Background: an optimization exercise with open tools, aiming at small area, a short achievable clock period and few clock cycles per item. Do not read the settings as production practice. At most, simulation tests tie the RTL to the original design; equivalence was not proved. The series may have gaps, and a smaller design here may also do less where the tests do not look. No functional check of the RTL was part of runs 2 to 5. With no activity given, the tool overestimates toggling in this design, so its power and IR-drop figures are unreliable.

### design/flow/run.sh
#!/bin/bash
# synth_recipe.tcl (not shown) runs the flow's synth.tcl, then flattens the netlist and writes it again
# the make line also repeats each setting of config.mk as NAME=value (left out here)
make -C /OpenROAD-flow-scripts/flow DESIGN_CONFIG=/design/flow/config.mk WORK_HOME=/design/flow/orfs CLKGATE_MAP_FILE= SYNTH_SCRIPT=/design/flow/synth_recipe.tcl finish
### design/flow/constraint.sdc
create_clock -name core_clock -period 5.0 [get_ports {clk}]
set_input_delay 1.0000 -clock core_clock [delete_from_list [all_inputs] [get_ports {clk}]]
set_output_delay 1.0000 -clock core_clock [all_outputs]
set_load 0.01 [all_outputs]
### design/flow/config.mk
export PLATFORM = sky130hd
export DESIGN_NAME = huffman
export DESIGN_NICKNAME = huffman
export VERILOG_FILES = /design/flow/design.v
export SDC_FILE = /design/flow/constraint.sdc
export NUM_CORES = 4
export LEC_CHECK = 0
export CAP_MARGIN = 20
export CORE_MARGIN = 2
export CORE_UTILIZATION = 40
export SLEW_MARGIN = 20
### design/flow/design.v
module huffman(clk, reset, gray_valid, gray_data, CNT_valid, CNT1, CNT2, CNT3, CNT4, CNT5, CNT6,
    code_valid, HC1, HC2, HC3, HC4, HC5, HC6, M1, M2, M3, M4, M5, M6 );
input clk;
input reset;
input gray_valid;
input [7:0] gray_data;
output reg CNT_valid;
output reg [7:0] CNT1, CNT2, CNT3, CNT4, CNT5, CNT6;
output reg code_valid;
output reg [7:0] HC1, HC2, HC3, HC4, HC5, HC6;
output reg [7:0] M1, M2, M3, M4, M5, M6;
	reg[2:0] HC_length[0:5] ;  
	reg[5:0] symbol[0:5] ;  
	reg[7:0] symbol_value[0:5] ;  
	reg[5:0] C1_symbol[0:4] ;  
	reg[5:0] C2_symbol[0:3] ;
	reg[5:0] C3_symbol[0:2] ;
	reg[5:0] C4_symbol[0:1] ;
	reg[7:0] C1[0:4] ;
	reg[7:0] C2[0:3] ;
	reg[7:0] C3[0:2] ;
	reg[7:0] C4[0:1] ;
	reg C1_sort ;  
	reg C2_sort ;
	reg C3_sort ;
	reg C4_sort ;
	reg[3:0] state ;
	reg[2:0] sort_stage ;
	always@( posedge clk or posedge reset )begin
		if( reset ) begin
			HC_length[0] <= 0 ;
			HC_length[1] <= 0 ;
			HC_length[2] <= 0 ;
			HC_length[3] <= 0 ;
			HC_length[4] <= 0 ;
			HC_length[5] <= 0 ;
			C1_symbol[0] <= 0 ;
			C1_symbol[1] <= 0 ;
			C1_symbol[2] <= 0 ;
			C1_symbol[3] <= 0 ;
			C1_symbol[4] <= 0 ;
			C2_symbol[0] <= 0 ;
			C2_symbol[1] <= 0 ;
			C2_symbol[2] <= 0 ;
			C2_symbol[3] <= 0 ;
			C3_symbol[0] <= 0 ;
			C3_symbol[1] <= 0 ;
			C3_symbol[2] <= 0 ;
			C4_symbol[0] <= 0 ;
			C4_symbol[1] <= 0 ;
			C1_sort <= 0 ;
			C2_sort <= 0 ;
			C3_sort <= 0 ;
			C4_sort <= 0 ;
			C1[0] <= 0 ;
			C1[1] <= 0 ;
			C1[2] <= 0 ;
			C1[3] <= 0 ;
			C1[4] <= 0 ;
			C2[0] <= 0 ;
			C2[1] <= 0 ;
			C2[2] <= 0 ;
			C2[3] <= 0 ;
			C3[0] <= 0 ;
			C3[1] <= 0 ;
			C3[2] <= 0 ;
			C4[0] <= 0 ;
			C4[1] <= 0 ;
			symbol_value[0] <= 0 ;
			symbol_value[1] <= 0 ;
			symbol_value[2] <= 0 ;
			symbol_value[3] <= 0 ;
			symbol_value[4] <= 0 ;
			symbol_value[5] <= 0 ;
			symbol[0] <= 6'b000001 ;  
			symbol[1] <= 6'b000010 ;  
			symbol[2] <= 6'b000100 ;  
			symbol[3] <= 6'b001000 ;  
			symbol[4] <= 6'b010000 ;  
			symbol[5] <= 6'b100000 ;  
			sort_stage <= 0 ;
			state <= 0 ;
			CNT_valid <= 0 ;
			CNT1 <= 0 ;
			CNT2 <= 0 ;
			CNT3 <= 0 ;
			CNT4 <= 0 ;
			CNT5 <= 0 ;
			CNT6 <= 0 ;
			code_valid <= 0 ;
			HC1 <= 0 ;
			HC2 <= 0 ;
			HC3 <= 0 ;
			HC4 <= 0 ;
			HC5 <= 0 ;
			HC6 <= 0 ;
			M1 <= 0 ;
			M2 <= 0 ;
			M3 <= 0 ;
			M4 <= 0 ;
			M5 <= 0 ;
			M6 <= 0 ;
		end
		else begin
			if( gray_valid )begin
				if( gray_data == 1 ) begin
					CNT1 <= CNT1 + 1 ;
					symbol_value[0] <= symbol_value[0] + 1 ;
				end
				if( gray_data == 2 ) begin
					CNT2 <= CNT2 + 1 ;
					symbol_value[1] <= symbol_value[1] + 1 ;
				end
				if( gray_data == 3 ) begin
					CNT3 <= CNT3 + 1 ;
					symbol_value[2] <= symbol_value[2] + 1 ;
				end
				if( gray_data == 4 ) begin
					CNT4 <= CNT4 + 1 ;
					symbol_value[3] <= symbol_value[3] + 1 ;
				end
				if( gray_data == 5 ) begin
					CNT5 <= CNT5 + 1 ;
					symbol_value[4] <= symbol_value[4] + 1 ;
				end
				if( gray_data == 6 ) begin
					CNT6 <= CNT6 + 1 ;
					symbol_value[5] <= symbol_value[5] + 1 ;
				end
			end
			else if ( state == 0 )begin
				if( sort_stage == 0 || sort_stage == 2 || sort_stage == 4 || sort_stage == 6 ) begin
					if( symbol_value[0] < symbol_value[1] ) begin
						symbol[0] <= symbol[1] ;
						symbol[1] <= symbol[0] ;
						symbol_value[0] <= symbol_value[1] ;
						symbol_value[1] <= symbol_value[0] ;
					end
					if( symbol_value[2] < symbol_value[3] ) begin
						symbol[2] <= symbol[3] ;
						symbol[3] <= symbol[2] ;
						symbol_value[2] <= symbol_value[3] ;
						symbol_value[3] <= symbol_value[2] ;
					end
					if( symbol_value[4] < symbol_value[5] ) begin
						symbol[4] <= symbol[5] ;
						symbol[5] <= symbol[4] ;
						symbol_value[4] <= symbol_value[5] ;
						symbol_value[5] <= symbol_value[4] ;
					end
				end
				else if( sort_stage == 1 || sort_stage == 3 || sort_stage == 5 || sort_stage == 7 ) begin
					if( symbol_value[1] < symbol_value[2] ) begin
						symbol[1] <= symbol[2] ;
						symbol[2] <= symbol[1] ;
						symbol_value[1] <= symbol_value[2] ;
						symbol_value[2] <= symbol_value[1] ;
					end
					if( symbol_value[3] < symbol_value[4] ) begin
						symbol[3] <= symbol[4] ;
						symbol[4] <= symbol[3] ;
						symbol_value[3] <= symbol_value[4] ;
						symbol_value[4] <= symbol_value[3] ;
					end
				end
				sort_stage <= sort_stage + 1 ;
				if ( sort_stage == 7 ) begin
					CNT_valid <= 1 ;
					state <= 1 ;
					sort_stage <= 0 ;
				end
			end  
			else if( state == 1 ) begin
				CNT_valid <= 0 ;
				if( !C1_sort ) begin
					if( symbol[5][0] == 1 ) begin
						HC1 <= 8'b00000001 ;
						M1 <= 8'b00000001 ;
						HC_length[0] <= HC_length[0] + 1 ;
					end
					if( symbol[5][1] == 1 ) begin
						HC2 <= 8'b00000001 ;
						M2 <= 8'b00000001 ;
						HC_length[1] <= HC_length[1] + 1 ;
					end
					if( symbol[5][2] == 1 ) begin
						HC3 <= 8'b00000001 ;
						M3 <= 8'b00000001 ;
						HC_length[2] <= HC_length[2] + 1 ;
					end
					if( symbol[5][3] == 1 ) begin
						HC4 <= 8'b00000001 ;
						M4 <= 8'b00000001 ;
						HC_length[3] <= HC_length[3] + 1 ;
					end
					if( symbol[5][4] == 1 ) begin
						HC5 <= 8'b00000001 ;
						M5 <= 8'b00000001 ;
						HC_length[4] <= HC_length[4] + 1 ;
					end
					if( symbol[5][5] == 1 ) begin
						HC6 <= 8'b00000001 ;
						M6 <= 8'b00000001 ;
						HC_length[5] <= HC_length[5] + 1 ;
					end
					if( symbol[4][0] == 1 ) begin
						HC1 <= 8'b00000000 ;
						M1 <= 8'b00000001 ;
						HC_length[0] <= HC_length[0] + 1 ;
					end
					if( symbol[4][1] == 1 ) begin
						HC2 <= 8'b00000000 ;
						M2 <= 8'b00000001 ;
						HC_length[1] <= HC_length[1] + 1 ;
					end
					if( symbol[4][2] == 1 ) begin
						HC3 <= 8'b00000000 ;
						M3 <= 8'b00000001 ;
						HC_length[2] <= HC_length[2] + 1 ;
					end
					if( symbol[4][3] == 1 ) begin
						HC4 <= 8'b00000000 ;
						M4 <= 8'b00000001 ;
						HC_length[3] <= HC_length[3] + 1 ;
					end
					if( symbol[4][4] == 1 ) begin
						HC5 <= 8'b00000000 ;
						M5 <= 8'b00000001 ;
						HC_length[4] <= HC_length[4] + 1 ;
					end
					if( symbol[4][5] == 1 ) begin
						HC6 <= 8'b00000000 ;
						M6 <= 8'b00000001 ;
						HC_length[5] <= HC_length[5] + 1 ;
					end
					C1_symbol[4] <= symbol[4] | symbol[5] ;
					C1_symbol[3] <= symbol[3] ;
					C1_symbol[2] <= symbol[2] ;
					C1_symbol[1] <= symbol[1] ;
					C1_symbol[0] <= symbol[0] ;
					C1[4] <= symbol_value[4] + symbol_value[5] ;
					C1[3] <= symbol_value[3] ;
					C1[2] <= symbol_value[2] ;
					C1[1] <= symbol_value[1] ;
					C1[0] <= symbol_value[0] ;
					C1_sort <= 1 ;
				end
				else if( C1_sort ) begin
					if( sort_stage == 0 ) begin
						if( C1[4] > C1[3]) begin
							C1[4] <= C1[3] ;
							C1[3] <= C1[4] ;
							C1_symbol[4] <= C1_symbol[3] ;
							C1_symbol[3] <= C1_symbol[4] ;
						end
						sort_stage <= sort_stage + 1 ;
					end
					if( sort_stage == 1 ) begin
						if( C1[3] > C1[2]) begin
							C1[3] <= C1[2] ;
							C1[2] <= C1[3] ;
							C1_symbol[2] <= C1_symbol[3] ;
							C1_symbol[3] <= C1_symbol[2] ;
						end
						sort_stage <= sort_stage + 1 ;
					end
					if( sort_stage == 2 ) begin
						if( C1[2] > C1[1]) begin
							C1[2] <= C1[1] ;
							C1[1] <= C1[2] ;
							C1_symbol[2] <= C1_symbol[1] ;
							C1_symbol[1] <= C1_symbol[2] ;
						end
						sort_stage <= sort_stage + 1 ;
					end
					if( sort_stage == 3 ) begin
						if( C1[1] > C1[0]) begin
							C1[1] <= C1[0] ;
							C1[0] <= C1[1] ;
							C1_symbol[0] <= C1_symbol[1] ;
							C1_symbol[1] <= C1_symbol[0] ;
						end
						sort_stage <= 0 ;
						state <= 2 ;
					end
				end  
			end  
			else if( state == 2 ) begin
				if( !C2_sort ) begin
					if( C1_symbol[4][0] == 1 ) begin
						HC1[HC_length[0]] <= 1 ;
						M1 <= ( M1 << 1 ) | 8'b00000001 ;
						HC_length[0] <= HC_length[0] + 1 ;
					end
					if( C1_symbol[4][1] == 1 ) begin
						HC2[HC_length[1]] <= 1 ;
						M2 <= ( M2 << 1 ) | 8'b00000001 ;
						HC_length[1] <= HC_length[1] + 1 ;
					end
					if( C1_symbol[4][2] == 1 ) begin
						HC3[HC_length[2]] <= 1 ;
						M3 <= ( M3 << 1 ) | 8'b00000001 ;
						HC_length[2] <= HC_length[2] + 1 ;
					end
					if( C1_symbol[4][3] == 1 ) begin
						HC4[HC_length[3]] <= 1 ;
						M4 <= ( M4 << 1 ) | 8'b00000001 ;
						HC_length[3] <= HC_length[3] + 1 ;
					end
					if( C1_symbol[4][4] == 1 ) begin
						HC5[HC_length[4]] <= 1 ;
						M5 <= ( M5 << 1 ) | 8'b00000001 ;
						HC_length[4] <= HC_length[4] + 1 ;
					end
					if( C1_symbol[4][5] == 1 ) begin
						HC6[HC_length[5]] <= 1 ;
						M6 <= ( M6 << 1 ) | 8'b00000001 ;
						HC_length[5] <= HC_length[5] + 1 ;
					end
					if( C1_symbol[3][0] == 1 ) begin
						HC1[HC_length[0]] <= 0 ;
						M1 <= ( M1 << 1 ) | 8'b00000001 ;
						HC_length[0] <= HC_length[0] + 1 ;
					end
					if( C1_symbol[3][1] == 1 ) begin
						HC2[HC_length[1]] <= 0 ;
						M2 <= ( M2 << 1 ) | 8'b00000001 ;
						HC_length[1] <= HC_length[1] + 1 ;
					end
					if( C1_symbol[3][2] == 1 ) begin
						HC3[HC_length[2]] <= 0 ;
						M3 <= ( M3 << 1 ) | 8'b00000001 ;
						HC_length[2] <= HC_length[2] + 1 ;
					end
					if( C1_symbol[3][3] == 1 ) begin
						HC4[HC_length[3]] <= 0 ;
						M4 <= ( M4 << 1 ) | 8'b00000001 ;
						HC_length[3] <= HC_length[3] + 1 ;
					end
					if( C1_symbol[3][4] == 1 ) begin
						HC5[HC_length[4]] <= 0 ;
						M5 <= ( M5 << 1 ) | 8'b00000001 ;
						HC_length[4] <= HC_length[4] + 1 ;
					end
					if( C1_symbol[3][5] == 1 ) begin
						HC6[HC_length[5]] <= 0 ;
						M6 <= ( M6 << 1 ) | 8'b00000001 ;
						HC_length[5] <= HC_length[5] + 1 ;
					end
					C2_symbol[3] <= C1_symbol[3] | C1_symbol[4] ;
					C2_symbol[2] <= C1_symbol[2] ;
					C2_symbol[1] <= C1_symbol[1] ;
					C2_symbol[0] <= C1_symbol[0] ;
					C2[3] <= C1[3] + C1[4] ;
					C2[2] <= C1[2] ;
					C2[1] <= C1[1] ;
					C2[0] <= C1[0] ;
					C2_sort <= 1 ;
				end
				else if( C2_sort ) begin
					if( sort_stage == 0 ) begin
						if( C2[3] > C2[2]) begin
							C2[3] <= C2[2] ;
							C2[2] <= C2[3] ;
							C2_symbol[3] <= C2_symbol[2] ;
							C2_symbol[2] <= C2_symbol[3] ;
						end
						sort_stage <= sort_stage + 1 ;
					end
					if( sort_stage == 1 ) begin
						if( C2[2] > C2[1]) begin
							C2[2] <= C2[1] ;
							C2[1] <= C2[2] ;
							C2_symbol[1] <= C2_symbol[2] ;
							C2_symbol[2] <= C2_symbol[1] ;
						end
						sort_stage <= sort_stage + 1 ;
					end
					if( sort_stage == 2 ) begin
						if( C2[1] > C2[0]) begin
							C2[1] <= C2[0] ;
							C2[0] <= C2[1] ;
							C2_symbol[1] <= C2_symbol[0] ;
							C2_symbol[0] <= C2_symbol[1] ;
						end
						sort_stage <= 0 ;
						state <= 3 ;
					end
				end  
			end  
			else if( state == 3 ) begin
				if( !C3_sort )begin
					if( C2_symbol[2][0] == 1 ) begin
						HC1[HC_length[0]] <= 0 ;
						M1 <= ( M1 << 1 ) | 8'b00000001 ;
						HC_length[0] <= HC_length[0] + 1 ;
					end
					if( C2_symbol[2][1] == 1 ) begin
						HC2[HC_length[1]] <=  0 ;
						M2 <= ( M2 << 1 ) | 8'b00000001 ;
						HC_length[1] <= HC_length[1] + 1 ;
					end
					if( C2_symbol[2][2] == 1 ) begin
						HC3[HC_length[2]] <=  0 ;
						M3 <= ( M3 << 1 ) | 8'b00000001 ;
						HC_length[2] <= HC_length[2] + 1 ;
					end
					if( C2_symbol[2][3] == 1 ) begin
						HC4[HC_length[3]] <=  0 ;
						M4 <= ( M4 << 1 ) | 8'b00000001 ;
						HC_length[3] <= HC_length[3] + 1 ;
					end
					if( C2_symbol[2][4] == 1 ) begin
						HC5[HC_length[4]] <=  0 ;
						M5 <= ( M5 << 1 ) | 8'b00000001 ;
						HC_length[4] <= HC_length[4] + 1 ;
					end
					if( C2_symbol[2][5] == 1 ) begin
						HC6[HC_length[5]] <=  0 ;
						M6 <= ( M6 << 1 ) | 8'b00000001 ;
						HC_length[5] <= HC_length[5] + 1 ;
					end
					if( C2_symbol[3][0] == 1 ) begin
						HC1[HC_length[0]] <= 1 ;
						M1 <= ( M1 << 1 ) | 8'b00000001 ;
						HC_length[0] <= HC_length[0] + 1 ;
					end
					if( C2_symbol[3][1] == 1 ) begin
						HC2[HC_length[1]] <= 1 ;
						M2 <= ( M2 << 1 ) | 8'b00000001 ;
						HC_length[1] <= HC_length[1] + 1 ;
					end
					if( C2_symbol[3][2] == 1 ) begin
						HC3[HC_length[2]] <= 1 ;
						M3 <= ( M3 << 1 ) | 8'b00000001 ;
						HC_length[2] <= HC_length[2] + 1 ;
					end
					if( C2_symbol[3][3] == 1 ) begin
						HC4[HC_length[3]] <= 1 ;
						M4 <= ( M4 << 1 ) | 8'b00000001 ;
						HC_length[3] <= HC_length[3] + 1 ;
					end
					if( C2_symbol[3][4] == 1 ) begin
						HC5[HC_length[4]] <= 1 ;
						M5 <= ( M5 << 1 ) | 8'b00000001 ;
						HC_length[4] <= HC_length[4] + 1 ;
					end
					if( C2_symbol[3][5] == 1 ) begin
						HC6[HC_length[5]] <= 1 ;
						M6 <= ( M6 << 1 ) | 8'b00000001 ;
						HC_length[5] <= HC_length[5] + 1 ;
					end
					C3_symbol[2] <= C2_symbol[2] | C2_symbol[3] ;
					C3_symbol[1] <= C2_symbol[1] ;
					C3_symbol[0] <= C2_symbol[0] ;
					C3[2] <= C2[2] + C2[3] ;
					C3[1] <= C2[1] ;
					C3[0] <= C2[0] ;
					C3_sort <= 1 ;
				end
				else if( C3_sort ) begin
					if( sort_stage == 0 ) begin
						if( C3[2] > C3[1]) begin
							C3_symbol[1] <= C3_symbol[2] ;
							C3_symbol[2] <= C3_symbol[1] ;
							C3[2] <= C3[1] ;
							C3[1] <= C3[2] ;
						end
						sort_stage <= sort_stage + 1 ;
					end
					if( sort_stage == 1 ) begin
						if( C3[1] > C3[0]) begin
							C3_symbol[1] <= C3_symbol[0] ;
							C3_symbol[0] <= C3_symbol[1] ;
							C3[1] <= C3[0] ;
							C3[0] <= C3[1] ;
						end
						sort_stage <= 0 ;
						state <= 4 ;
					end
				end  
			end  
			else if( state == 4 ) begin
				if( !C4_sort )begin
					if( C3_symbol[2][0] == 1 ) begin
						HC1[HC_length[0]] <=   1 ;
						M1 <= ( M1 << 1 ) | 8'b00000001 ;
						HC_length[0] <= HC_length[0] + 1 ;
					end
					if( C3_symbol[2][1] == 1 ) begin
						HC2[HC_length[1]] <=    1 ;
						M2 <= ( M2 << 1 ) | 8'b00000001 ;
						HC_length[1] <= HC_length[1] + 1 ;
					end
					if( C3_symbol[2][2] == 1 ) begin
						HC3[HC_length[2]] <=   1 ;
						M3 <= ( M3 << 1 ) | 8'b00000001 ;
						HC_length[2] <= HC_length[2] + 1 ;
					end
					if( C3_symbol[2][3] == 1 ) begin
						HC4[HC_length[3]] <=   1 ;
						M4 <= ( M4 << 1 ) | 8'b00000001 ;
						HC_length[3] <= HC_length[3] + 1 ;
					end
					if( C3_symbol[2][4] == 1 ) begin
						HC5[HC_length[4]] <=   1 ;
						M5 <= ( M5 << 1 ) | 8'b00000001 ;
                        HC_length[4] <= HC_length[4] + 1 ;
					end
					if( C3_symbol[2][5] == 1 ) begin
						HC6[HC_length[5]] <=   1 ;
						M6 <= ( M6 << 1 ) | 8'b00000001 ;
						HC_length[5] <= HC_length[5] + 1 ;
					end
					if( C3_symbol[1][0] == 1 ) begin
						HC1[HC_length[0]] <= 0 ;
						M1 <= ( M1 << 1 ) | 8'b00000001 ;
						HC_length[0] <= HC_length[0] + 1 ;
					end
					if( C3_symbol[1][1] == 1 ) begin
						HC2[HC_length[1]] <= 0 ;
						M2 <= ( M2 << 1 ) | 8'b00000001 ;
						HC_length[1] <= HC_length[1] + 1 ;
					end
					if( C3_symbol[1][2] == 1 ) begin
						HC3[HC_length[2]] <= 0 ;
						M3 <= ( M3 << 1 ) | 8'b00000001 ;
						HC_length[2] <= HC_length[2] + 1 ;
					end
					if( C3_symbol[1][3] == 1 ) begin
						HC4[HC_length[3]] <= 0 ;
						M4 <= ( M4 << 1 ) | 8'b00000001 ;
						HC_length[3] <= HC_length[3] + 1 ;
					end
					if( C3_symbol[1][4] == 1 ) begin
						HC5[HC_length[4]] <= 0 ;
						M5 <= ( M5 << 1 ) | 8'b00000001 ;
						HC_length[4] <= HC_length[4] + 1 ;
					end
					if( C3_symbol[1][5] == 1 ) begin
						HC6[HC_length[5]] <= 0 ;
						M6 <= ( M6 << 1 ) | 8'b00000001 ;
						HC_length[5] <= HC_length[5] + 1 ;
					end
					C4_symbol[1] <= C3_symbol[1] | C3_symbol[2] ;
					C4_symbol[0] <= C3_symbol[0] ;
					C4[1] <= C3[1] + C3[2];
					C4[0] <= C3[0] ;
					C4_sort <= 1 ;
				end
				else if( C4_sort ) begin
					if( sort_stage == 0 ) begin
						if( C4[1] > C4[0]) begin
							C4_symbol[1] <= C4_symbol[0] ;
							C4_symbol[0] <= C4_symbol[1] ;
							C4[1] <= C4[0] ;
							C4[0] <= C4[1] ;
						end
						sort_stage <= 0 ;
						state <= 5 ;
					end
				end  
			end  
			else if ( state == 5 )begin
					if( C4_symbol[0][0] == 1 ) begin
						HC1[HC_length[0]] <=  0 ;
						M1 <= ( M1 << 1 ) | 8'b00000001 ;
						HC_length[0] <= HC_length[0] + 1 ;
					end
					if( C4_symbol[0][1] == 1 ) begin
						HC2[HC_length[1]] <=  0 ;
						M2 <= ( M2 << 1 ) | 8'b00000001 ;
						HC_length[1] <= HC_length[1] + 1 ;
					end
					if( C4_symbol[0][2] == 1 ) begin
						HC3[HC_length[2]] <=  0 ;
						M3 <= ( M3 << 1 ) | 8'b00000001 ;
						HC_length[2] <= HC_length[2] + 1 ;
					end
					if( C4_symbol[0][3] == 1 ) begin
						HC4[HC_length[3]] <=  0 ;
						M4 <= ( M4 << 1 ) | 8'b00000001 ;
						HC_length[3] <= HC_length[3] + 1 ;
					end
					if( C4_symbol[0][4] == 1 ) begin
						HC5[HC_length[4]] <=  0 ;
						M5 <= ( M5 << 1 ) | 8'b00000001 ;
						HC_length[4] <= HC_length[4] + 1 ;
					end
					if( C4_symbol[0][5] == 1 ) begin
						HC6[HC_length[5]] <=  0 ;
						M6 <= ( M6 << 1 ) | 8'b00000001 ;
						HC_length[5] <= HC_length[5] + 1 ;
					end
					if( C4_symbol[1][0] == 1 ) begin
						HC1[HC_length[0]] <=  1 ;
						M1 <= ( M1 << 1 ) | 8'b00000001 ;
						HC_length[0] <= HC_length[0] + 1 ;
					end
					if( C4_symbol[1][1] == 1 ) begin
						HC2[HC_length[1]] <=  1 ;
						M2 <= ( M2 << 1 ) | 8'b00000001 ;
						HC_length[1] <= HC_length[1] + 1 ;
					end
					if( C4_symbol[1][2] == 1 ) begin
						HC3[HC_length[2]] <=  1 ;
						M3 <= ( M3 << 1 ) | 8'b00000001 ;
						HC_length[2] <= HC_length[2] + 1 ;
					end
					if( C4_symbol[1][3] == 1 ) begin
						HC4[HC_length[3]] <=  1 ;
						M4 <= ( M4 << 1 ) | 8'b00000001 ;
						HC_length[3] <= HC_length[3] + 1 ;
					end
					if( C4_symbol[1][4] == 1 ) begin
						HC5[HC_length[4]] <=  1 ;
						M5 <= ( M5 << 1 ) | 8'b00000001 ;
						HC_length[4] <= HC_length[4] + 1 ;
					end
					if( C4_symbol[1][5] == 1 ) begin
						HC6[HC_length[5]] <=  1 ;
						M6 <= ( M6 << 1 ) | 8'b00000001 ;
						HC_length[5] <= HC_length[5] + 1 ;
					end
					code_valid <= 1 ;
					state <= 6 ;
			end
		end
	end
endmodule
Figure 1. Power grid (run 1).
Scale bar: 100 um. Pins as bars on the die edge. Tap cells in gray.
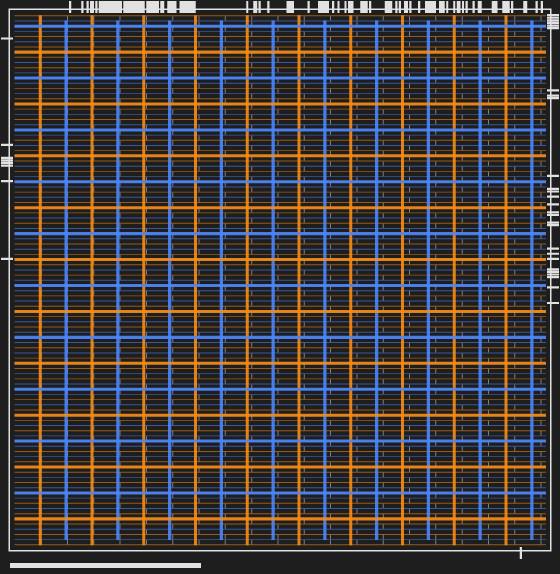
| color | net |
|---|---|
| orange | VSS |
| blue | VDD |
signal pins: 157
tap cells: 1040
Die Height: 283 um
Core Area: 77300 um2

Figure 2. Cells colored by class (run 1).
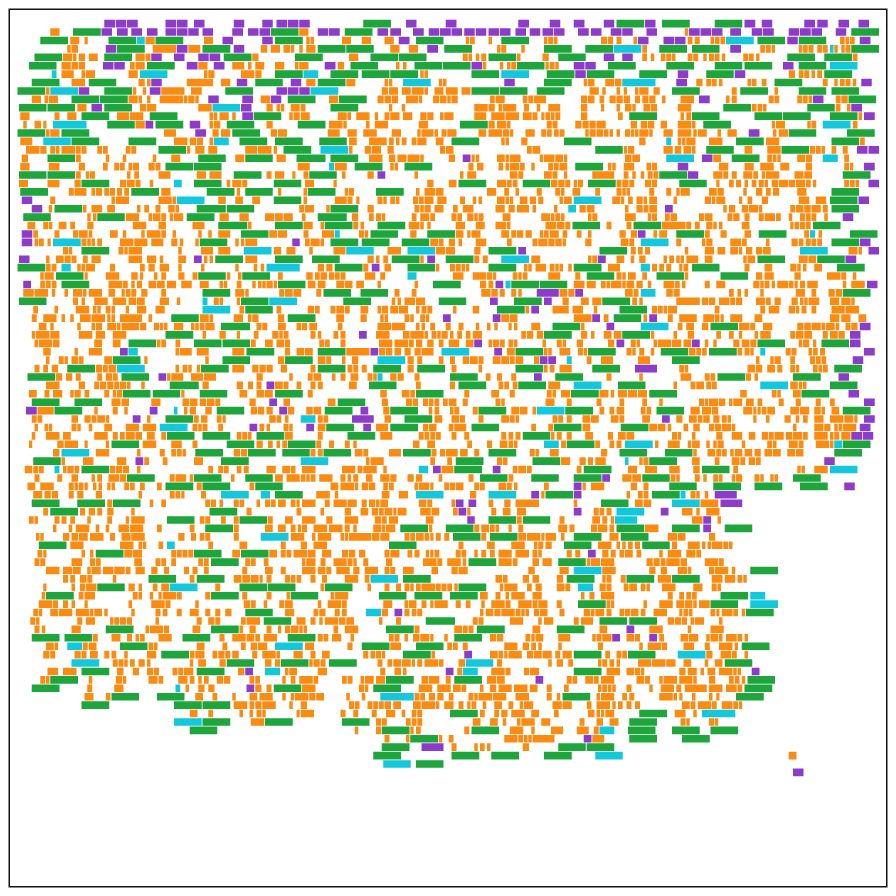
| color | class | cells | share of their area |
|---|---|---|---|
| cyan | clock drivers and dummy loads | 99 | 5.4% |
| green | flops | 454 | 33% |
| orange | combinational and other logic | 3017 | 55% |
| purple | other buffers and delay cells | 231 | 6.4% |
sequential share of cell area: 32.0%
FP Rows: 102
post-layout util: 46.0%
Final Cell Area: 35600 um2

==> key figures, run 1 <==
Global route
  – GR met2 Demand/Resource: 39.2%

Timing
  – Setup ws final: between 1 and 1.5 ns
  – Relative slew margins: 21.7%
  – Worst-Margin Slew: 1.17 ns
  – # setup viols final: 0
  – Hold slack: about 0.48 ns

Critical path
  – RR Endpoint: HC_length[3][1]
  – Crit start category: flop
  – Critical path class: flop to flop
  – CP Capture Type: flop
  – R2R depth: 5
  – Crit-path cells: nor2_1, xnor2_1, o32a_1, nand4b_1, mux2_2
  – Worst R2R Start: state[1]
  – WP buf/inv: 0
  – Worst Setup SP: state[1]
  – Cell family with most CP delay: flip-flops

Logic synthesis
  – Area contributors post-synth: dfrtp_1 (36%), ha_1 (7.6%), o21ai_0 (7.5%), a21oi_1 (4.4%), nand2_1 (4.2%)
  – Synth Area in XOR/XNOR: 2.50%
  – Post-synthesis sequential area ratio: between 30 and 40%
  – Synth top cells by count: o21ai_0 (467), dfrtp_1 (448), nand2_1 (349), a21oi_1 (273), inv_1 (231)
  – Cell taking the most area after synthesis: dfrtp_1
  – Synth Register Bits: between 400 and 500
  – Synth warn: 12

CTS
  – CTS buffer count: 53
  – CTS Root Cell: clkbuf_16
  – Clock buffer depth: 3

Finish
  – Seq Cell Count: approximately 450
  – Fin nets: 3961
  – Top Registers: symbol_value (48), C1 (40), symbol (36)
  – Multi-input gate area: 18000 um2
  – Inverters: 234
  – Layout clock buffer count: 69

Route
  – Vias post-DR: 29028
  – Met2 WL post-DR: 47100 um
  – DR DRC count: 0
  – Via/cell ratio: about 6

Min path
  – Worst min-delay path category: flop to flop
  – Worst hold stages: 1

Placed design
  – HPWL Detailed: 72900 um

Floorplan
  – Initial Utilization: 40.3%

Status
  – Status: finished clean

Job
  – Max-cap violations: 0
Testbench counts for the RTL of run 1, summed over its fixed seeds: cycles 11,904, items 96.
Figure 3. Clock network drawn from the DEF (run 1).
Scale bar: 100 um.
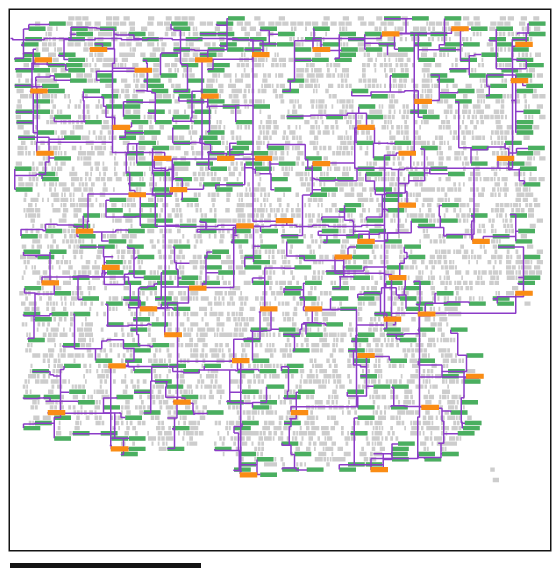
[purple] clock wires | length: 7150 um
[orange] clock drivers | count: 53
[green] flip-flops | count: 454
routed clock nets: 54
Clock Skew: 0.0229 ns
clock latency on the worst-skew pair: 0.63 ns

==> run 2: changes to the inputs <==
==> design/flow/design.v (replaced) <==
module huffman(clk, reset, gray_valid, gray_data, CNT_valid, CNT1, CNT2, CNT3, CNT4, CNT5, CNT6,
    code_valid, HC1, HC2, HC3, HC4, HC5, HC6, M1, M2, M3, M4, M5, M6 );
input clk;
input reset;
input gray_valid;
input [7:0] gray_data;
output reg CNT_valid;
output [7:0] CNT1, CNT2, CNT3, CNT4, CNT5, CNT6;
output reg code_valid;
output [7:0] HC1, HC2, HC3, HC4, HC5, HC6;
output [7:0] M1, M2, M3, M4, M5, M6;
	reg [6:0] w0, w1, w2, w3, w4, w5;
	reg [5:0] m0, m1, m2, m3, m4, m5;
	reg [4:0] hc [0:5];
	reg [4:0] mk [0:5];
	reg started;
	reg [3:0] st;  
	assign CNT1 = {1'b0, w5};
	assign CNT2 = {1'b0, w0};
	assign CNT3 = {1'b0, w1};
	assign CNT4 = {1'b0, w2};
	assign CNT5 = {1'b0, w3};
	assign CNT6 = {1'b0, w4};
	assign HC1 = {3'b0, hc[0]};
	assign HC2 = {3'b0, hc[1]};
	assign HC3 = {3'b0, hc[2]};
	assign HC4 = {3'b0, hc[3]};
	assign HC5 = {3'b0, hc[4]};
	assign HC6 = {3'b0, hc[5]};
	assign M1 = {3'b0, mk[0]};
	assign M2 = {3'b0, mk[1]};
	assign M3 = {3'b0, mk[2]};
	assign M4 = {3'b0, mk[3]};
	assign M5 = {3'b0, mk[4]};
	assign M6 = {3'b0, mk[5]};
	wire ins = (st >= 4'd1) && (st <= 4'd5);
	wire mrg = (st >= 4'd6) && (st <= 4'd10);
	wire cnt = gray_valid && (st == 4'd0);
	wire [6:0] nw = w0 + (mrg ? w1 : 7'd0);
	wire [5:0] nm = m0 | (mrg ? m1 : 6'd0);
	wire l1 = w1 < nw, l2 = w2 < nw, l3 = w3 < nw, l4 = w4 < nw, l5 = w5 < nw;
	wire c1 = l1 | (st <= 4'd4);
	wire c2 = l2 | (st <= 4'd3);
	wire c3 = l3 | (st <= 4'd2);
	wire c4 = l4 | (st <= 4'd1);
	wire c5 = l5;
	wire [2:0] g = gray_data[2:0];
	wire i1 = cnt && g == 3'd1, i2 = cnt && g == 3'd2, i3 = cnt && g == 3'd3;
	wire i4 = cnt && g == 3'd4, i5 = cnt && g == 3'd5, i6 = cnt && g == 3'd6;
	always @(posedge clk or posedge reset) begin
		if (reset) begin
			w0 <= 0; w1 <= 0; w2 <= 0; w3 <= 0; w4 <= 0; w5 <= 0;
			m5 <= 6'b000001; m0 <= 6'b000010; m1 <= 6'b000100;
			m2 <= 6'b001000; m3 <= 6'b010000; m4 <= 6'b100000;
			started <= 0;
			st <= 0;
			CNT_valid <= 0;
			code_valid <= 0;
		end else begin
			if (gray_valid) started <= 1;
			CNT_valid <= (st == 4'd0) && started && !gray_valid;
			if ((st == 4'd0 && started && !gray_valid) || (st != 4'd0 && st != 4'd11)) st <= st + 1;
			if (st == 4'd10) code_valid <= 1;
			if (st == 4'd0) begin
				w5 <= w5 + i1; w0 <= w0 + i2; w1 <= w1 + i3;
				w2 <= w2 + i4; w3 <= w3 + i5; w4 <= w4 + i6;
			end else if (ins) begin
				if (c1) begin w0 <= w1; m0 <= m1; end else begin w0 <= nw; m0 <= nm; end
				if (c2) begin w1 <= w2; m1 <= m2; end else if (c1) begin w1 <= nw; m1 <= nm; end
				if (c3) begin w2 <= w3; m2 <= m3; end else if (c2) begin w2 <= nw; m2 <= nm; end
				if (c4) begin w3 <= w4; m3 <= m4; end else if (c3) begin w3 <= nw; m3 <= nm; end
				if (c5) begin w4 <= w5; m4 <= m5; end else if (c4) begin w4 <= nw; m4 <= nm; end
				if (c5) begin w5 <= nw; m5 <= nm; end
			end else if (mrg) begin
				if (l2) begin w0 <= w2; m0 <= m2; end else begin w0 <= nw; m0 <= nm; end
				if (l3) begin w1 <= w3; m1 <= m3; end else if (l2) begin w1 <= nw; m1 <= nm; end else begin w1 <= w2; m1 <= m2; end
				if (l4) begin w2 <= w4; m2 <= m4; end else if (l3) begin w2 <= nw; m2 <= nm; end else begin w2 <= w3; m2 <= m3; end
				if (l5) begin w3 <= w5; m3 <= m5; end else if (l4) begin w3 <= nw; m3 <= nm; end else begin w3 <= w4; m3 <= m4; end
				if (l5) begin w4 <= nw; m4 <= nm; end else begin w4 <= w5; m4 <= m5; end
				w5 <= 7'h7f; m5 <= 6'b0;
			end
		end
	end
	genvar i;
	generate for (i = 0; i < 6; i = i + 1) begin : sym
		wire a0 = mrg && m0[i];
		wire a = mrg && (m0[i] || m1[i]);
		always @(posedge clk or posedge reset) begin
			if (reset) begin
				hc[i] <= 0;
				mk[i] <= 0;
			end else if (a) begin
				mk[i] <= {mk[i][3:0], 1'b1};
				hc[i] <= hc[i] | ({5{a0}} & ({mk[i][3:0], 1'b1} & ~mk[i]));
			end
		end
	end endgenerate
endmodule
==> key figures, run 2 <==
Critical path
  – RR Endpoint: w2[1]
  – CP Capture Type: flop
  – Critical path class: flop to flop
  – Worst R2R Start: st[0]
  – Crit-path cells: inv_1, ha_1, o21ai_2, o2bb2ai_4, and2_1, ha_1, fa_1, a211oi_2, o21bai_1, a21oi_1, xor3_2, inv_2, ha_1, and2_1, and2_1, o221ai_2, nand2_2, a31oi_1, buf_4, o21ai_0, o21ai_0
  – Crit start category: flop
  – R2R depth: 21
  – WP buf/inv: 3
  – Worst Setup SP: st[0]

Placed design
  – HPWL Detailed: 23800 um
  – Pre-CTS setup slack: 0.0183 ns

Finish
  – Inverters: 44
  – Most frequent cells in the layout: dfrtp_1 (138), nand2_1 (121), clkdlybuf4s50_1 (109)
  – Post-layout util: 49.3%
  – Top Registers: hc (30), mk (30)
  – Sequential share of cell area: 28.6%
  – Layout clock buffer count: 17
  – Seq Cell Count: 145
  – Multi-input gate area: approximately 6300 um2
  – Final Cell Area: about 13000 um2

Logic synthesis
  – Post-synthesis sequential area ratio: a little over a third
  – Area contributors post-synth: dfrtp_1 (33%), mux2i_1 (5.1%), ha_1 (5.0%), nand2_1 (4.3%), o21ai_0 (4.1%)
  – Synth Register Bits: 145
  – Synth warn: 3
  – Synth Area in XOR/XNOR: 0.982%
  – Count leader, synth: dfrtp_1
  – Synth top cells by count: dfrtp_1 (139), nand2_1 (120), o21ai_0 (86), nor2_1 (77), a21oi_1 (60)
  – Yosys top cell area share: between 30 and 40%
  – Cell taking the most area after synthesis: dfrtp_1

Min path
  – Hold path endpoint: hc[0][0]
  – Worst min-delay path category: flop to flop
  – Worst hold stages: 1

CTS
  – Post-CTS setup buffer count: 0
  – CTS buffer count: 17
  – Clock buffer depth: 2
  – Clock latency on the worst-skew pair: 0.43 ns
  – CTS Root Cell: clkbuf_16

Timing
  – Worst-Margin Slew: 1.14 ns
  – Hold slack: about 0.46 ns
  – Setup ws final: approximately 0.20 ns
  – # setup viols final: 0
  – Relative slew margins: between 20% and 30%
  – Clock Skew: 0.0159 ns

Job
  – Max-cap violations: 0

Floorplan
  – FP Rows: 59
  – Initial Utilization: 40.4%

Route
  – Via/cell ratio: 5.88
  – Met2 WL post-DR: 14800 um
  – DR DRC count: 0

Global route
  – GR met2 Demand/Resource: 35.3%
  – Met3 GRT Util: ~5.7%

Status
  – Status: finished clean
Figure 4. Clock network drawn from the DEF (run 2).
Scale bar: 50 um.
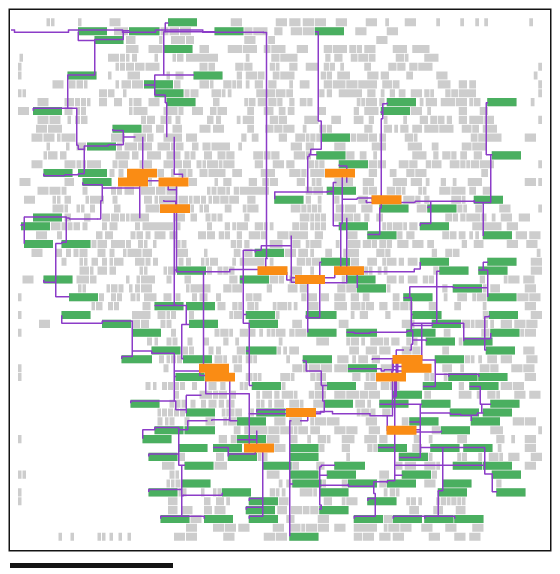
[purple] clock wires | length: 2250 um
[orange] clock drivers | count: 17
[green] flip-flops | count: 145
routed clock nets: 18

Figure 5. IR drop over the die (run 2).
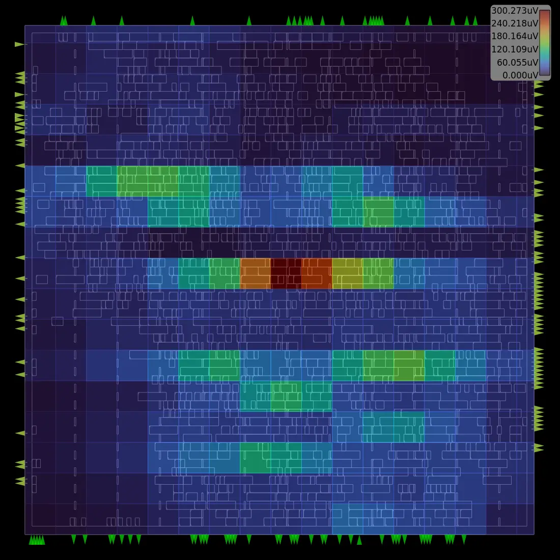

Figure 6. Metal layers overlaid (run 2).
Scale bar: 50 um.
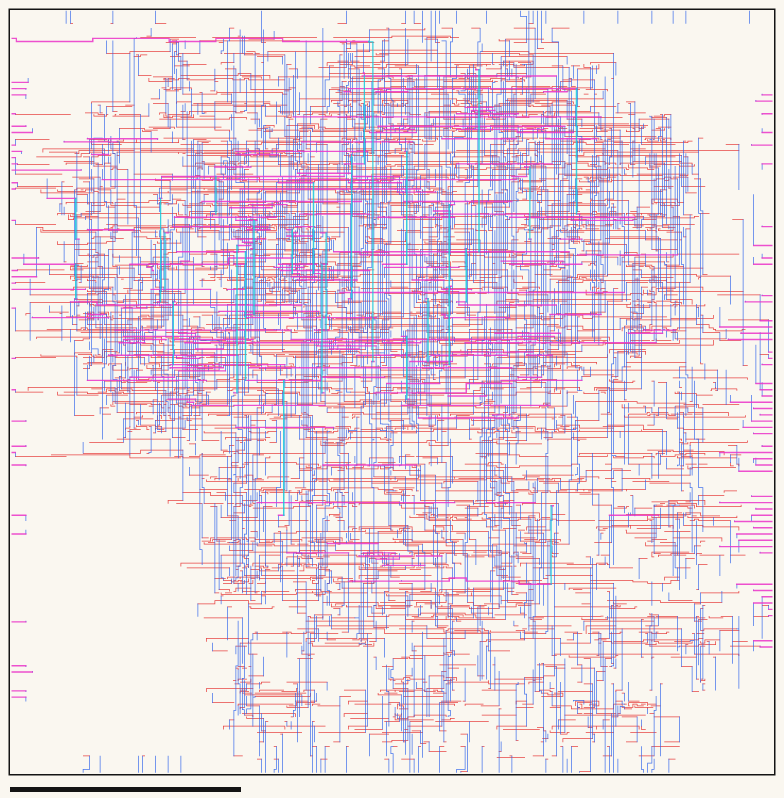
| color | layer | wire length |
|---|---|---|
| magenta | metal 3 | 2830 um |
| red | metal 1 | 15000 um |
| cyan | metal 4 | 578 um |
| blue | metal 2 | 14800 um |
WL/cell: 19.9 um
vias post-DR: 9831
global routing usage summed across all routing layers: 23.6%
final wirelength: 33200 um

Figure 7. Power grid (run 2).
Scale bar: 50 um. Pins as bars on the die edge. Tap cells in gray.
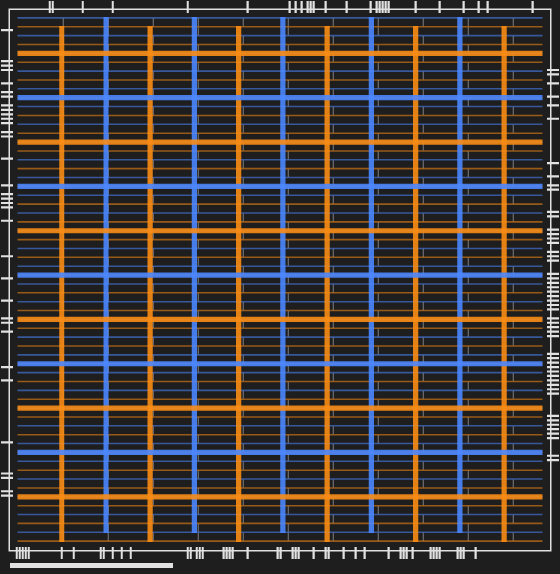
| color | net |
|---|---|
| blue | VDD |
| orange | VSS |
rows: 59
met4 straps: 11
signal pins: 157
tap cells: 335
met1 rails: 60
Die X: 166 um
Die Height: 166 um
Core Area: 25800 um2

## Run 3: files that changed since run 2, shown whole
==> design/flow/design.v <==
module huffman(clk, reset, gray_valid, gray_data, CNT_valid, CNT1, CNT2, CNT3, CNT4, CNT5, CNT6,
    code_valid, HC1, HC2, HC3, HC4, HC5, HC6, M1, M2, M3, M4, M5, M6 );
input clk;
input reset;
input gray_valid;
input [7:0] gray_data;
output reg CNT_valid;
output [7:0] CNT1, CNT2, CNT3, CNT4, CNT5, CNT6;
output reg code_valid;
output [7:0] HC1, HC2, HC3, HC4, HC5, HC6;
output [7:0] M1, M2, M3, M4, M5, M6;
	reg [6:0] w [0:5];    
	reg [6:0] S;          
	reg [2:0] ptr [0:5];  
	reg [4:0] hc [0:5];
	reg [4:0] mk [0:5];
	reg started;
	reg [3:0] st;  
	assign CNT1 = {1'b0, w[5]};
	assign CNT2 = {1'b0, w[0]};
	assign CNT3 = {1'b0, w[1]};
	assign CNT4 = {1'b0, w[2]};
	assign CNT5 = {1'b0, w[3]};
	assign CNT6 = {1'b0, w[4]};
	assign HC1 = {3'b0, hc[0]};
	assign HC2 = {3'b0, hc[1]};
	assign HC3 = {3'b0, hc[2]};
	assign HC4 = {3'b0, hc[3]};
	assign HC5 = {3'b0, hc[4]};
	assign HC6 = {3'b0, hc[5]};
	assign M1 = {3'b0, mk[0]};
	assign M2 = {3'b0, mk[1]};
	assign M3 = {3'b0, mk[2]};
	assign M4 = {3'b0, mk[3]};
	assign M5 = {3'b0, mk[4]};
	assign M6 = {3'b0, mk[5]};
	wire ins = (st >= 4'd1) && (st <= 4'd5);
	wire mrg = (st >= 4'd6) && (st <= 4'd10);
	wire cnt = gray_valid && (st == 4'd0);
	wire [6:0] N = ins ? w[0] : S;
	wire [5:0] l;
	assign l[0] = 1'b1;
	genvar k;
	generate for (k = 1; k < 6; k = k + 1) begin : cmp
		assign l[k] = w[k] < N;
	end endgenerate
	wire [7:0] c = {2'b00, l[5], l[4] | (st <= 4'd1), l[3] | (st <= 4'd2),
	                l[2] | (st <= 4'd3), l[1] | (st <= 4'd4), 1'b1};
	wire [7:0] b = {2'b00, l[5:2], 2'b11};
	wire [2:0] qi = c[1] + c[2] + c[3] + c[4] + c[5];
	wire [2:0] qm = b[2] + b[3] + b[4] + b[5];
	wire [6:0] w6 = 7'h7f;
	wire [6:0] X = ins ? w[1] : w[2];
	wire [6:0] Y = ins ? w[2] : w[3];
	wire [6:0] Sn = (ins ? l[2] : l[3]) ? X + Y : X + N;
	wire [2:0] g = gray_data[2:0];
	always @(posedge clk or posedge reset) begin
		if (reset) begin
			started <= 0;
			st <= 0;
			CNT_valid <= 0;
			code_valid <= 0;
		end else begin
			if (gray_valid) started <= 1;
			CNT_valid <= (st == 4'd0) && started && !gray_valid;
			if ((st == 4'd0 && started && !gray_valid) || (st != 4'd0 && st != 4'd11)) st <= st + 1;
			if (st == 4'd10) code_valid <= 1;
		end
	end
	always @(posedge clk) if (ins || mrg) S <= Sn;
	always @(posedge clk or posedge reset) begin
		if (reset) begin
			w[0] <= 0; w[1] <= 0; w[2] <= 0; w[3] <= 0; w[4] <= 0; w[5] <= 0;
		end else if (st == 4'd0) begin
			if (cnt && g == 3'd1) w[5] <= w[5] + 1'b1;
			if (cnt && g == 3'd2) w[0] <= w[0] + 1'b1;
			if (cnt && g == 3'd3) w[1] <= w[1] + 1'b1;
			if (cnt && g == 3'd4) w[2] <= w[2] + 1'b1;
			if (cnt && g == 3'd5) w[3] <= w[3] + 1'b1;
			if (cnt && g == 3'd6) w[4] <= w[4] + 1'b1;
		end else if (ins) begin
			w[0] <= c[1] ? w[1] : N;
			w[1] <= c[2] ? w[2] : c[1] ? N : w[1];
			w[2] <= c[3] ? w[3] : c[2] ? N : w[2];
			w[3] <= c[4] ? w[4] : c[3] ? N : w[3];
			w[4] <= c[5] ? w[5] : c[4] ? N : w[4];
			w[5] <= c[5] ? N : w[5];
		end else if (mrg) begin
			w[0] <= b[2] ? w[2] : N;
			w[1] <= b[3] ? w[3] : b[2] ? N : w[2];
			w[2] <= b[4] ? w[4] : b[3] ? N : w[3];
			w[3] <= b[5] ? w[5] : b[4] ? N : w[4];
			w[4] <= b[5] ? N : w[5];
			w[5] <= w6;
		end
	end
	genvar i;
	generate for (i = 0; i < 6; i = i + 1) begin : sym
		wire [2:0] p = ptr[i];
		wire a0 = mrg && p == 3'd0;
		wire a = mrg && p <= 3'd1;
		always @(posedge clk or posedge reset) begin
			if (reset) begin
				ptr[i] <= (i == 0) ? 3'd5 : i - 1;
				hc[i] <= 0;
				mk[i] <= 0;
			end else begin
				if (ins) ptr[i] <= (p == 3'd0) ? qi : (c[p] ? p - 3'd1 : p);
				else if (mrg) ptr[i] <= (p <= 3'd1) ? qm : (b[p] ? p - 3'd2 : p - 3'd1);
				if (a) begin
					mk[i] <= {mk[i][3:0], 1'b1};
					hc[i] <= hc[i] | ({5{a0}} & ({mk[i][3:0], 1'b1} & ~mk[i]));
				end
			end
		end
	end endgenerate
endmodule
==> design/flow/config.mk <==
export PLATFORM = sky130hd
export DESIGN_NAME = huffman
export DESIGN_NICKNAME = huffman
export VERILOG_FILES = /design/flow/design.v
export SDC_FILE = /design/flow/constraint.sdc
export NUM_CORES = 4
export LEC_CHECK = 0
export ABC_CLOCK_PERIOD_IN_PS = 2000
export CAP_MARGIN = 20
export CORE_MARGIN = 2
export CORE_UTILIZATION = 40
export SETUP_SLACK_MARGIN = 3.0
export SLEW_MARGIN = 20
==> key figures, run 3 <==
CTS
  – Post-CTS setup buffer count: roughly 160
  – CTS Root Cell: clkbuf_16
  – Clock buffer depth: 2

Placed design
  – HPWL Detailed: 31600 um
  – Pre-CTS setup slack: 0.143 ns

Finish
  – Inverters: 95
  – Top Registers: w (42), hc (30), mk (30)
  – Sequential share of cell area: 19.6%
  – Seq Cell Count: about 130
  – Fin nets: around 1900
  – Most frequent cells in the layout: buf_4 (200), nand2_1 (170), buf_6 (141)
  – Multi-input gate area: 8480 um2
  – Layout clock buffer count: 17
  – Final Cell Area: ~18000 um2

Logic synthesis
  – Synth top cells by count: nand2_1 (185), o21ai_0 (124), dfrtp_1 (120), nor2_1 (115), a21oi_1 (102)
  – Yosys top cell area share: 25.6%
  – Cell taking the most area after synthesis: dfrtp_1
  – Count leader, synth: nand2_1
  – Area contributors post-synth: dfrtp_1 (26%), nand2_1 (5.9%), ha_1 (5.9%), o21ai_0 (5.3%), a21oi_1 (4.4%)
  – Synth Area in XOR/XNOR: under 10%
  – Post-synthesis sequential area ratio: 29.0%
  – Synth warn: 5

Critical path
  – R2R depth: 25
  – RR Endpoint: S[6]
  – WP buf/inv: 7
  – Worst Setup SP: st[0]
  – CP Capture Type: flop
  – Worst R2R Start: st[0]
  – Cell family with most CP delay: compound AO/OA/AOI/OAI gates
  – Crit start category: flop
  – Critical path class: flop to flop

Timing
  – Setup ws final: 0.434 ns
  – # setup viols final: 0
  – Hold slack: 0.448 ns
  – Relative slew margins: 31.2%

Job
  – Max-cap violations: 0

Route
  – Final wirelength: between 50000 and 60000 um
  – Drt pass-1 iters: 8
  – Met2 WL post-DR: 21800 um
  – Vias post-DR: 14162
  – DR DRC count: 0

Floorplan
  – FP Rows: between 60 and 70
  – Initial Utilization: 40.7%
  – Die X: 175 um
  – Die Height: 175 um

Min path
  – Worst hold stages: 1
  – Worst min-delay path category: flop to flop
  – Hold path endpoint: hc[1][0]

Status
  – Status: finished clean

Global route
  – Met3 GRT Util: 7.92%
Figure 8. IR drop over the die (run 3).
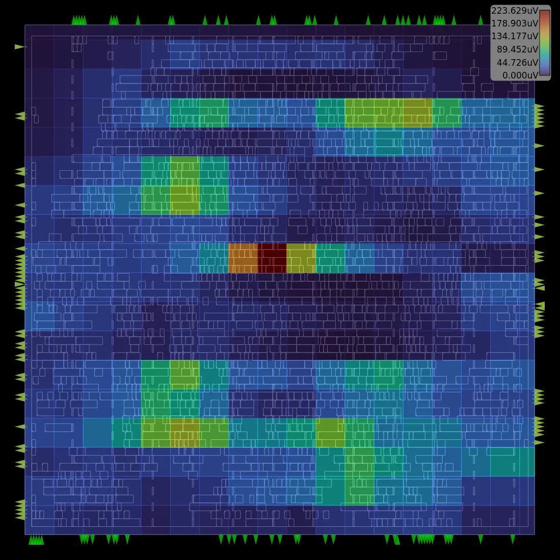

Figure 9. Clock network drawn from the DEF (run 3).
Scale bar: 50 um.
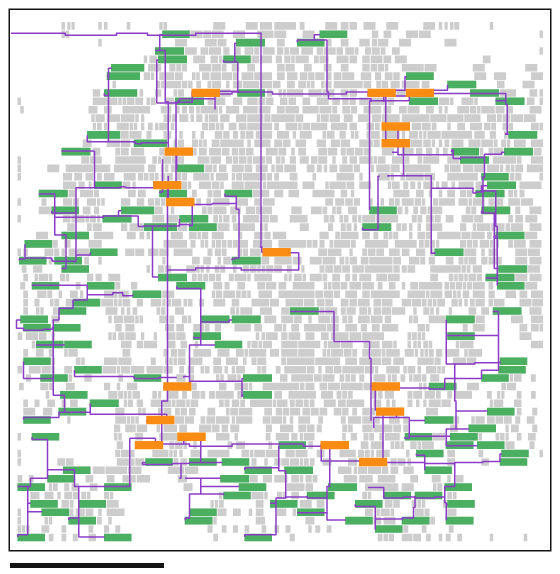
[green] flip-flops | count: 134
[purple] clock wires | length: 2540 um
[orange] clock drivers | count: 17
flops lie: spread over the die
routed clock nets: 18
clock latency on the worst-skew pair: 0.46 ns
Clock Skew: 0.0153 ns

Figure 10. Cells colored by class (run 3).
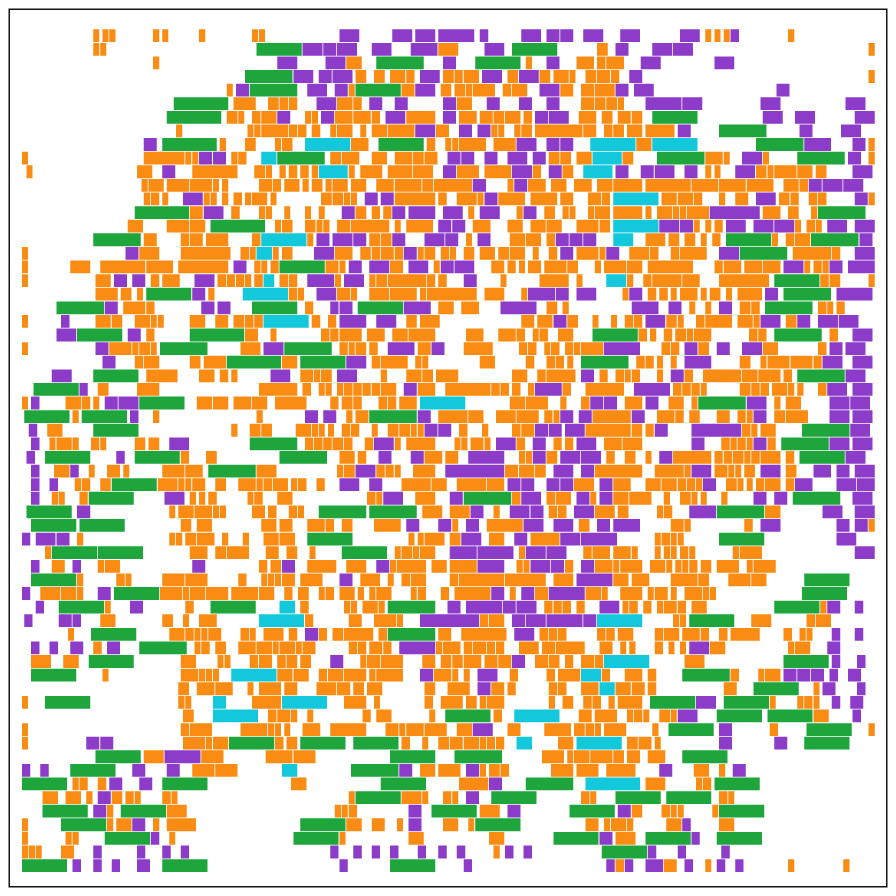
| color | class | cells | share of their area |
|---|---|---|---|
| cyan | clock drivers and dummy loads | 32 | 3.5% |
| orange | combinational and other logic | 1267 | 52% |
| purple | other buffers and delay cells | 445 | 24% |
| green | flops | 134 | 20% |
post-layout util: 60.9%
Core Area: 28800 um2

Figure 11. Metal layers overlaid (run 3).
Scale bar: 50 um.
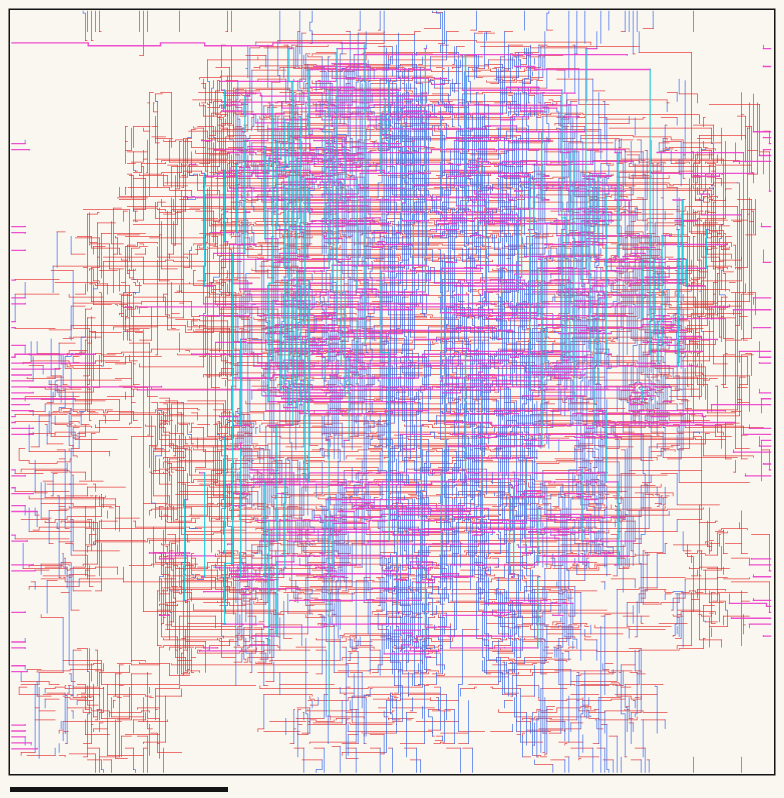
| color | layer | wire length |
|---|---|---|
| blue | metal 2 | 21.8 mm |
| magenta | metal 3 | 6160 um |
| red | metal 1 | 20.6 mm |
| cyan | metal 4 | 3020 um |

## Run 4: files that changed since run 3, shown whole
==> design/flow/design.v <==
module huffman(clk, reset, gray_valid, gray_data, CNT_valid, CNT1, CNT2, CNT3, CNT4, CNT5, CNT6,
    code_valid, HC1, HC2, HC3, HC4, HC5, HC6, M1, M2, M3, M4, M5, M6 );
input clk;
input reset;
input gray_valid;
input [7:0] gray_data;
output reg CNT_valid;
output [7:0] CNT1, CNT2, CNT3, CNT4, CNT5, CNT6;
output reg code_valid;
output [7:0] HC1, HC2, HC3, HC4, HC5, HC6;
output [7:0] M1, M2, M3, M4, M5, M6;
	reg [6:0] w [0:5];    
	reg [2:0] ptr [0:5];  
	reg [4:0] hc [0:5];
	reg [4:0] mk [0:5];   
	reg started;          
	reg act;              
	reg ph;               
	reg [4:1] fm;         
	assign CNT1 = {1'b0, w[5]};
	assign CNT2 = {1'b0, w[0]};
	assign CNT3 = {1'b0, w[1]};
	assign CNT4 = {1'b0, w[2]};
	assign CNT5 = {1'b0, w[3]};
	assign CNT6 = {1'b0, w[4]};
	assign HC1 = {3'b0, hc[0]};
	assign HC2 = {3'b0, hc[1]};
	assign HC3 = {3'b0, hc[2]};
	assign HC4 = {3'b0, hc[3]};
	assign HC5 = {3'b0, hc[4]};
	assign HC6 = {3'b0, hc[5]};
	assign M1 = {3'b0, mk[0][4:1], 1'b1};
	assign M2 = {3'b0, mk[1][4:1], 1'b1};
	assign M3 = {3'b0, mk[2][4:1], 1'b1};
	assign M4 = {3'b0, mk[3][4:1], 1'b1};
	assign M5 = {3'b0, mk[4][4:1], 1'b1};
	assign M6 = {3'b0, mk[5][4:1], 1'b1};
	wire detect = started && !gray_valid;
	wire sum = act && ph;
	wire ins = act && !ph;
	wire last = sum && w[2][6] && w[2][5] && w[2][4];
	function lt;
		input [6:0] a, b;
		integer n;
		begin
			lt = 1'b0;
			for (n = 0; n < 7; n = n + 1) lt = (a[n] == b[n]) ? lt : b[n];
		end
	endfunction
	wire [6:0] N = w[0];
	wire [5:1] l;
	genvar k;
	generate for (k = 1; k < 6; k = k + 1) begin : cmp
		assign l[k] = lt(w[k], N);
	end endgenerate
	wire [6:0] c = {1'b0, l[5], l[4:1] | fm, 1'b1};
	wire [2:0] q = {c[4], c[2] & !c[4], (c[1] & !c[2]) | (c[3] & !c[4]) | c[5]};
	wire [6:0] ap = w[0] ^ w[1], ag = w[0] & w[1];
	wire [6:0] cy;
	assign cy[0] = 1'b0;
	assign cy[1] = ag[0];
	assign cy[2] = ag[1] | (ap[1] & ag[0]);
	wire g32 = ag[3] | (ap[3] & ag[2]), p32 = ap[3] & ap[2];
	wire g54 = ag[5] | (ap[5] & ag[4]), p54 = ap[5] & ap[4];
	assign cy[3] = ag[2] | (ap[2] & cy[2]);
	assign cy[4] = g32 | (p32 & cy[2]);
	assign cy[5] = ag[4] | (ap[4] & cy[4]);
	assign cy[6] = g54 | (p54 & cy[4]);
	wire [6:0] ws = ap ^ cy;
	always @(posedge clk or posedge reset) begin
		if (reset) begin
			started <= 0;
			act <= 0;
			ph <= 0;
			fm <= 4'b1111;
			CNT_valid <= 0;
			code_valid <= 0;
		end else begin
			started <= gray_valid || (started && !detect);
			CNT_valid <= detect;
			act <= detect || (act && !last);
			ph <= ins && !fm[1];
			if (ins) fm <= {1'b0, fm[4:2]};
			if (last) code_valid <= 1;
		end
	end
	wire [2:0] g = gray_data[2:0];
	wire [5:0] en = {gray_valid && g == 3'd6, gray_valid && g == 3'd5, gray_valid && g == 3'd4,
	                 gray_valid && g == 3'd3, gray_valid && g == 3'd2, gray_valid && g == 3'd1};
	wire [2:0] slot [0:5];
	assign slot[0] = 3'd5; assign slot[1] = 3'd0; assign slot[2] = 3'd1;
	assign slot[3] = 3'd2; assign slot[4] = 3'd3; assign slot[5] = 3'd4;
	genvar j;
	generate for (j = 0; j < 6; j = j + 1) begin : ent
		localparam integer s = (j == 5) ? 0 : j + 1;
		wire [6:0] up = (j < 5) ? w[j + 1] : 7'h7f;
		wire [6:0] ones;    
		assign ones[0] = 1'b1;
		genvar n;
		for (n = 1; n < 7; n = n + 1) begin : pre
			assign ones[n] = &w[j][n - 1:0];
		end
		wire [6:0] inc = w[j] ^ (ones & {7{en[s]}});
		always @(posedge clk or posedge reset) begin
			if (reset) w[j] <= 0;
			else if (gray_valid) w[j] <= inc;
			else if (sum) w[j] <= (j == 0) ? ws : up;
			else if (ins) w[j] <= c[j + 1] ? up : c[j] ? N : w[j];
		end
	end endgenerate
	genvar i;
	generate for (i = 0; i < 6; i = i + 1) begin : sym
		wire [2:0] p = ptr[i];
		wire [2:0] pm1 = {p[2] & (p[1] | p[0]), p[1] ^ !p[0], !p[0]};  
		wire dec = sum | c[p];
		always @(posedge clk or posedge reset) begin
			if (reset) begin
				ptr[i] <= slot[i];
				hc[i] <= 0;
				mk[i] <= 0;
			end else begin
				if (act) ptr[i] <= (p == 3'd0) ? (sum ? 3'd0 : q) : (dec ? pm1 : p);
				if (sum && p <= 3'd1) begin
					mk[i] <= {mk[i][3:0], 1'b1};
					hc[i] <= hc[i] | ({5{p == 3'd0}} & ({mk[i][3:0], 1'b1} & ~mk[i]));
				end
			end
		end
	end endgenerate
endmodule
==> design/flow/config.mk <==
export PLATFORM = sky130hd
export DESIGN_NAME = huffman
export DESIGN_NICKNAME = huffman
export VERILOG_FILES = /design/flow/design.v
export SDC_FILE = /design/flow/constraint.sdc
export NUM_CORES = 4
export LEC_CHECK = 0
export CAP_MARGIN = 20
export CORE_MARGIN = 2
export CORE_UTILIZATION = 40
export SLEW_MARGIN = 20
==> key figures, run 4 <==
Min path
  – Worst hold stages: 1

Status
  – Status: finished clean

Critical path
  – Critical path class: flop to flop
  – Crit-path cells: clkinv_1, a22oi_1, o311ai_1, a21oi_1, nor2_1, a221oi_2, o21ai_0, a22o_1
  – Cell family with most CP delay: compound AO/OA/AOI/OAI gates
  – Worst R2R Start: w[0][5]
  – R2R depth: 8
  – WP buf/inv: 1

Route
  – DR DRC count: 0
  – Drt pass-1 iters: 7
  – Via/cell ratio: around 5.4

Logic synthesis
  – Synth warn: 5
  – Area contributors post-synth: dfrtp_1 (35%), buf_4 (6.6%), a21oi_1 (4.7%), ha_1 (3.9%), o21ai_0 (3.8%)
  – Yosys top cell area share: between 30 and 40%
  – Synth Area in XOR/XNOR: 0.316%

CTS
  – Post-CTS setup buffer count: 0

Job
  – Max-cap violations: 0

Timing
  – Relative slew margins: 34.3%

Finish
  – Top Registers: w (42), hc (30), mk (30)
  – Layout clock buffer count: 18
  – Post-layout util: 48.3%

Floorplan
  – Die Height: 148 um
  – Initial Utilization: 41.0%
Figure 12. Power grid (run 4).
Scale bar: 50 um. Pins as bars on the die edge. Tap cells in gray.
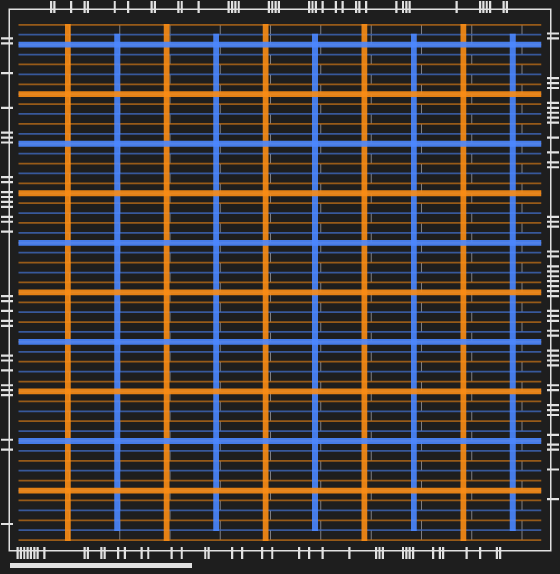
| color | net |
|---|---|
| blue | VDD |
| orange | VSS |
met5 straps: 10
met1 rails: 53
met4 straps: 10
signal pins: 157

Figure 13. Clock network drawn from the DEF (run 4).
Scale bar: 50 um.
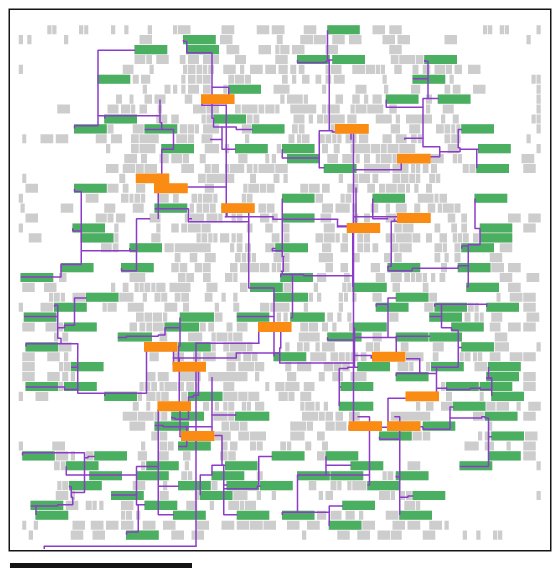
[orange] clock drivers | count: 17
[purple] clock wires | length: 1990 um
[green] flip-flops | count: 129
flops lie: spread over the die
routed clock nets: 18
clock latency on the worst-skew pair: 0.43 ns
Clock Skew: 0.0135 ns

Figure 14. IR drop over the die (run 4).
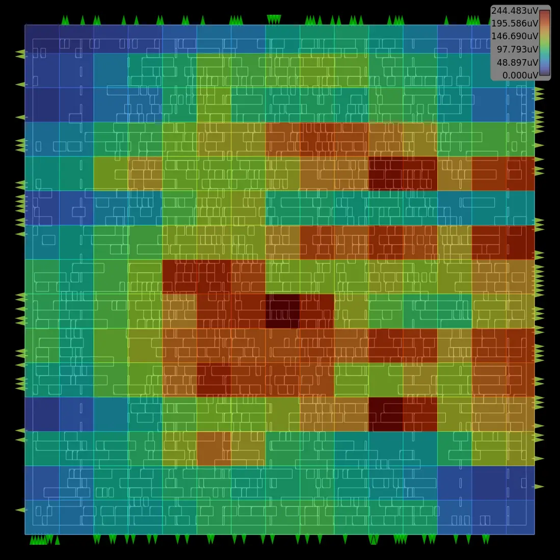

Figure 15. Metal layers overlaid (run 4).
Scale bar: 50 um.
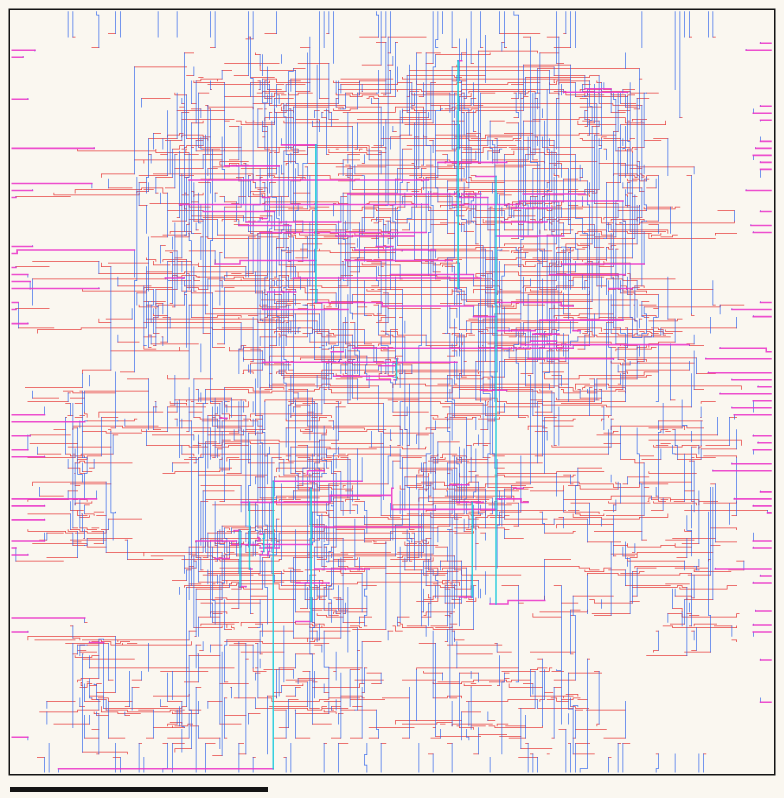
| color | layer | wire length |
|---|---|---|
| blue | metal 2 | 9720 um |
| red | metal 1 | 10200 um |
| cyan | metal 4 | 289 um |
| magenta | metal 3 | 1390 um |
final wirelength: 21600 um
WL/cell: 16.8 um
vias post-DR: 6948
global routing usage summed across all routing layers: 19.5%

==> run 5: changes to the inputs <==
--- a/design/flow/config.mk
+++ b/design/flow/config.mk
@@ -9,3 +9,4 @@
 export CORE_MARGIN = 2
 export CORE_UTILIZATION = 40
+export SETUP_SLACK_MARGIN = 2.8
 export SLEW_MARGIN = 20
==> key figures, run 5 <==
Floorplan
  – FP Rows: 52
  – Core Area: approximately 20000 um2
  – Initial Utilization: 41.0%
  – Die Height: 148 um
  – Full die area: 22000 um2
  – Die X: 148 um

Global route
  – Met3 GRT Util: around 5%
  – Met1 Resource Use GR: approximately a third
  – GR met2 Demand/Resource: 35.0%
  – Global routing usage summed across all routing layers: between 20% and 30%

Status
  – Status: finished clean

Finish
  – Seq Cell Count: 129
  – Fin nets: ~1200
  – Multi-input gate area: 5330 um2
  – Top Registers: w (42), hc (30), mk (30)
  – Post-layout util: around three fifths
  – Inverters: between 70 and 80
  – Final Cell Area: 12400 um2
  – Area growth from synthesis to layout: 48.5%
  – Layout clock buffer count: 19
  – Most frequent cells in the layout: buf_4 (123), dlygate4sd2_1 (81), dfrtp_1 (78), nand2_1 (78), inv_1 (60)

Min path
  – Hold path endpoint: hc[4][0]
  – Worst min-delay path category: flop to flop

Critical path
  – Worst R2R Start: w[0][1]
  – CP Capture Type: flop
  – Critical path class: flop to flop
  – Cell family with most CP delay: simple AND/OR/NAND/NOR gates
  – R2R depth: 12
  – WP buf/inv: 5
  – Crit start category: flop
  – RR Endpoint: w[4][0]

CTS
  – Post-CTS setup buffer count: 123
  – CTS buffer count: 17
  – Clock buffer depth: 2
  – Post-CTS sizing: 321

Timing
  – Setup ws final: 2.29 ns
  – Relative slew margins: 50.6%
  – Hold slack: 0.452 ns

Placed design
  – Pre-CTS setup slack: 1.64 ns
  – HPWL Detailed: 14900 um

Route
  – DR DRC count: 0
  – Via/cell ratio: 5.62
  – Met2 WL post-DR: 12700 um
  – WL/cell: 18.8 um
  – Final wirelength: between 20000 and 30000 um

Logic synthesis
  – Area contributors post-synth: dfrtp_1 (35%), buf_4 (6.6%), a21oi_1 (4.7%), ha_1 (3.9%), o21ai_0 (3.8%)
  – Synth Register Bits: about 130
  – Post-synthesis sequential area ratio: 39.0%
  – Synth Area in XOR/XNOR: less than 1%
  – Yosys top cell area share: 35.5%
  – Count leader, synth: dfrtp_1
Figure 16. Power grid (run 5).
Scale bar: 50 um. Pins as bars on the die edge. Tap cells in gray.
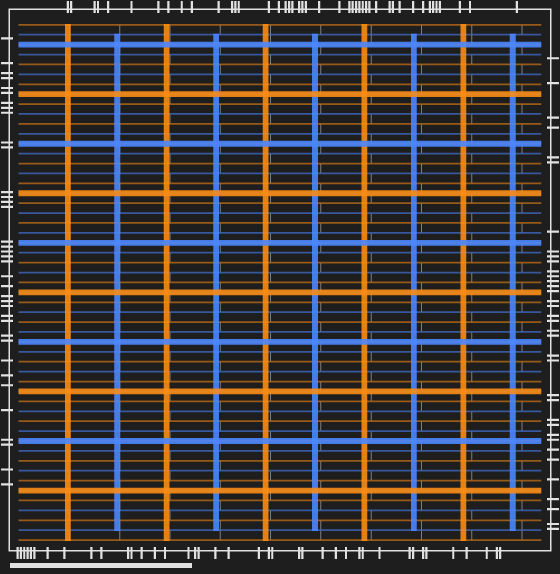
| color | net |
|---|---|
| orange | VSS |
| blue | VDD |
rows: 52
met4 straps: 10
met5 straps: 10

Figure 17. Cells colored by class (run 5).
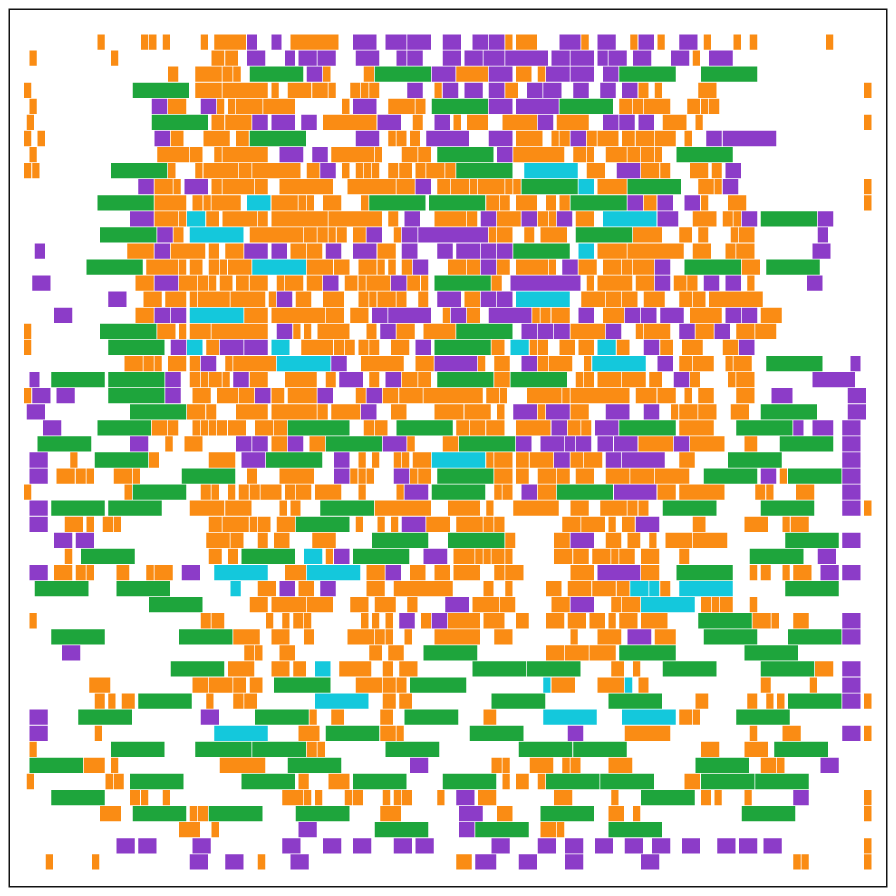
| color | class | cells | share of their area |
|---|---|---|---|
| cyan | clock drivers and dummy loads | 32 | 4.5% |
| green | flops | 129 | 27% |
| purple | other buffers and delay cells | 280 | 21% |
| orange | combinational and other logic | 745 | 47% |

Figure 18. IR drop over the die (run 5).
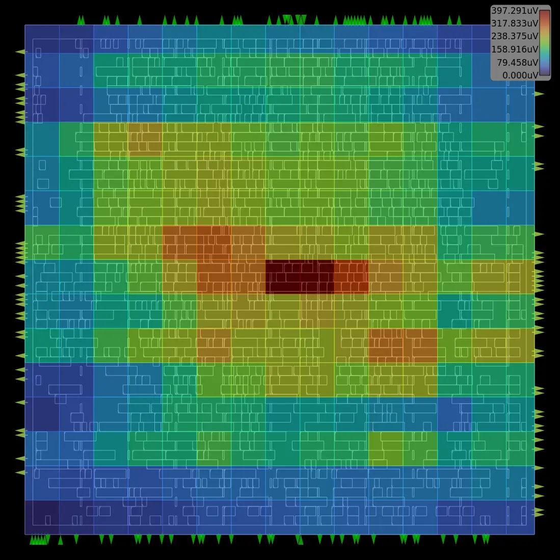

Figure 19. Clock network drawn from the DEF (run 5).
Scale bar: 50 um.
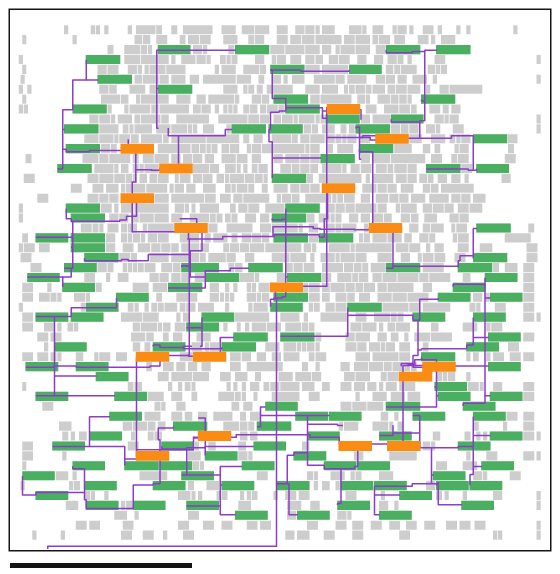
[green] flip-flops | count: 129
[orange] clock drivers | count: 17
[purple] clock wires | length: 2030 um
routed clock nets: 18
clock latency on the worst-skew pair: 0.44 ns
Clock Skew: 0.0166 ns

==> run 6: changes to the inputs <==
--- a/design/flow/design.v
+++ b/design/flow/design.v
@@ -55,4 +55,5 @@
 	end endgenerate
 	wire [6:0] c = {1'b0, l[5], l[4:1] | fm, 1'b1};
+	wire [6:1] mv = {sum, {5{act}} & (c[5:1] | {5{ph}})};
 	wire [2:0] q = {c[4], c[2] & !c[4], (c[1] & !c[2]) | (c[3] & !c[4]) | c[5]};
 	wire [6:0] ap = w[0] ^ w[1], ag = w[0] & w[1];
@@ -104,7 +105,11 @@
 		always @(posedge clk or posedge reset) begin
 			if (reset) w[j] <= 0;
-			else if (gray_valid) w[j] <= inc;
-			else if (sum) w[j] <= (j == 0) ? ws : up;
-			else if (ins) w[j] <= c[j + 1] ? up : c[j] ? N : w[j];
+			else if (en[s]) w[j] <= inc;
+			else if (j == 0) begin
+				if (sum) w[j] <= ws;
+				else if (ins) w[j] <= c[1] ? up : N;
+			end
+			else if (mv[j + 1]) w[j] <= up;
+			else if (mv[j]) w[j] <= N;
 		end
 	end endgenerate
@@ -114,4 +119,6 @@
 		wire [2:0] pm1 = {p[2] & (p[1] | p[0]), p[1] ^ !p[0], !p[0]};  
 		wire dec = sum | c[p];
+		wire a = sum && p[2:1] == 2'd0;
+		wire a0 = sum && p == 3'd0;
 		always @(posedge clk or posedge reset) begin
 			if (reset) begin
@@ -121,8 +128,6 @@
 			end else begin
 				if (act) ptr[i] <= (p == 3'd0) ? (sum ? 3'd0 : q) : (dec ? pm1 : p);
-				if (sum && p <= 3'd1) begin
-					mk[i] <= {mk[i][3:0], 1'b1};
-					hc[i] <= hc[i] | ({5{p == 3'd0}} & ({mk[i][3:0], 1'b1} & ~mk[i]));
-				end
+				mk[i] <= mk[i] | ({5{a}} & {mk[i][3:0], 1'b1});
+				hc[i] <= hc[i] | ({5{a0}} & {mk[i][3:0], 1'b1} & ~mk[i]);
 			end
 		end
==> design/flow/flow/run.sh (new file) <==
#!/bin/bash
# The standard layout, with plain buffers on the ports instead of the
# resizer's default pick (a slow delay cell).
set -euo pipefail
export BUFFER_PORTS_ARGS="-buffer_cell sky130_fd_sc_hd__buf_2"
bash standard.sh > standard.log 2>&1
==> design/flow/standard.sh (new file) <==
#!/bin/bash
# synth_recipe.tcl (not shown) runs the flow's synth.tcl, then flattens the netlist and writes it again
# the make line also repeats each setting of config.mk as NAME=value (left out here)
make -C /OpenROAD-flow-scripts/flow DESIGN_CONFIG=/design/flow/config.mk WORK_HOME=/design/flow/orfs CLKGATE_MAP_FILE= SYNTH_SCRIPT=/design/flow/synth_recipe.tcl "${@:-finish}"
--- a/design/flow/config.mk
+++ b/design/flow/config.mk
@@ -9,4 +9,3 @@
 export CORE_MARGIN = 2
 export CORE_UTILIZATION = 40
-export SETUP_SLACK_MARGIN = 2.8
 export SLEW_MARGIN = 20
removed: design/flow/run.sh
==> key figures, run 6 <==
Finish
  – Fin nets: between 1000 and 1500
  – Top Registers: w (42), hc (30), mk (30)
  – Post-layout util: 45.6%
  – Multi-input gate area: 4240 um2
  – Comb_multi_in: 660
  – Seq Cell Count: 129
  – Layout clock buffer count: 26
  – Inverters: 62
  – Most frequent cells in the layout: dfrtp_1 (118), buf_2 (104), nand2_1 (90)
  – Area growth from synthesis to layout: 11.7%

Global route
  – GR met2 Demand/Resource: 31.8%
  – Met3 GRT Util: between 3 and 4%
  – Global routing usage summed across all routing layers: 20.3%
  – Met1 Resource Use GR: roughly 29%

Critical path
  – RR Endpoint: ptr[1][1]
  – WP buf/inv: 1
  – CP Capture Type: flop
  – Cell family with most CP delay: compound AO/OA/AOI/OAI gates
  – Worst Setup SP: w[0][4]
  – Critical path class: flop to flop
  – R2R depth: 9
  – Worst R2R Start: w[0][4]

Logic synthesis
  – Synth top cells by count: dfrtp_1 (118), nand2_1 (90), buf_4 (77), inv_1 (56), nor2_1 (51)
  – Area contributors post-synth: dfrtp_1 (36%), buf_4 (7.0%), nand2_1 (4.1%), dfstp_2 (3.5%), a21oi_1 (2.9%)
  – Synth Register Bits: 129
  – Async S/R FF share, synth: 100%
  – Post-synthesis sequential area ratio: around two fifths
  – Synth Area in XOR/XNOR: 0.635%
  – Count leader, synth: dfrtp_1
  – Synth warn: 5

Min path
  – Hold path endpoint: hc[4][0]
  – Worst hold stages: 1
  – Worst min-delay path category: flop to flop

Route
  – Met2 WL post-DR: 10000 um
  – Vias post-DR: 7053
  – Via/cell ratio: around 5.6
  – DR DRC count: 0
  – WL/cell: 17.3 um

CTS
  – Post-CTS setup buffer count: 0
  – Clock buffer depth: 2
  – Post-CTS sizing: 0
  – CTS buffer count: 17

Timing
  – Relative slew margins: 34.3%
  – Setup ws final: 1.56 ns
  – # setup viols final: 0
  – Worst-Margin Slew: 0.983 ns
  – Hold slack: approximately 0.45 ns

Placed design
  – HPWL Detailed: 15100 um
  – Pre-CTS setup slack: around 1.6 ns

Floorplan
  – Full die area: 21800 um2
  – FP Rows: 52

Status
  – Status: finished clean

Job
  – Max-cap violations: 0
Testbench counts for the RTL of run 6, summed over its fixed seeds: cycles 11,136, items 96.
Figure 20. Cells colored by class (run 6).
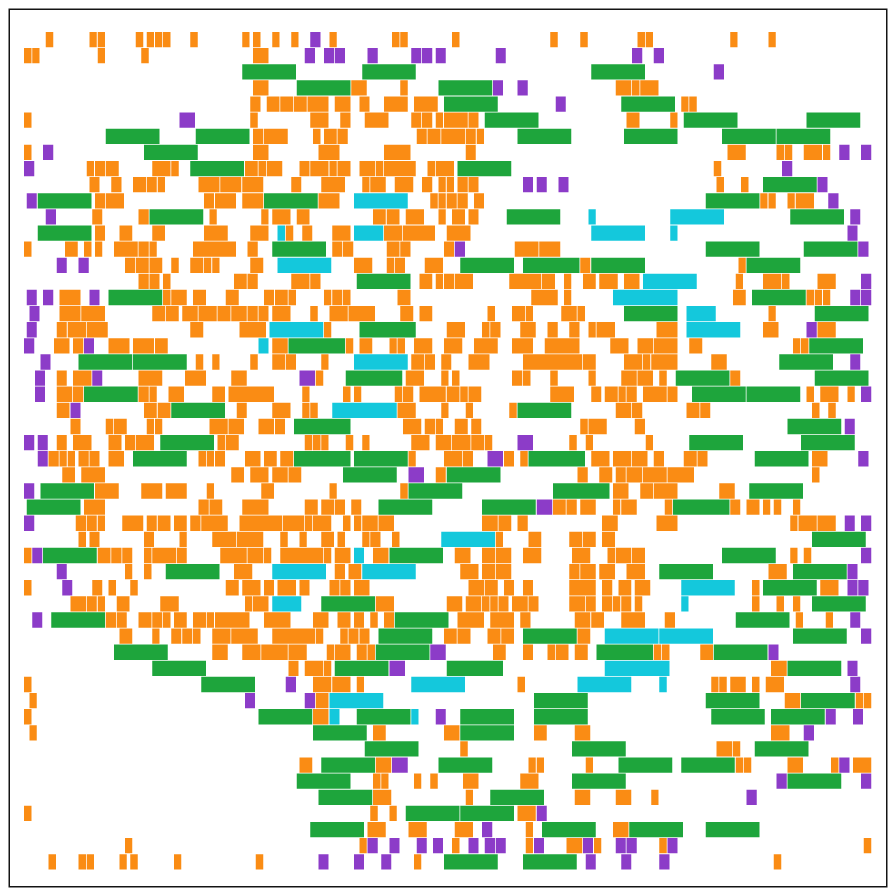
| color | class | cells | share of their area |
|---|---|---|---|
| cyan | clock drivers and dummy loads | 32 | 6.7% |
| green | flops | 129 | 36% |
| purple | other buffers and delay cells | 113 | 6.6% |
| orange | combinational and other logic | 722 | 50% |

Figure 21. Clock network drawn from the DEF (run 6).
Scale bar: 50 um.
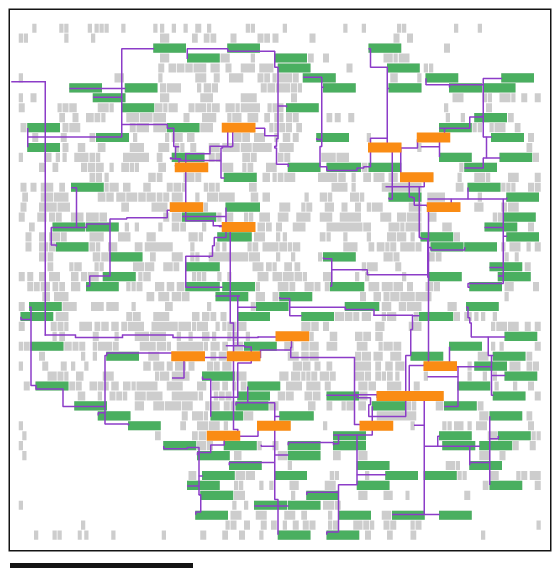
[orange] clock drivers | count: 17
[purple] clock wires | length: 1910 um
[green] flip-flops | count: 129
flops lie: spread over the die
clock latency on the worst-skew pair: 0.42 ns
Clock Skew: 0.0106 ns

Figure 22. IR drop over the die (run 6).
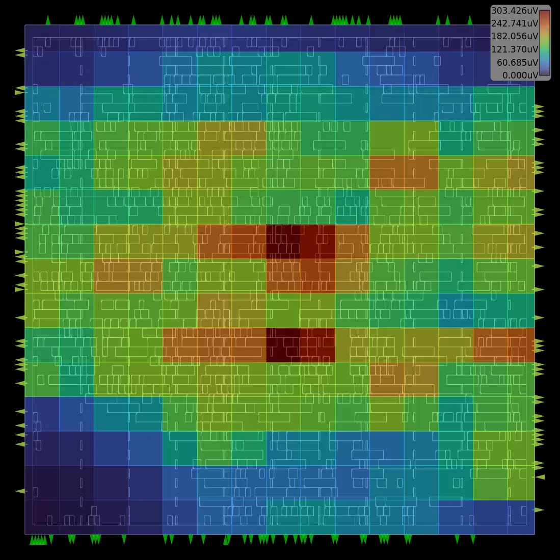

Figure 23. Power grid (run 6).
Scale bar: 50 um. Pins as bars on the die edge. Tap cells in gray.
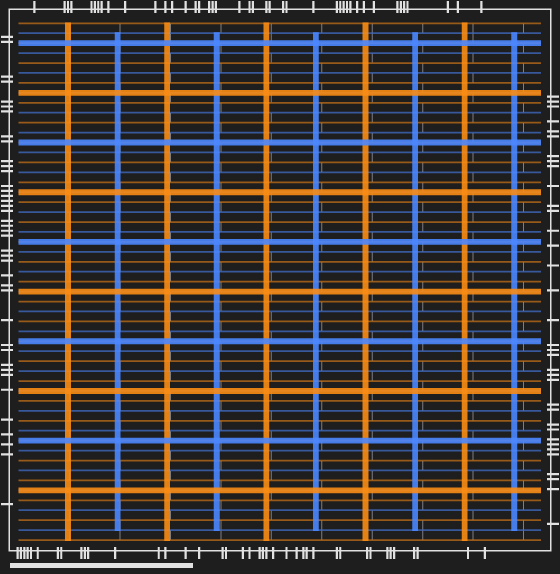
| color | net |
|---|---|
| blue | VDD |
| orange | VSS |
met1 rails: 53
rows: 52
Die Height: 148 um
Die X: 148 um
Core Area: 20200 um2

==> run 7: changes to the inputs <==
--- a/design/flow/config.mk
+++ b/design/flow/config.mk
@@ -9,3 +9,4 @@
 export CORE_MARGIN = 2
 export CORE_UTILIZATION = 40
+export SETUP_SLACK_MARGIN = 2.6
 export SLEW_MARGIN = 20
==> key figures, run 7 <==
Logic synthesis
  – Synth Area in XOR/XNOR: 0.635%
  – Area contributors post-synth: dfrtp_1 (36%), buf_4 (7.0%), nand2_1 (4.1%), dfstp_2 (3.5%), a21oi_1 (2.9%)
  – Synth top cells by count: dfrtp_1 (118), nand2_1 (90), buf_4 (77), inv_1 (56), nor2_1 (51)

Finish
  – Comb_multi_in: 662
  – Inverters: 62
  – Post-layout util: 56.0%
  – Seq Cell Count: around 130
  – Top Registers: w (42), hc (30), mk (30)
  – Area growth from synthesis to layout: 36.9%

Floorplan
  – Die X: 148 um
  – FP Rows: 52

Status
  – Status: finished clean

Min path
  – Hold path endpoint: hc[3][0]
  – Worst min-delay path category: flop to flop

Critical path
  – WP buf/inv: 2
  – Crit-path cells: buf_12, nor2b_4, maj3_2, nor2_4, o21ai_4, a2111o_1, buf_4, mux2_2, mux2i_1
  – Worst Setup SP: w[0][4]

Job
  – Max-cap violations: 0

Route
  – Vias post-DR: 7764

CTS
  – CTS buffer count: 17
  – Post-CTS sizing: 166
  – CTS Root Cell: clkbuf_16

Global route
  – GR met2 Demand/Resource: 35.5%

Timing
  – Clock Skew: between 0.009 and 0.01 ns
  – # setup viols final: 0

Placed design
  – Pre-CTS setup slack: 1.63 ns
Figure 24. IR drop over the die (run 7).
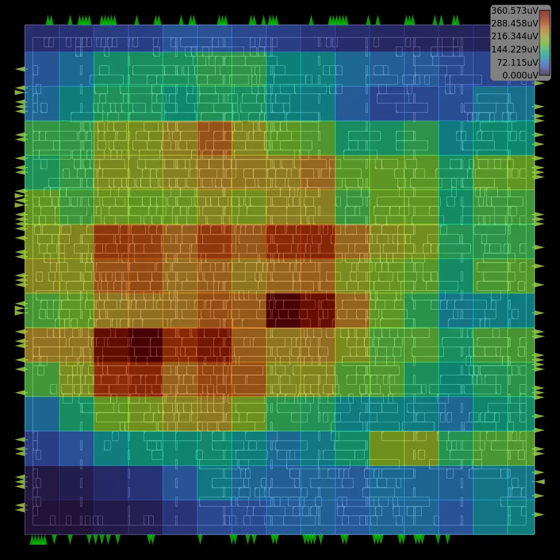

Figure 25. Metal layers overlaid (run 7).
Scale bar: 50 um.
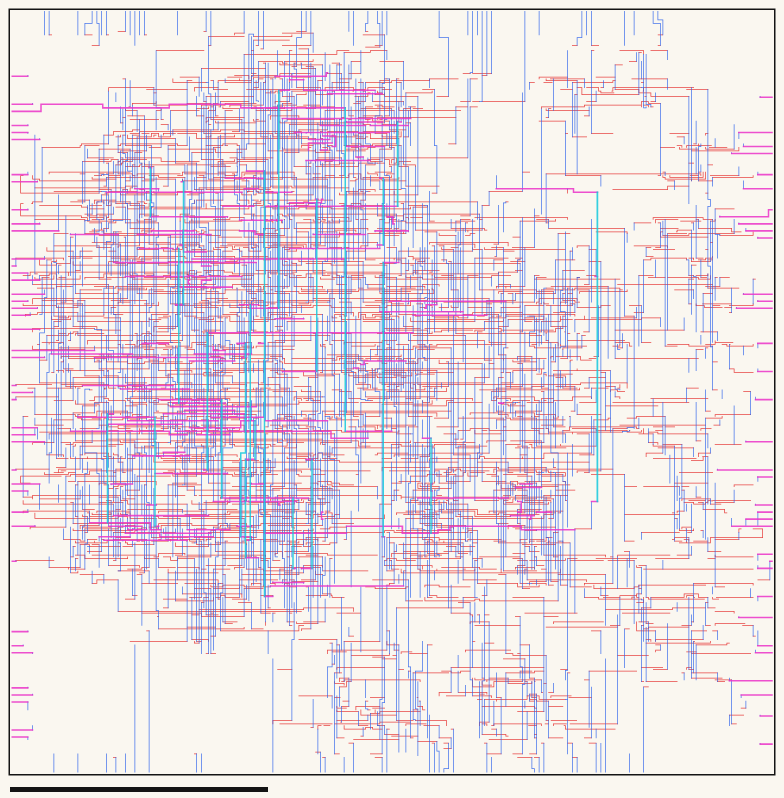
| color | layer | wire length |
|---|---|---|
| magenta | metal 3 | 1640 um |
| cyan | metal 4 | 677 um |
| red | metal 1 | 11200 um |
| blue | metal 2 | 12200 um |

Figure 26. Clock network drawn from the DEF (run 7).
Scale bar: 50 um.
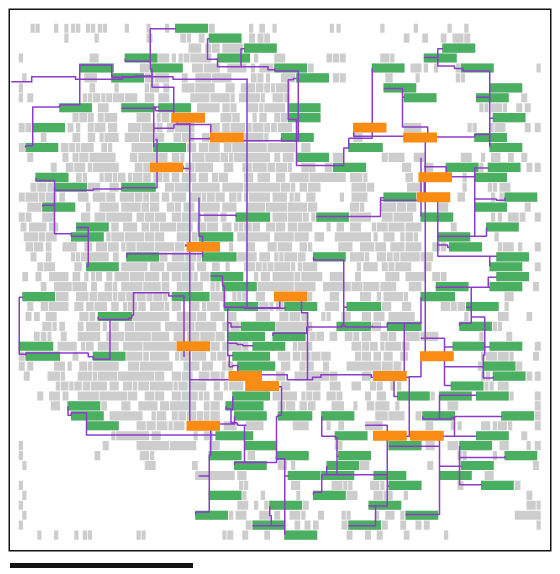
[purple] clock wires | length: 1990 um
[green] flip-flops | count: 129
[orange] clock drivers | count: 17
routed clock nets: 18

Figure 27. Power grid (run 7).
Scale bar: 50 um. Pins as bars on the die edge. Tap cells in gray.
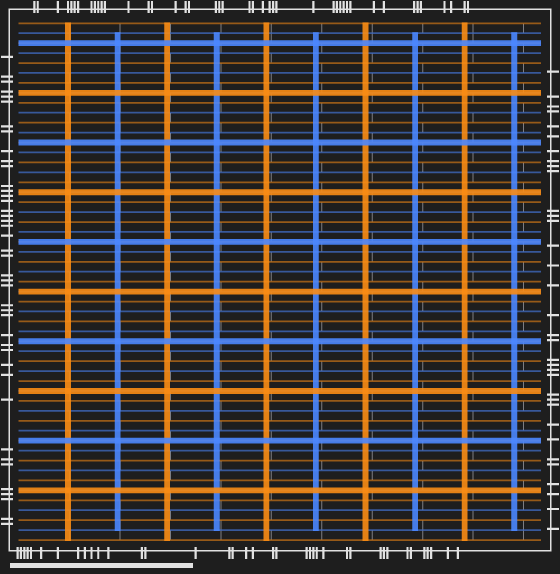
| color | net |
|---|---|
| blue | VDD |
| orange | VSS |
met1 rails: 53
met5 straps: 10
rows: 52
tap cells: 270
signal pins: 157

==> run 8: changes to the inputs <==
--- a/design/flow/config.mk
+++ b/design/flow/config.mk
@@ -9,4 +9,4 @@
 export CORE_MARGIN = 2
 export CORE_UTILIZATION = 40
-export SETUP_SLACK_MARGIN = 2.6
+export SETUP_SLACK_MARGIN = 2.0
 export SLEW_MARGIN = 20
==> key figures, run 8 <==
Status
  – Status: finished clean

Critical path
  – RR Endpoint: ptr[2][1]
  – CP Capture Type: flop
  – Crit start category: flop
  – R2R depth: 9
  – Cell family with most CP delay: compound AO/OA/AOI/OAI gates
  – WP buf/inv: 0
  – Critical path class: flop to flop

CTS
  – Post-CTS sizing: 10
  – CTS Root Cell: clkbuf_16
  – CTS buffer count: 17
  – Clock buffer depth: 2
  – Post-CTS setup buffer count: 0
  – Clock latency on the worst-skew pair: 0.42 ns

Global route
  – GR met2 Demand/Resource: 31.1%
  – Met1 Resource Use GR: 28.9%

Placed design
  – HPWL Detailed: 15000 um

Finish
  – Fin nets: a little over 1000
  – Layout clock buffer count: 22
  – Final Cell Area: 9310 um2
  – Post-layout util: 46.0%
  – Area growth from synthesis to layout: 12.6%
  – Inverters: 62

Logic synthesis
  – Cell taking the most area after synthesis: dfrtp_1
  – Yosys top cell area share: 35.7%
  – Count leader, synth: dfrtp_1
  – Area contributors post-synth: dfrtp_1 (36%), buf_4 (7.0%), nand2_1 (4.1%), dfstp_2 (3.5%), a21oi_1 (2.9%)
  – Async S/R FF share, synth: 100%
  – Synth Register Bits: around 130

Route
  – DR DRC count: 0
  – Via/cell ratio: 5.57
  – Met2 WL post-DR: 10100 um

Floorplan
  – Initial Utilization: 40.9%
  – Die Height: 148 um
  – Die X: 148 um
  – Core Area: a little over 20000 um2

Job
  – Max-cap violations: 0

Timing
  – Setup ws final: between 2 and 2.5 ns
  – Hold slack: 0.452 ns

Min path
  – Worst min-delay path category: flop to flop
  – Worst hold stages: 1
Figure 28. Metal layers overlaid (run 8).
Scale bar: 50 um.
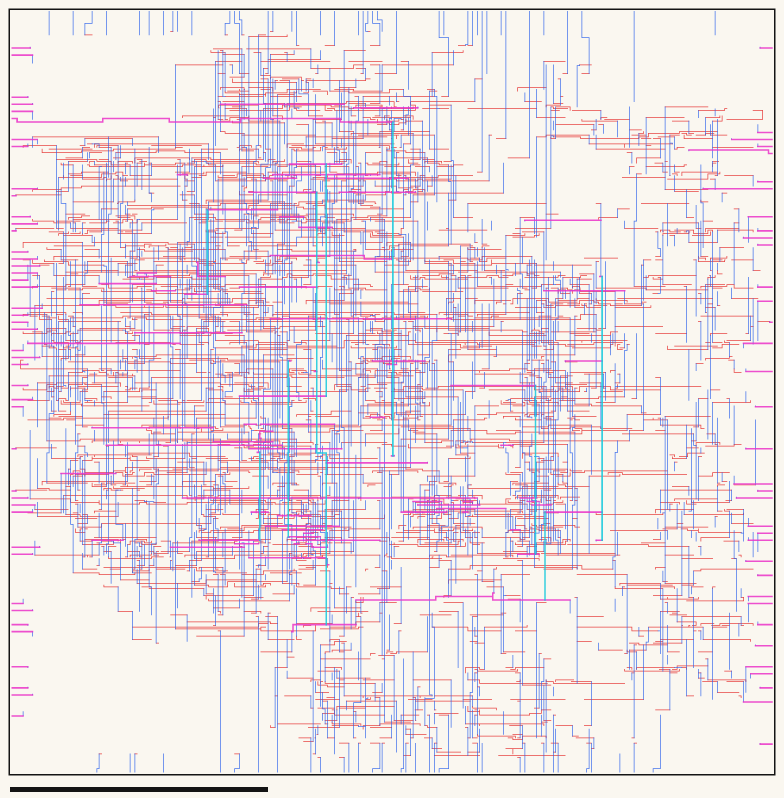
| color | layer | wire length |
|---|---|---|
| red | metal 1 | 10100 um |
| cyan | metal 4 | 363 um |
| blue | metal 2 | 10100 um |
| magenta | metal 3 | 1250 um |
vias post-DR: 7059
final wirelength: 21900 um
global routing usage summed across all routing layers: 20.2%
WL/cell: 17.3 um

Figure 29. Clock network drawn from the DEF (run 8).
Scale bar: 50 um.
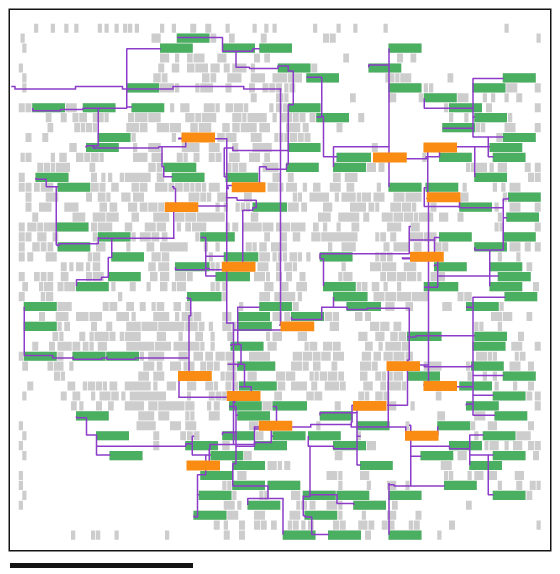
[purple] clock wires | length: 1930 um
[orange] clock drivers | count: 17
[green] flip-flops | count: 129
flops lie: spread over the die

Figure 30. Cells colored by class (run 8).
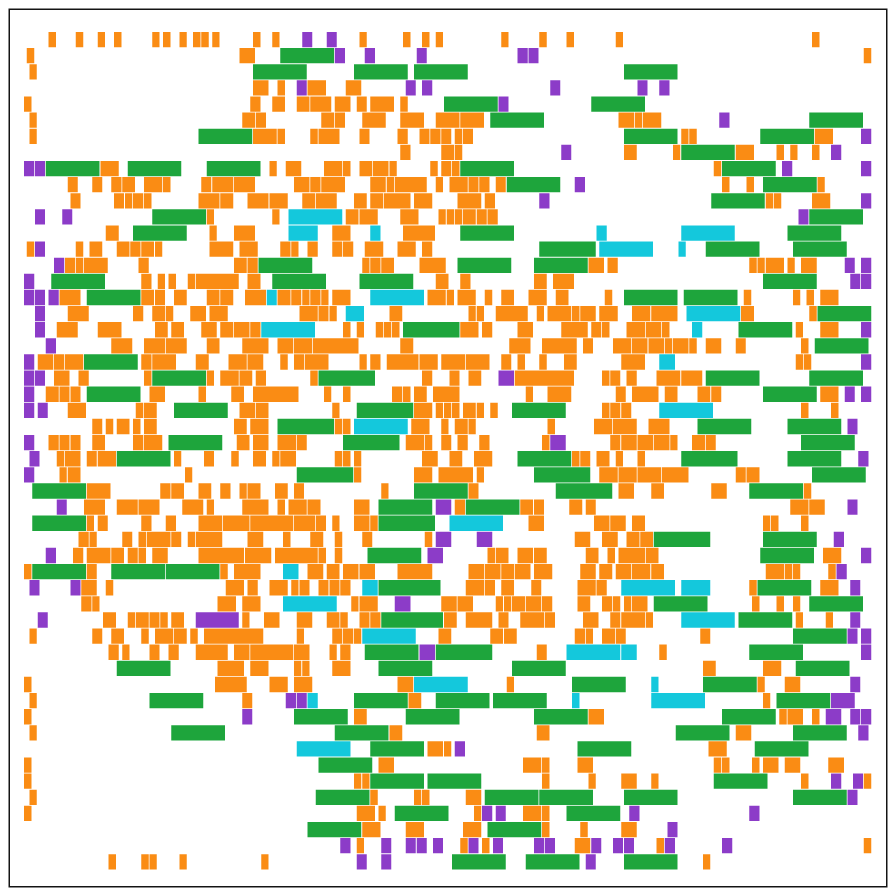
| color | class | cells | share of their area |
|---|---|---|---|
| purple | other buffers and delay cells | 114 | 6.8% |
| green | flops | 129 | 36% |
| cyan | clock drivers and dummy loads | 32 | 5.9% |
| orange | combinational and other logic | 723 | 51% |

Figure 31. IR drop over the die (run 8).
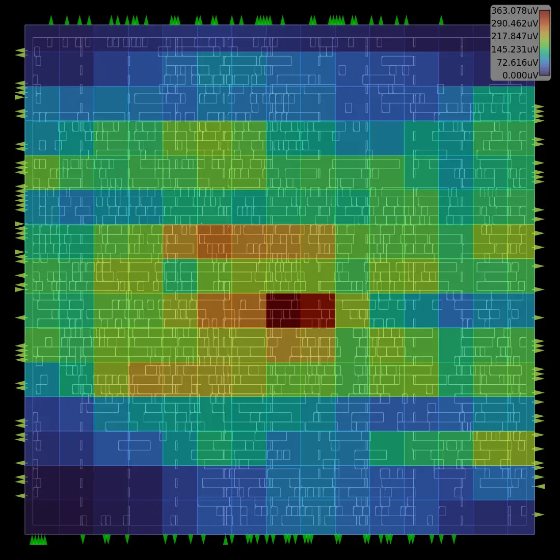

==> run 9: changes to the inputs <==
==> design/flow/run.sh (new file) <==
#!/bin/bash
# synth_recipe.tcl (not shown) runs the flow's synth.tcl, then flattens the netlist and writes it again
# the make line also repeats each setting of config.mk as NAME=value (left out here)
make -C /OpenROAD-flow-scripts/flow DESIGN_CONFIG=/design/flow/config.mk WORK_HOME=/design/flow/orfs CLKGATE_MAP_FILE= SYNTH_SCRIPT=/design/flow/synth_recipe.tcl finish
--- a/design/flow/config.mk
+++ b/design/flow/config.mk
@@ -9,4 +9,3 @@
 export CORE_MARGIN = 2
 export CORE_UTILIZATION = 40
-export SETUP_SLACK_MARGIN = 2.0
 export SLEW_MARGIN = 20
removed: design/flow/flow/run.sh
removed: design/flow/standard.sh
==> key figures, run 9 <==
Critical path
  – Worst R2R Start: w[0][3]
  – Critical path class: flop to flop
  – Cell family with most CP delay: compound AO/OA/AOI/OAI gates
  – Worst Setup SP: w[0][3]
  – Crit-path cells: inv_2, a222oi_1, nand3_1, o211ai_2, a21o_2, o21ai_2, or3_1, a32o_1
  – WP buf/inv: 1
  – R2R depth: 8
  – CP Capture Type: flop
  – RR Endpoint: w[3][0]

Min path
  – Worst hold stages: 1
  – Hold path endpoint: hc[1][0]

Global route
  – Met3 GRT Util: 3.70%
  – GR met2 Demand/Resource: 32.1%

Finish
  – Most frequent cells in the layout: dfrtp_1 (118), clkdlybuf4s50_1 (103), nand2_1 (90)
  – Area growth from synthesis to layout: 17.6%
  – Inverters: slightly above 60
  – Comb_multi_in: 660
  – Fin nets: roughly 1000
  – Seq Cell Count: 129

Job
  – Max-cap violations: 0

Status
  – Status: finished clean

Route
  – Via/cell ratio: roughly 5.5
  – WL/cell: between 15 and 20 um
  – Drt pass-1 iters: 5
  – DR DRC count: 0
  – Met2 WL post-DR: 10100 um

Placed design
  – HPWL Detailed: roughly 15000 um

CTS
  – Clock latency on the worst-skew pair: 0.42 ns
  – Clock buffer depth: 2

Logic synthesis
  – Synth Register Bits: 129
  – Count leader, synth: dfrtp_1
  – Cell taking the most area after synthesis: dfrtp_1
  – Async S/R FF share, synth: 100%
  – Post-synthesis sequential area ratio: 39.2%
  – Synth warn: 5
  – Yosys top cell area share: 35.7%

Floorplan
  – Die X: 148 um
  – Full die area: 21800 um2
  – Initial Utilization: 40.9%

Timing
  – Clock Skew: a little over 0.009 ns
  – Relative slew margins: about 36%
Figure 32. Clock network drawn from the DEF (run 9).
Scale bar: 50 um.
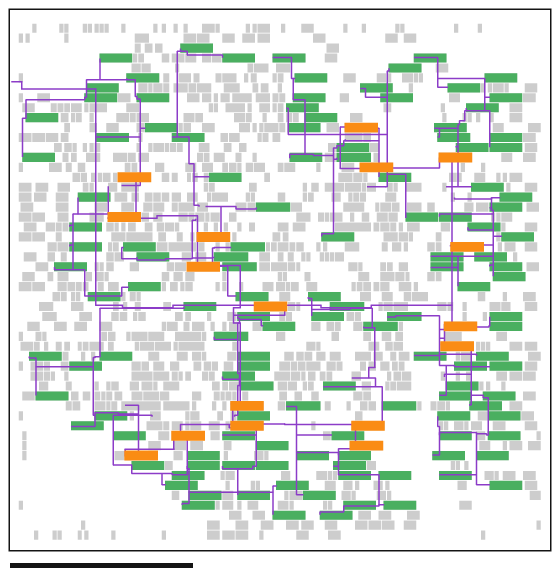
[green] flip-flops | count: 129
[purple] clock wires | length: 1940 um
[orange] clock drivers | count: 17
flops lie: spread over the die
routed clock nets: 18

Figure 33. IR drop over the die (run 9).
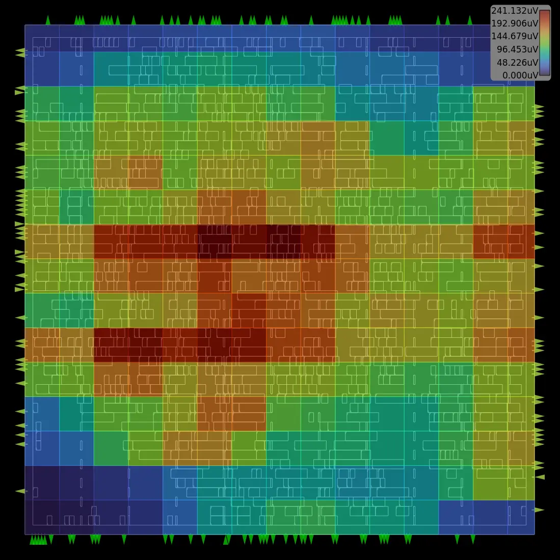

Figure 34. Metal layers overlaid (run 9).
Scale bar: 50 um.
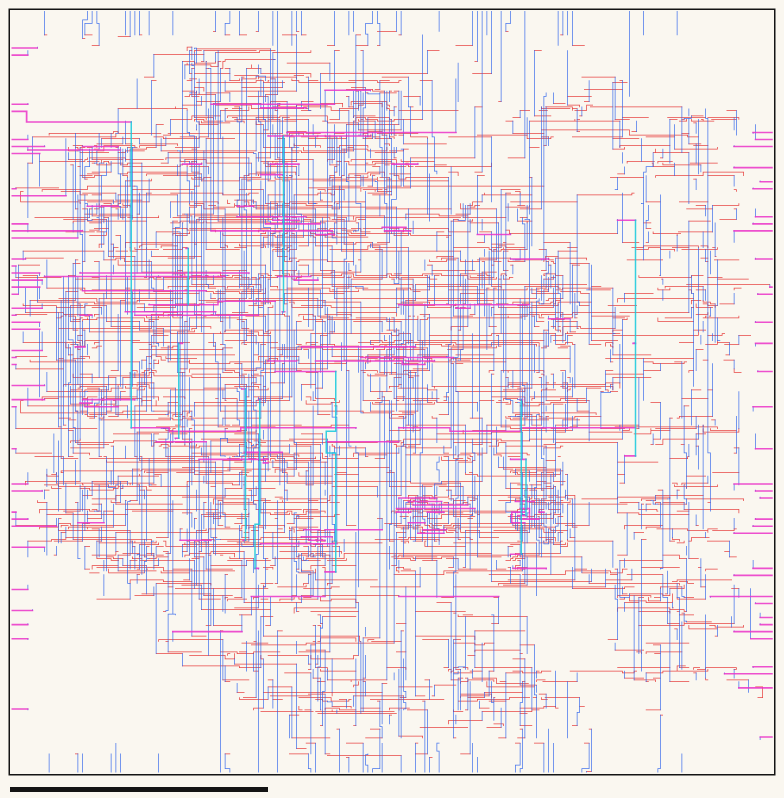
| color | layer | wire length |
|---|---|---|
| red | metal 1 | 10200 um |
| magenta | metal 3 | 1220 um |
| cyan | metal 4 | 314 um |
| blue | metal 2 | 10100 um |
vias post-DR: 7007
final wirelength: 21800 um
global routing usage summed across all routing layers: 20.2%

Figure 35. Cells colored by class (run 9).
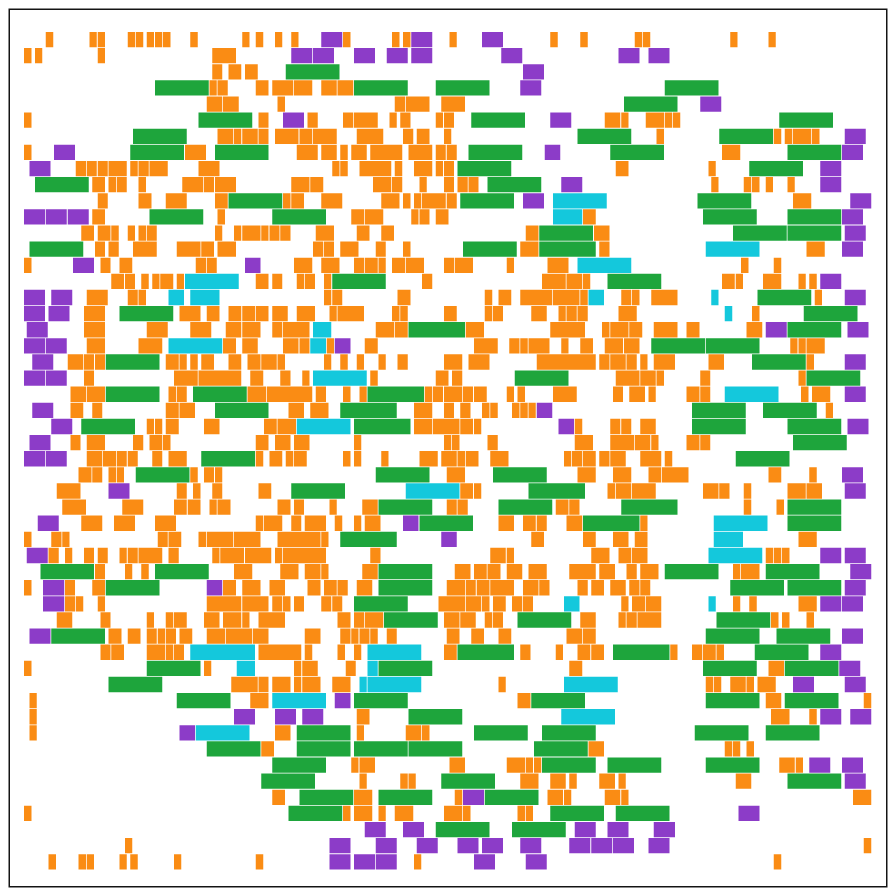
| color | class | cells | share of their area |
|---|---|---|---|
| orange | combinational and other logic | 722 | 48% |
| purple | other buffers and delay cells | 113 | 12% |
| cyan | clock drivers and dummy loads | 32 | 6.0% |
| green | flops | 129 | 35% |
post-layout util: 48.1%
Final Cell Area: 9720 um2
FP Rows: 52
sequential share of cell area: 33.3%

==> run 10: changes to the inputs <==
--- a/design/flow/design.v
+++ b/design/flow/design.v
@@ -103,22 +103,36 @@
 		end
 		wire [6:0] inc = w[j] ^ (ones & {7{en[s]}});
+		wire tu = (j == 0) ? ins && c[1] : mv[j + 1];
+		wire tn = (j == 0) ? act && !tu : mv[j] && !mv[j + 1];
+		wire [6:0] nv = (j == 0) ? (sum ? ws : N) : N;
+		wire [6:0] d = ({7{tu}} & up) | ({7{tn}} & nv) | ({7{!tu && !tn}} & inc);
 		always @(posedge clk or posedge reset) begin
 			if (reset) w[j] <= 0;
-			else if (en[s]) w[j] <= inc;
-			else if (j == 0) begin
-				if (sum) w[j] <= ws;
-				else if (ins) w[j] <= c[1] ? up : N;
-			end
-			else if (mv[j + 1]) w[j] <= up;
-			else if (mv[j]) w[j] <= N;
+			else w[j] <= d;
 		end
 	end endgenerate
+	reg [5:1] cr;
+	reg sr, ir;
+	always @(posedge clk or posedge reset) begin
+		if (reset) begin
+			cr <= 0;
+			sr <= 0;
+			ir <= 0;
+		end else begin
+			cr <= c[5:1];
+			sr <= sum;
+			ir <= ins;
+		end
+	end
+	wire [6:0] crx = {1'b0, cr, 1'b1};
+	wire [2:0] qr = {cr[4], cr[2] & !cr[4], (cr[1] & !cr[2]) | (cr[3] & !cr[4]) | cr[5]};
 	genvar i;
 	generate for (i = 0; i < 6; i = i + 1) begin : sym
 		wire [2:0] p = ptr[i];
 		wire [2:0] pm1 = {p[2] & (p[1] | p[0]), p[1] ^ !p[0], !p[0]};  
-		wire dec = sum | c[p];
-		wire a = sum && p[2:1] == 2'd0;
-		wire a0 = sum && p == 3'd0;
+		wire z = p == 3'd0;
+		wire [2:0] pe = (sr || ir) ? (z ? (sr ? 3'd0 : qr) : ((sr || crx[p]) ? pm1 : p)) : p;
+		wire a = sum && pe[2:1] == 2'd0;
+		wire a0 = sum && pe == 3'd0;
 		always @(posedge clk or posedge reset) begin
 			if (reset) begin
@@ -127,5 +141,5 @@
 				mk[i] <= 0;
 			end else begin
-				if (act) ptr[i] <= (p == 3'd0) ? (sum ? 3'd0 : q) : (dec ? pm1 : p);
+				ptr[i] <= pe;
 				mk[i] <= mk[i] | ({5{a}} & {mk[i][3:0], 1'b1});
 				hc[i] <= hc[i] | ({5{a0}} & {mk[i][3:0], 1'b1} & ~mk[i]);
==> design/flow/flow/run.sh (new file) <==
#!/bin/bash
# The standard layout, with plain buffers on the ports instead of the
# resizer's default pick (a slow delay cell).
set -euo pipefail
export BUFFER_PORTS_ARGS="-buffer_cell sky130_fd_sc_hd__buf_2"
bash standard.sh > standard.log 2>&1
==> design/flow/standard.sh (new file) <==
#!/bin/bash
# synth_recipe.tcl (not shown) runs the flow's synth.tcl, then flattens the netlist and writes it again
# the make line also repeats each setting of config.mk as NAME=value (left out here)
make -C /OpenROAD-flow-scripts/flow DESIGN_CONFIG=/design/flow/config.mk WORK_HOME=/design/flow/orfs CLKGATE_MAP_FILE= SYNTH_SCRIPT=/design/flow/synth_recipe.tcl "${@:-finish}"
--- a/design/flow/config.mk
+++ b/design/flow/config.mk
@@ -9,3 +9,4 @@
 export CORE_MARGIN = 2
 export CORE_UTILIZATION = 40
+export SETUP_SLACK_MARGIN = 2.0
 export SLEW_MARGIN = 20
removed: design/flow/run.sh
==> key figures, run 10 <==
Status
  – Status: finished clean

Logic synthesis
  – Synth Area in XOR/XNOR: 3.35%
  – Async S/R FF share, synth: 100%
  – Cell taking the most area after synthesis: dfrtp_1
  – Synth top cells by count: dfrtp_1 (125), buf_4 (72), inv_1 (70), nand2_1 (58), nand2b_1 (27)
  – Synth Register Bits: 136

Finish
  – Multi-input gate area: 4190 um2
  – Fin nets: 969
  – Seq Cell Count: 136
  – Top Registers: w (42), hc (30), mk (30)
  – Most frequent cells in the layout: dfrtp_1 (123), buf_2 (103), inv_1 (69)

Critical path
  – Critical path class: flop to flop
  – RR Endpoint: w[0][5]
  – Worst R2R Start: w[0][0]
  – WP buf/inv: 1
  – Crit start category: flop
  – R2R depth: 11
  – CP Capture Type: flop
  – Crit-path cells: ha_1, inv_1, fa_1, nor2b_1, o21ai_0, nor2b_1, fa_1, xnor2_1, nand2_1, a21oi_1, a221o_1

Route
  – DR DRC count: 0
  – Met2 WL post-DR: 10500 um
  – Via/cell ratio: 5.44
  – WL/cell: between 15 and 20 um
  – Vias post-DR: 6637

Min path
  – Worst min-delay path category: flop to flop
  – Worst hold stages: 1

Timing
  – # setup viols final: 0
  – Hold slack: 0.457 ns
  – Clock Skew: 0.0118 ns
  – Relative slew margins: 46.0%

Global route
  – Met1 Resource Use GR: 25.7%
  – Global routing usage summed across all routing layers: 19.5%

Floorplan
  – Die Height: 149 um
  – Initial Utilization: about two fifths
  – FP Rows: 52
  – Full die area: 22100 um2

Placed design
  – HPWL Detailed: around 14000 um

CTS
  – Clock latency on the worst-skew pair: ~0.44 ns
  – Post-CTS setup buffer count: 0
  – CTS buffer count: 17
  – CTS Root Cell: clkbuf_16
  – Post-CTS sizing: 0
  – Clock buffer depth: 2

Job
  – Max-cap violations: 0
Testbench counts for the RTL of run 10, summed over its fixed seeds: cycles 11,136, items 96.
Figure 36. Power grid (run 10).
Scale bar: 50 um. Pins as bars on the die edge. Tap cells in gray.
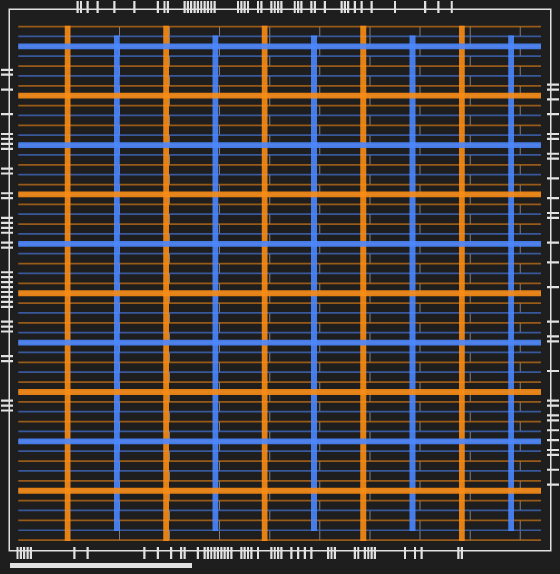
| color | net |
|---|---|
| orange | VSS |
| blue | VDD |
met4 straps: 10
signal pins: 157

Figure 37. IR drop over the die (run 10).
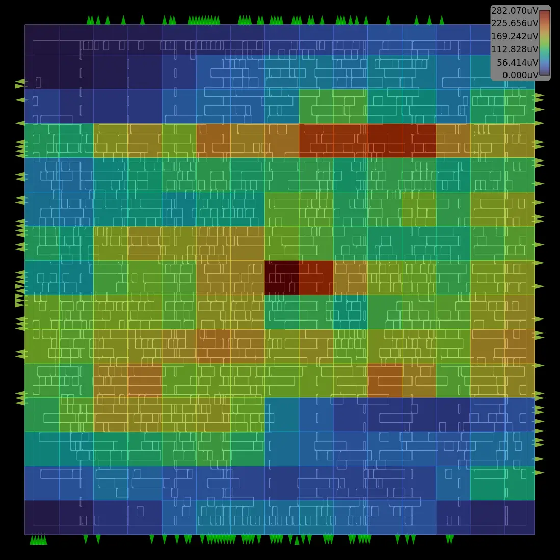

Figure 38. Metal layers overlaid (run 10).
Scale bar: 50 um.
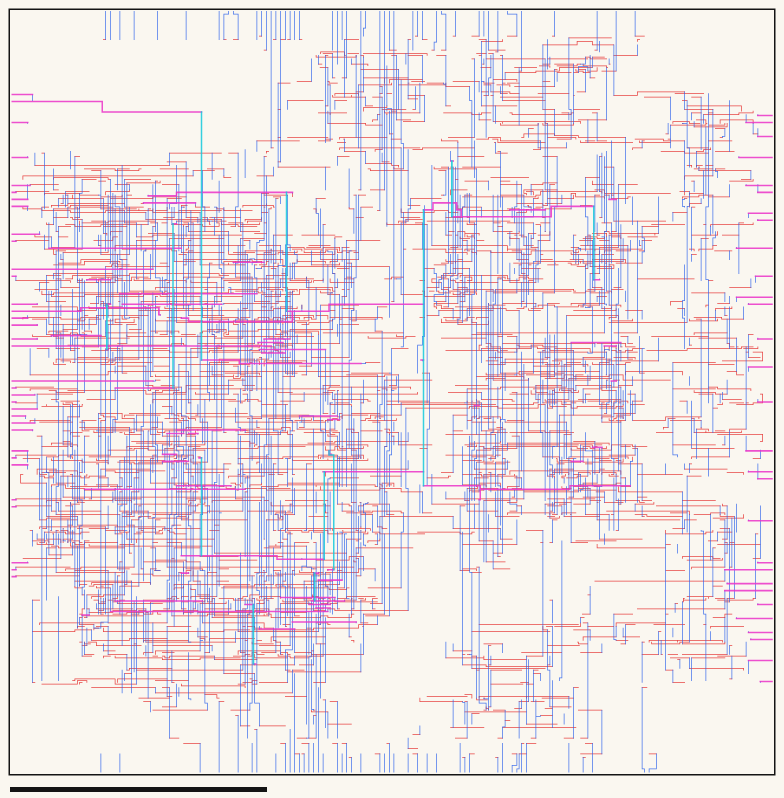
| color | layer | wire length |
|---|---|---|
| cyan | metal 4 | 268 um |
| magenta | metal 3 | 997 um |
| red | metal 1 | 9340 um |
| blue | metal 2 | 10500 um |

Figure 39. Cells colored by class (run 10).
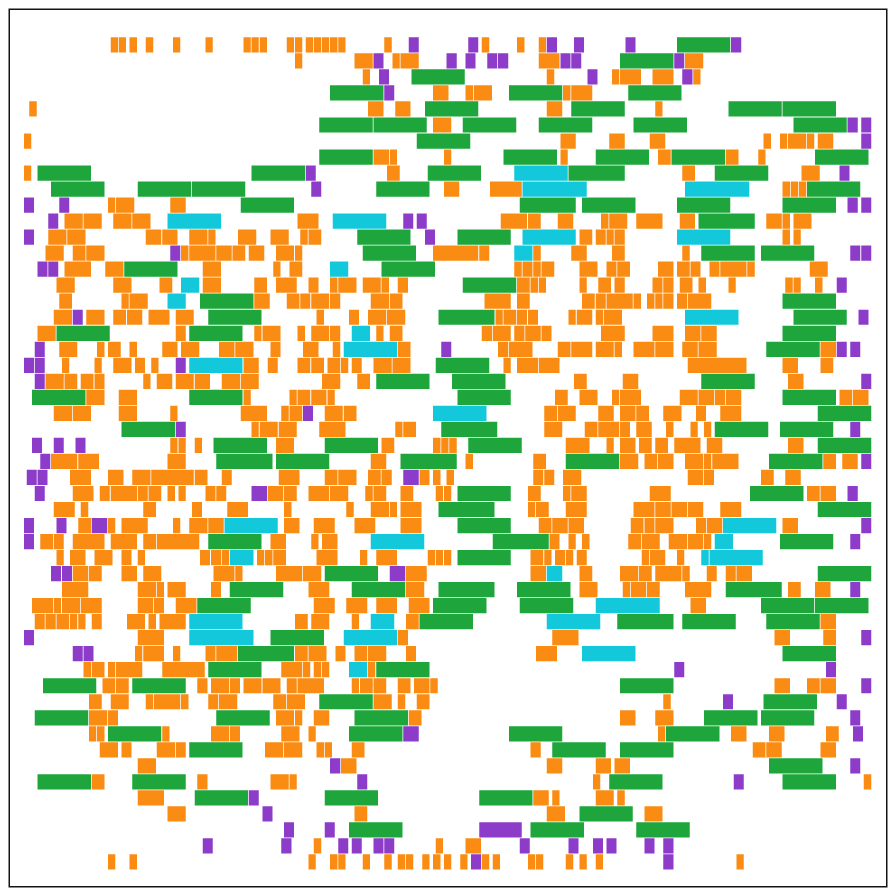
| color | class | cells | share of their area |
|---|---|---|---|
| orange | combinational and other logic | 672 | 49% |
| cyan | clock drivers and dummy loads | 32 | 7.0% |
| purple | other buffers and delay cells | 109 | 6.3% |
| green | flops | 136 | 38% |
Final Cell Area: 9450 um2
sequential share of cell area: 36.2%
post-layout util: 46.4%
Core Area: 20400 um2

## what the ideal ports hide
How much do the figures lean on ideal ports? The routed layouts below were timed once more, with nothing changed but the port constraints. Step 1 assumes that a clkbuf_16 drives the clock port and a buf_2 every other input. Step 2, shift: input delay + t, output delay - t, t = (earliest + latest rising clock arrival at the registers) / 2. This alone moves slack from input paths to output paths. a / b / c = ideal / step 1 / step 2; a / b = the first two.
| run | t, ns | setup WS [ns] | worst hold slack (ns) | worst register clock-pin slew, ns |
|---|---|---|---|---|
| run 1 | 0.687 | 1.289 / 1.289 / 1.149 | 0.476 / 0.476 / 0.476 | 0.07 / 0.07 |
| run 2 | 0.473 | 0.199 / 0.199 / 0.199 | 0.458 / 0.458 / 0.458 | 0.08 / 0.08 |
| run 3 | 0.499 | 0.434 / 0.434 / 0.434 | 0.448 / 0.448 / 0.448 | 0.08 / 0.08 |
| run 4 | 0.465 | 1.369 / 1.369 / 1.369 | 0.465 / 0.465 / 0.465 | 0.07 / 0.07 |
| run 5 | 0.469 | 2.289 / 2.289 / 2.018 | 0.452 / 0.452 / 0.452 | 0.06 / 0.06 |
| run 6 | 0.460 | 1.559 / 1.559 / 1.559 | 0.446 / 0.446 / 0.446 | 0.06 / 0.06 |
| run 7 | 0.470 | 2.369 / 2.369 / 2.178 | 0.452 / 0.452 / 0.452 | 0.06 / 0.06 |
| run 8 | 0.465 | 2.010 / 2.010 / 1.860 | 0.452 / 0.452 / 0.452 | 0.06 / 0.06 |
| run 9 | 0.462 | 1.609 / 1.609 / 1.334 | 0.453 / 0.453 / 0.453 | 0.06 / 0.06 |
| run 10 | 0.472 | 2.152 / 2.152 / 1.965 | 0.457 / 0.457 / 0.457 | 0.07 / 0.07 |
After both steps every run listed still meets setup and hold. The setup slack of run 9, which loses most, moves by 0.000 ns with the drivers and by -0.275 ns with both steps.
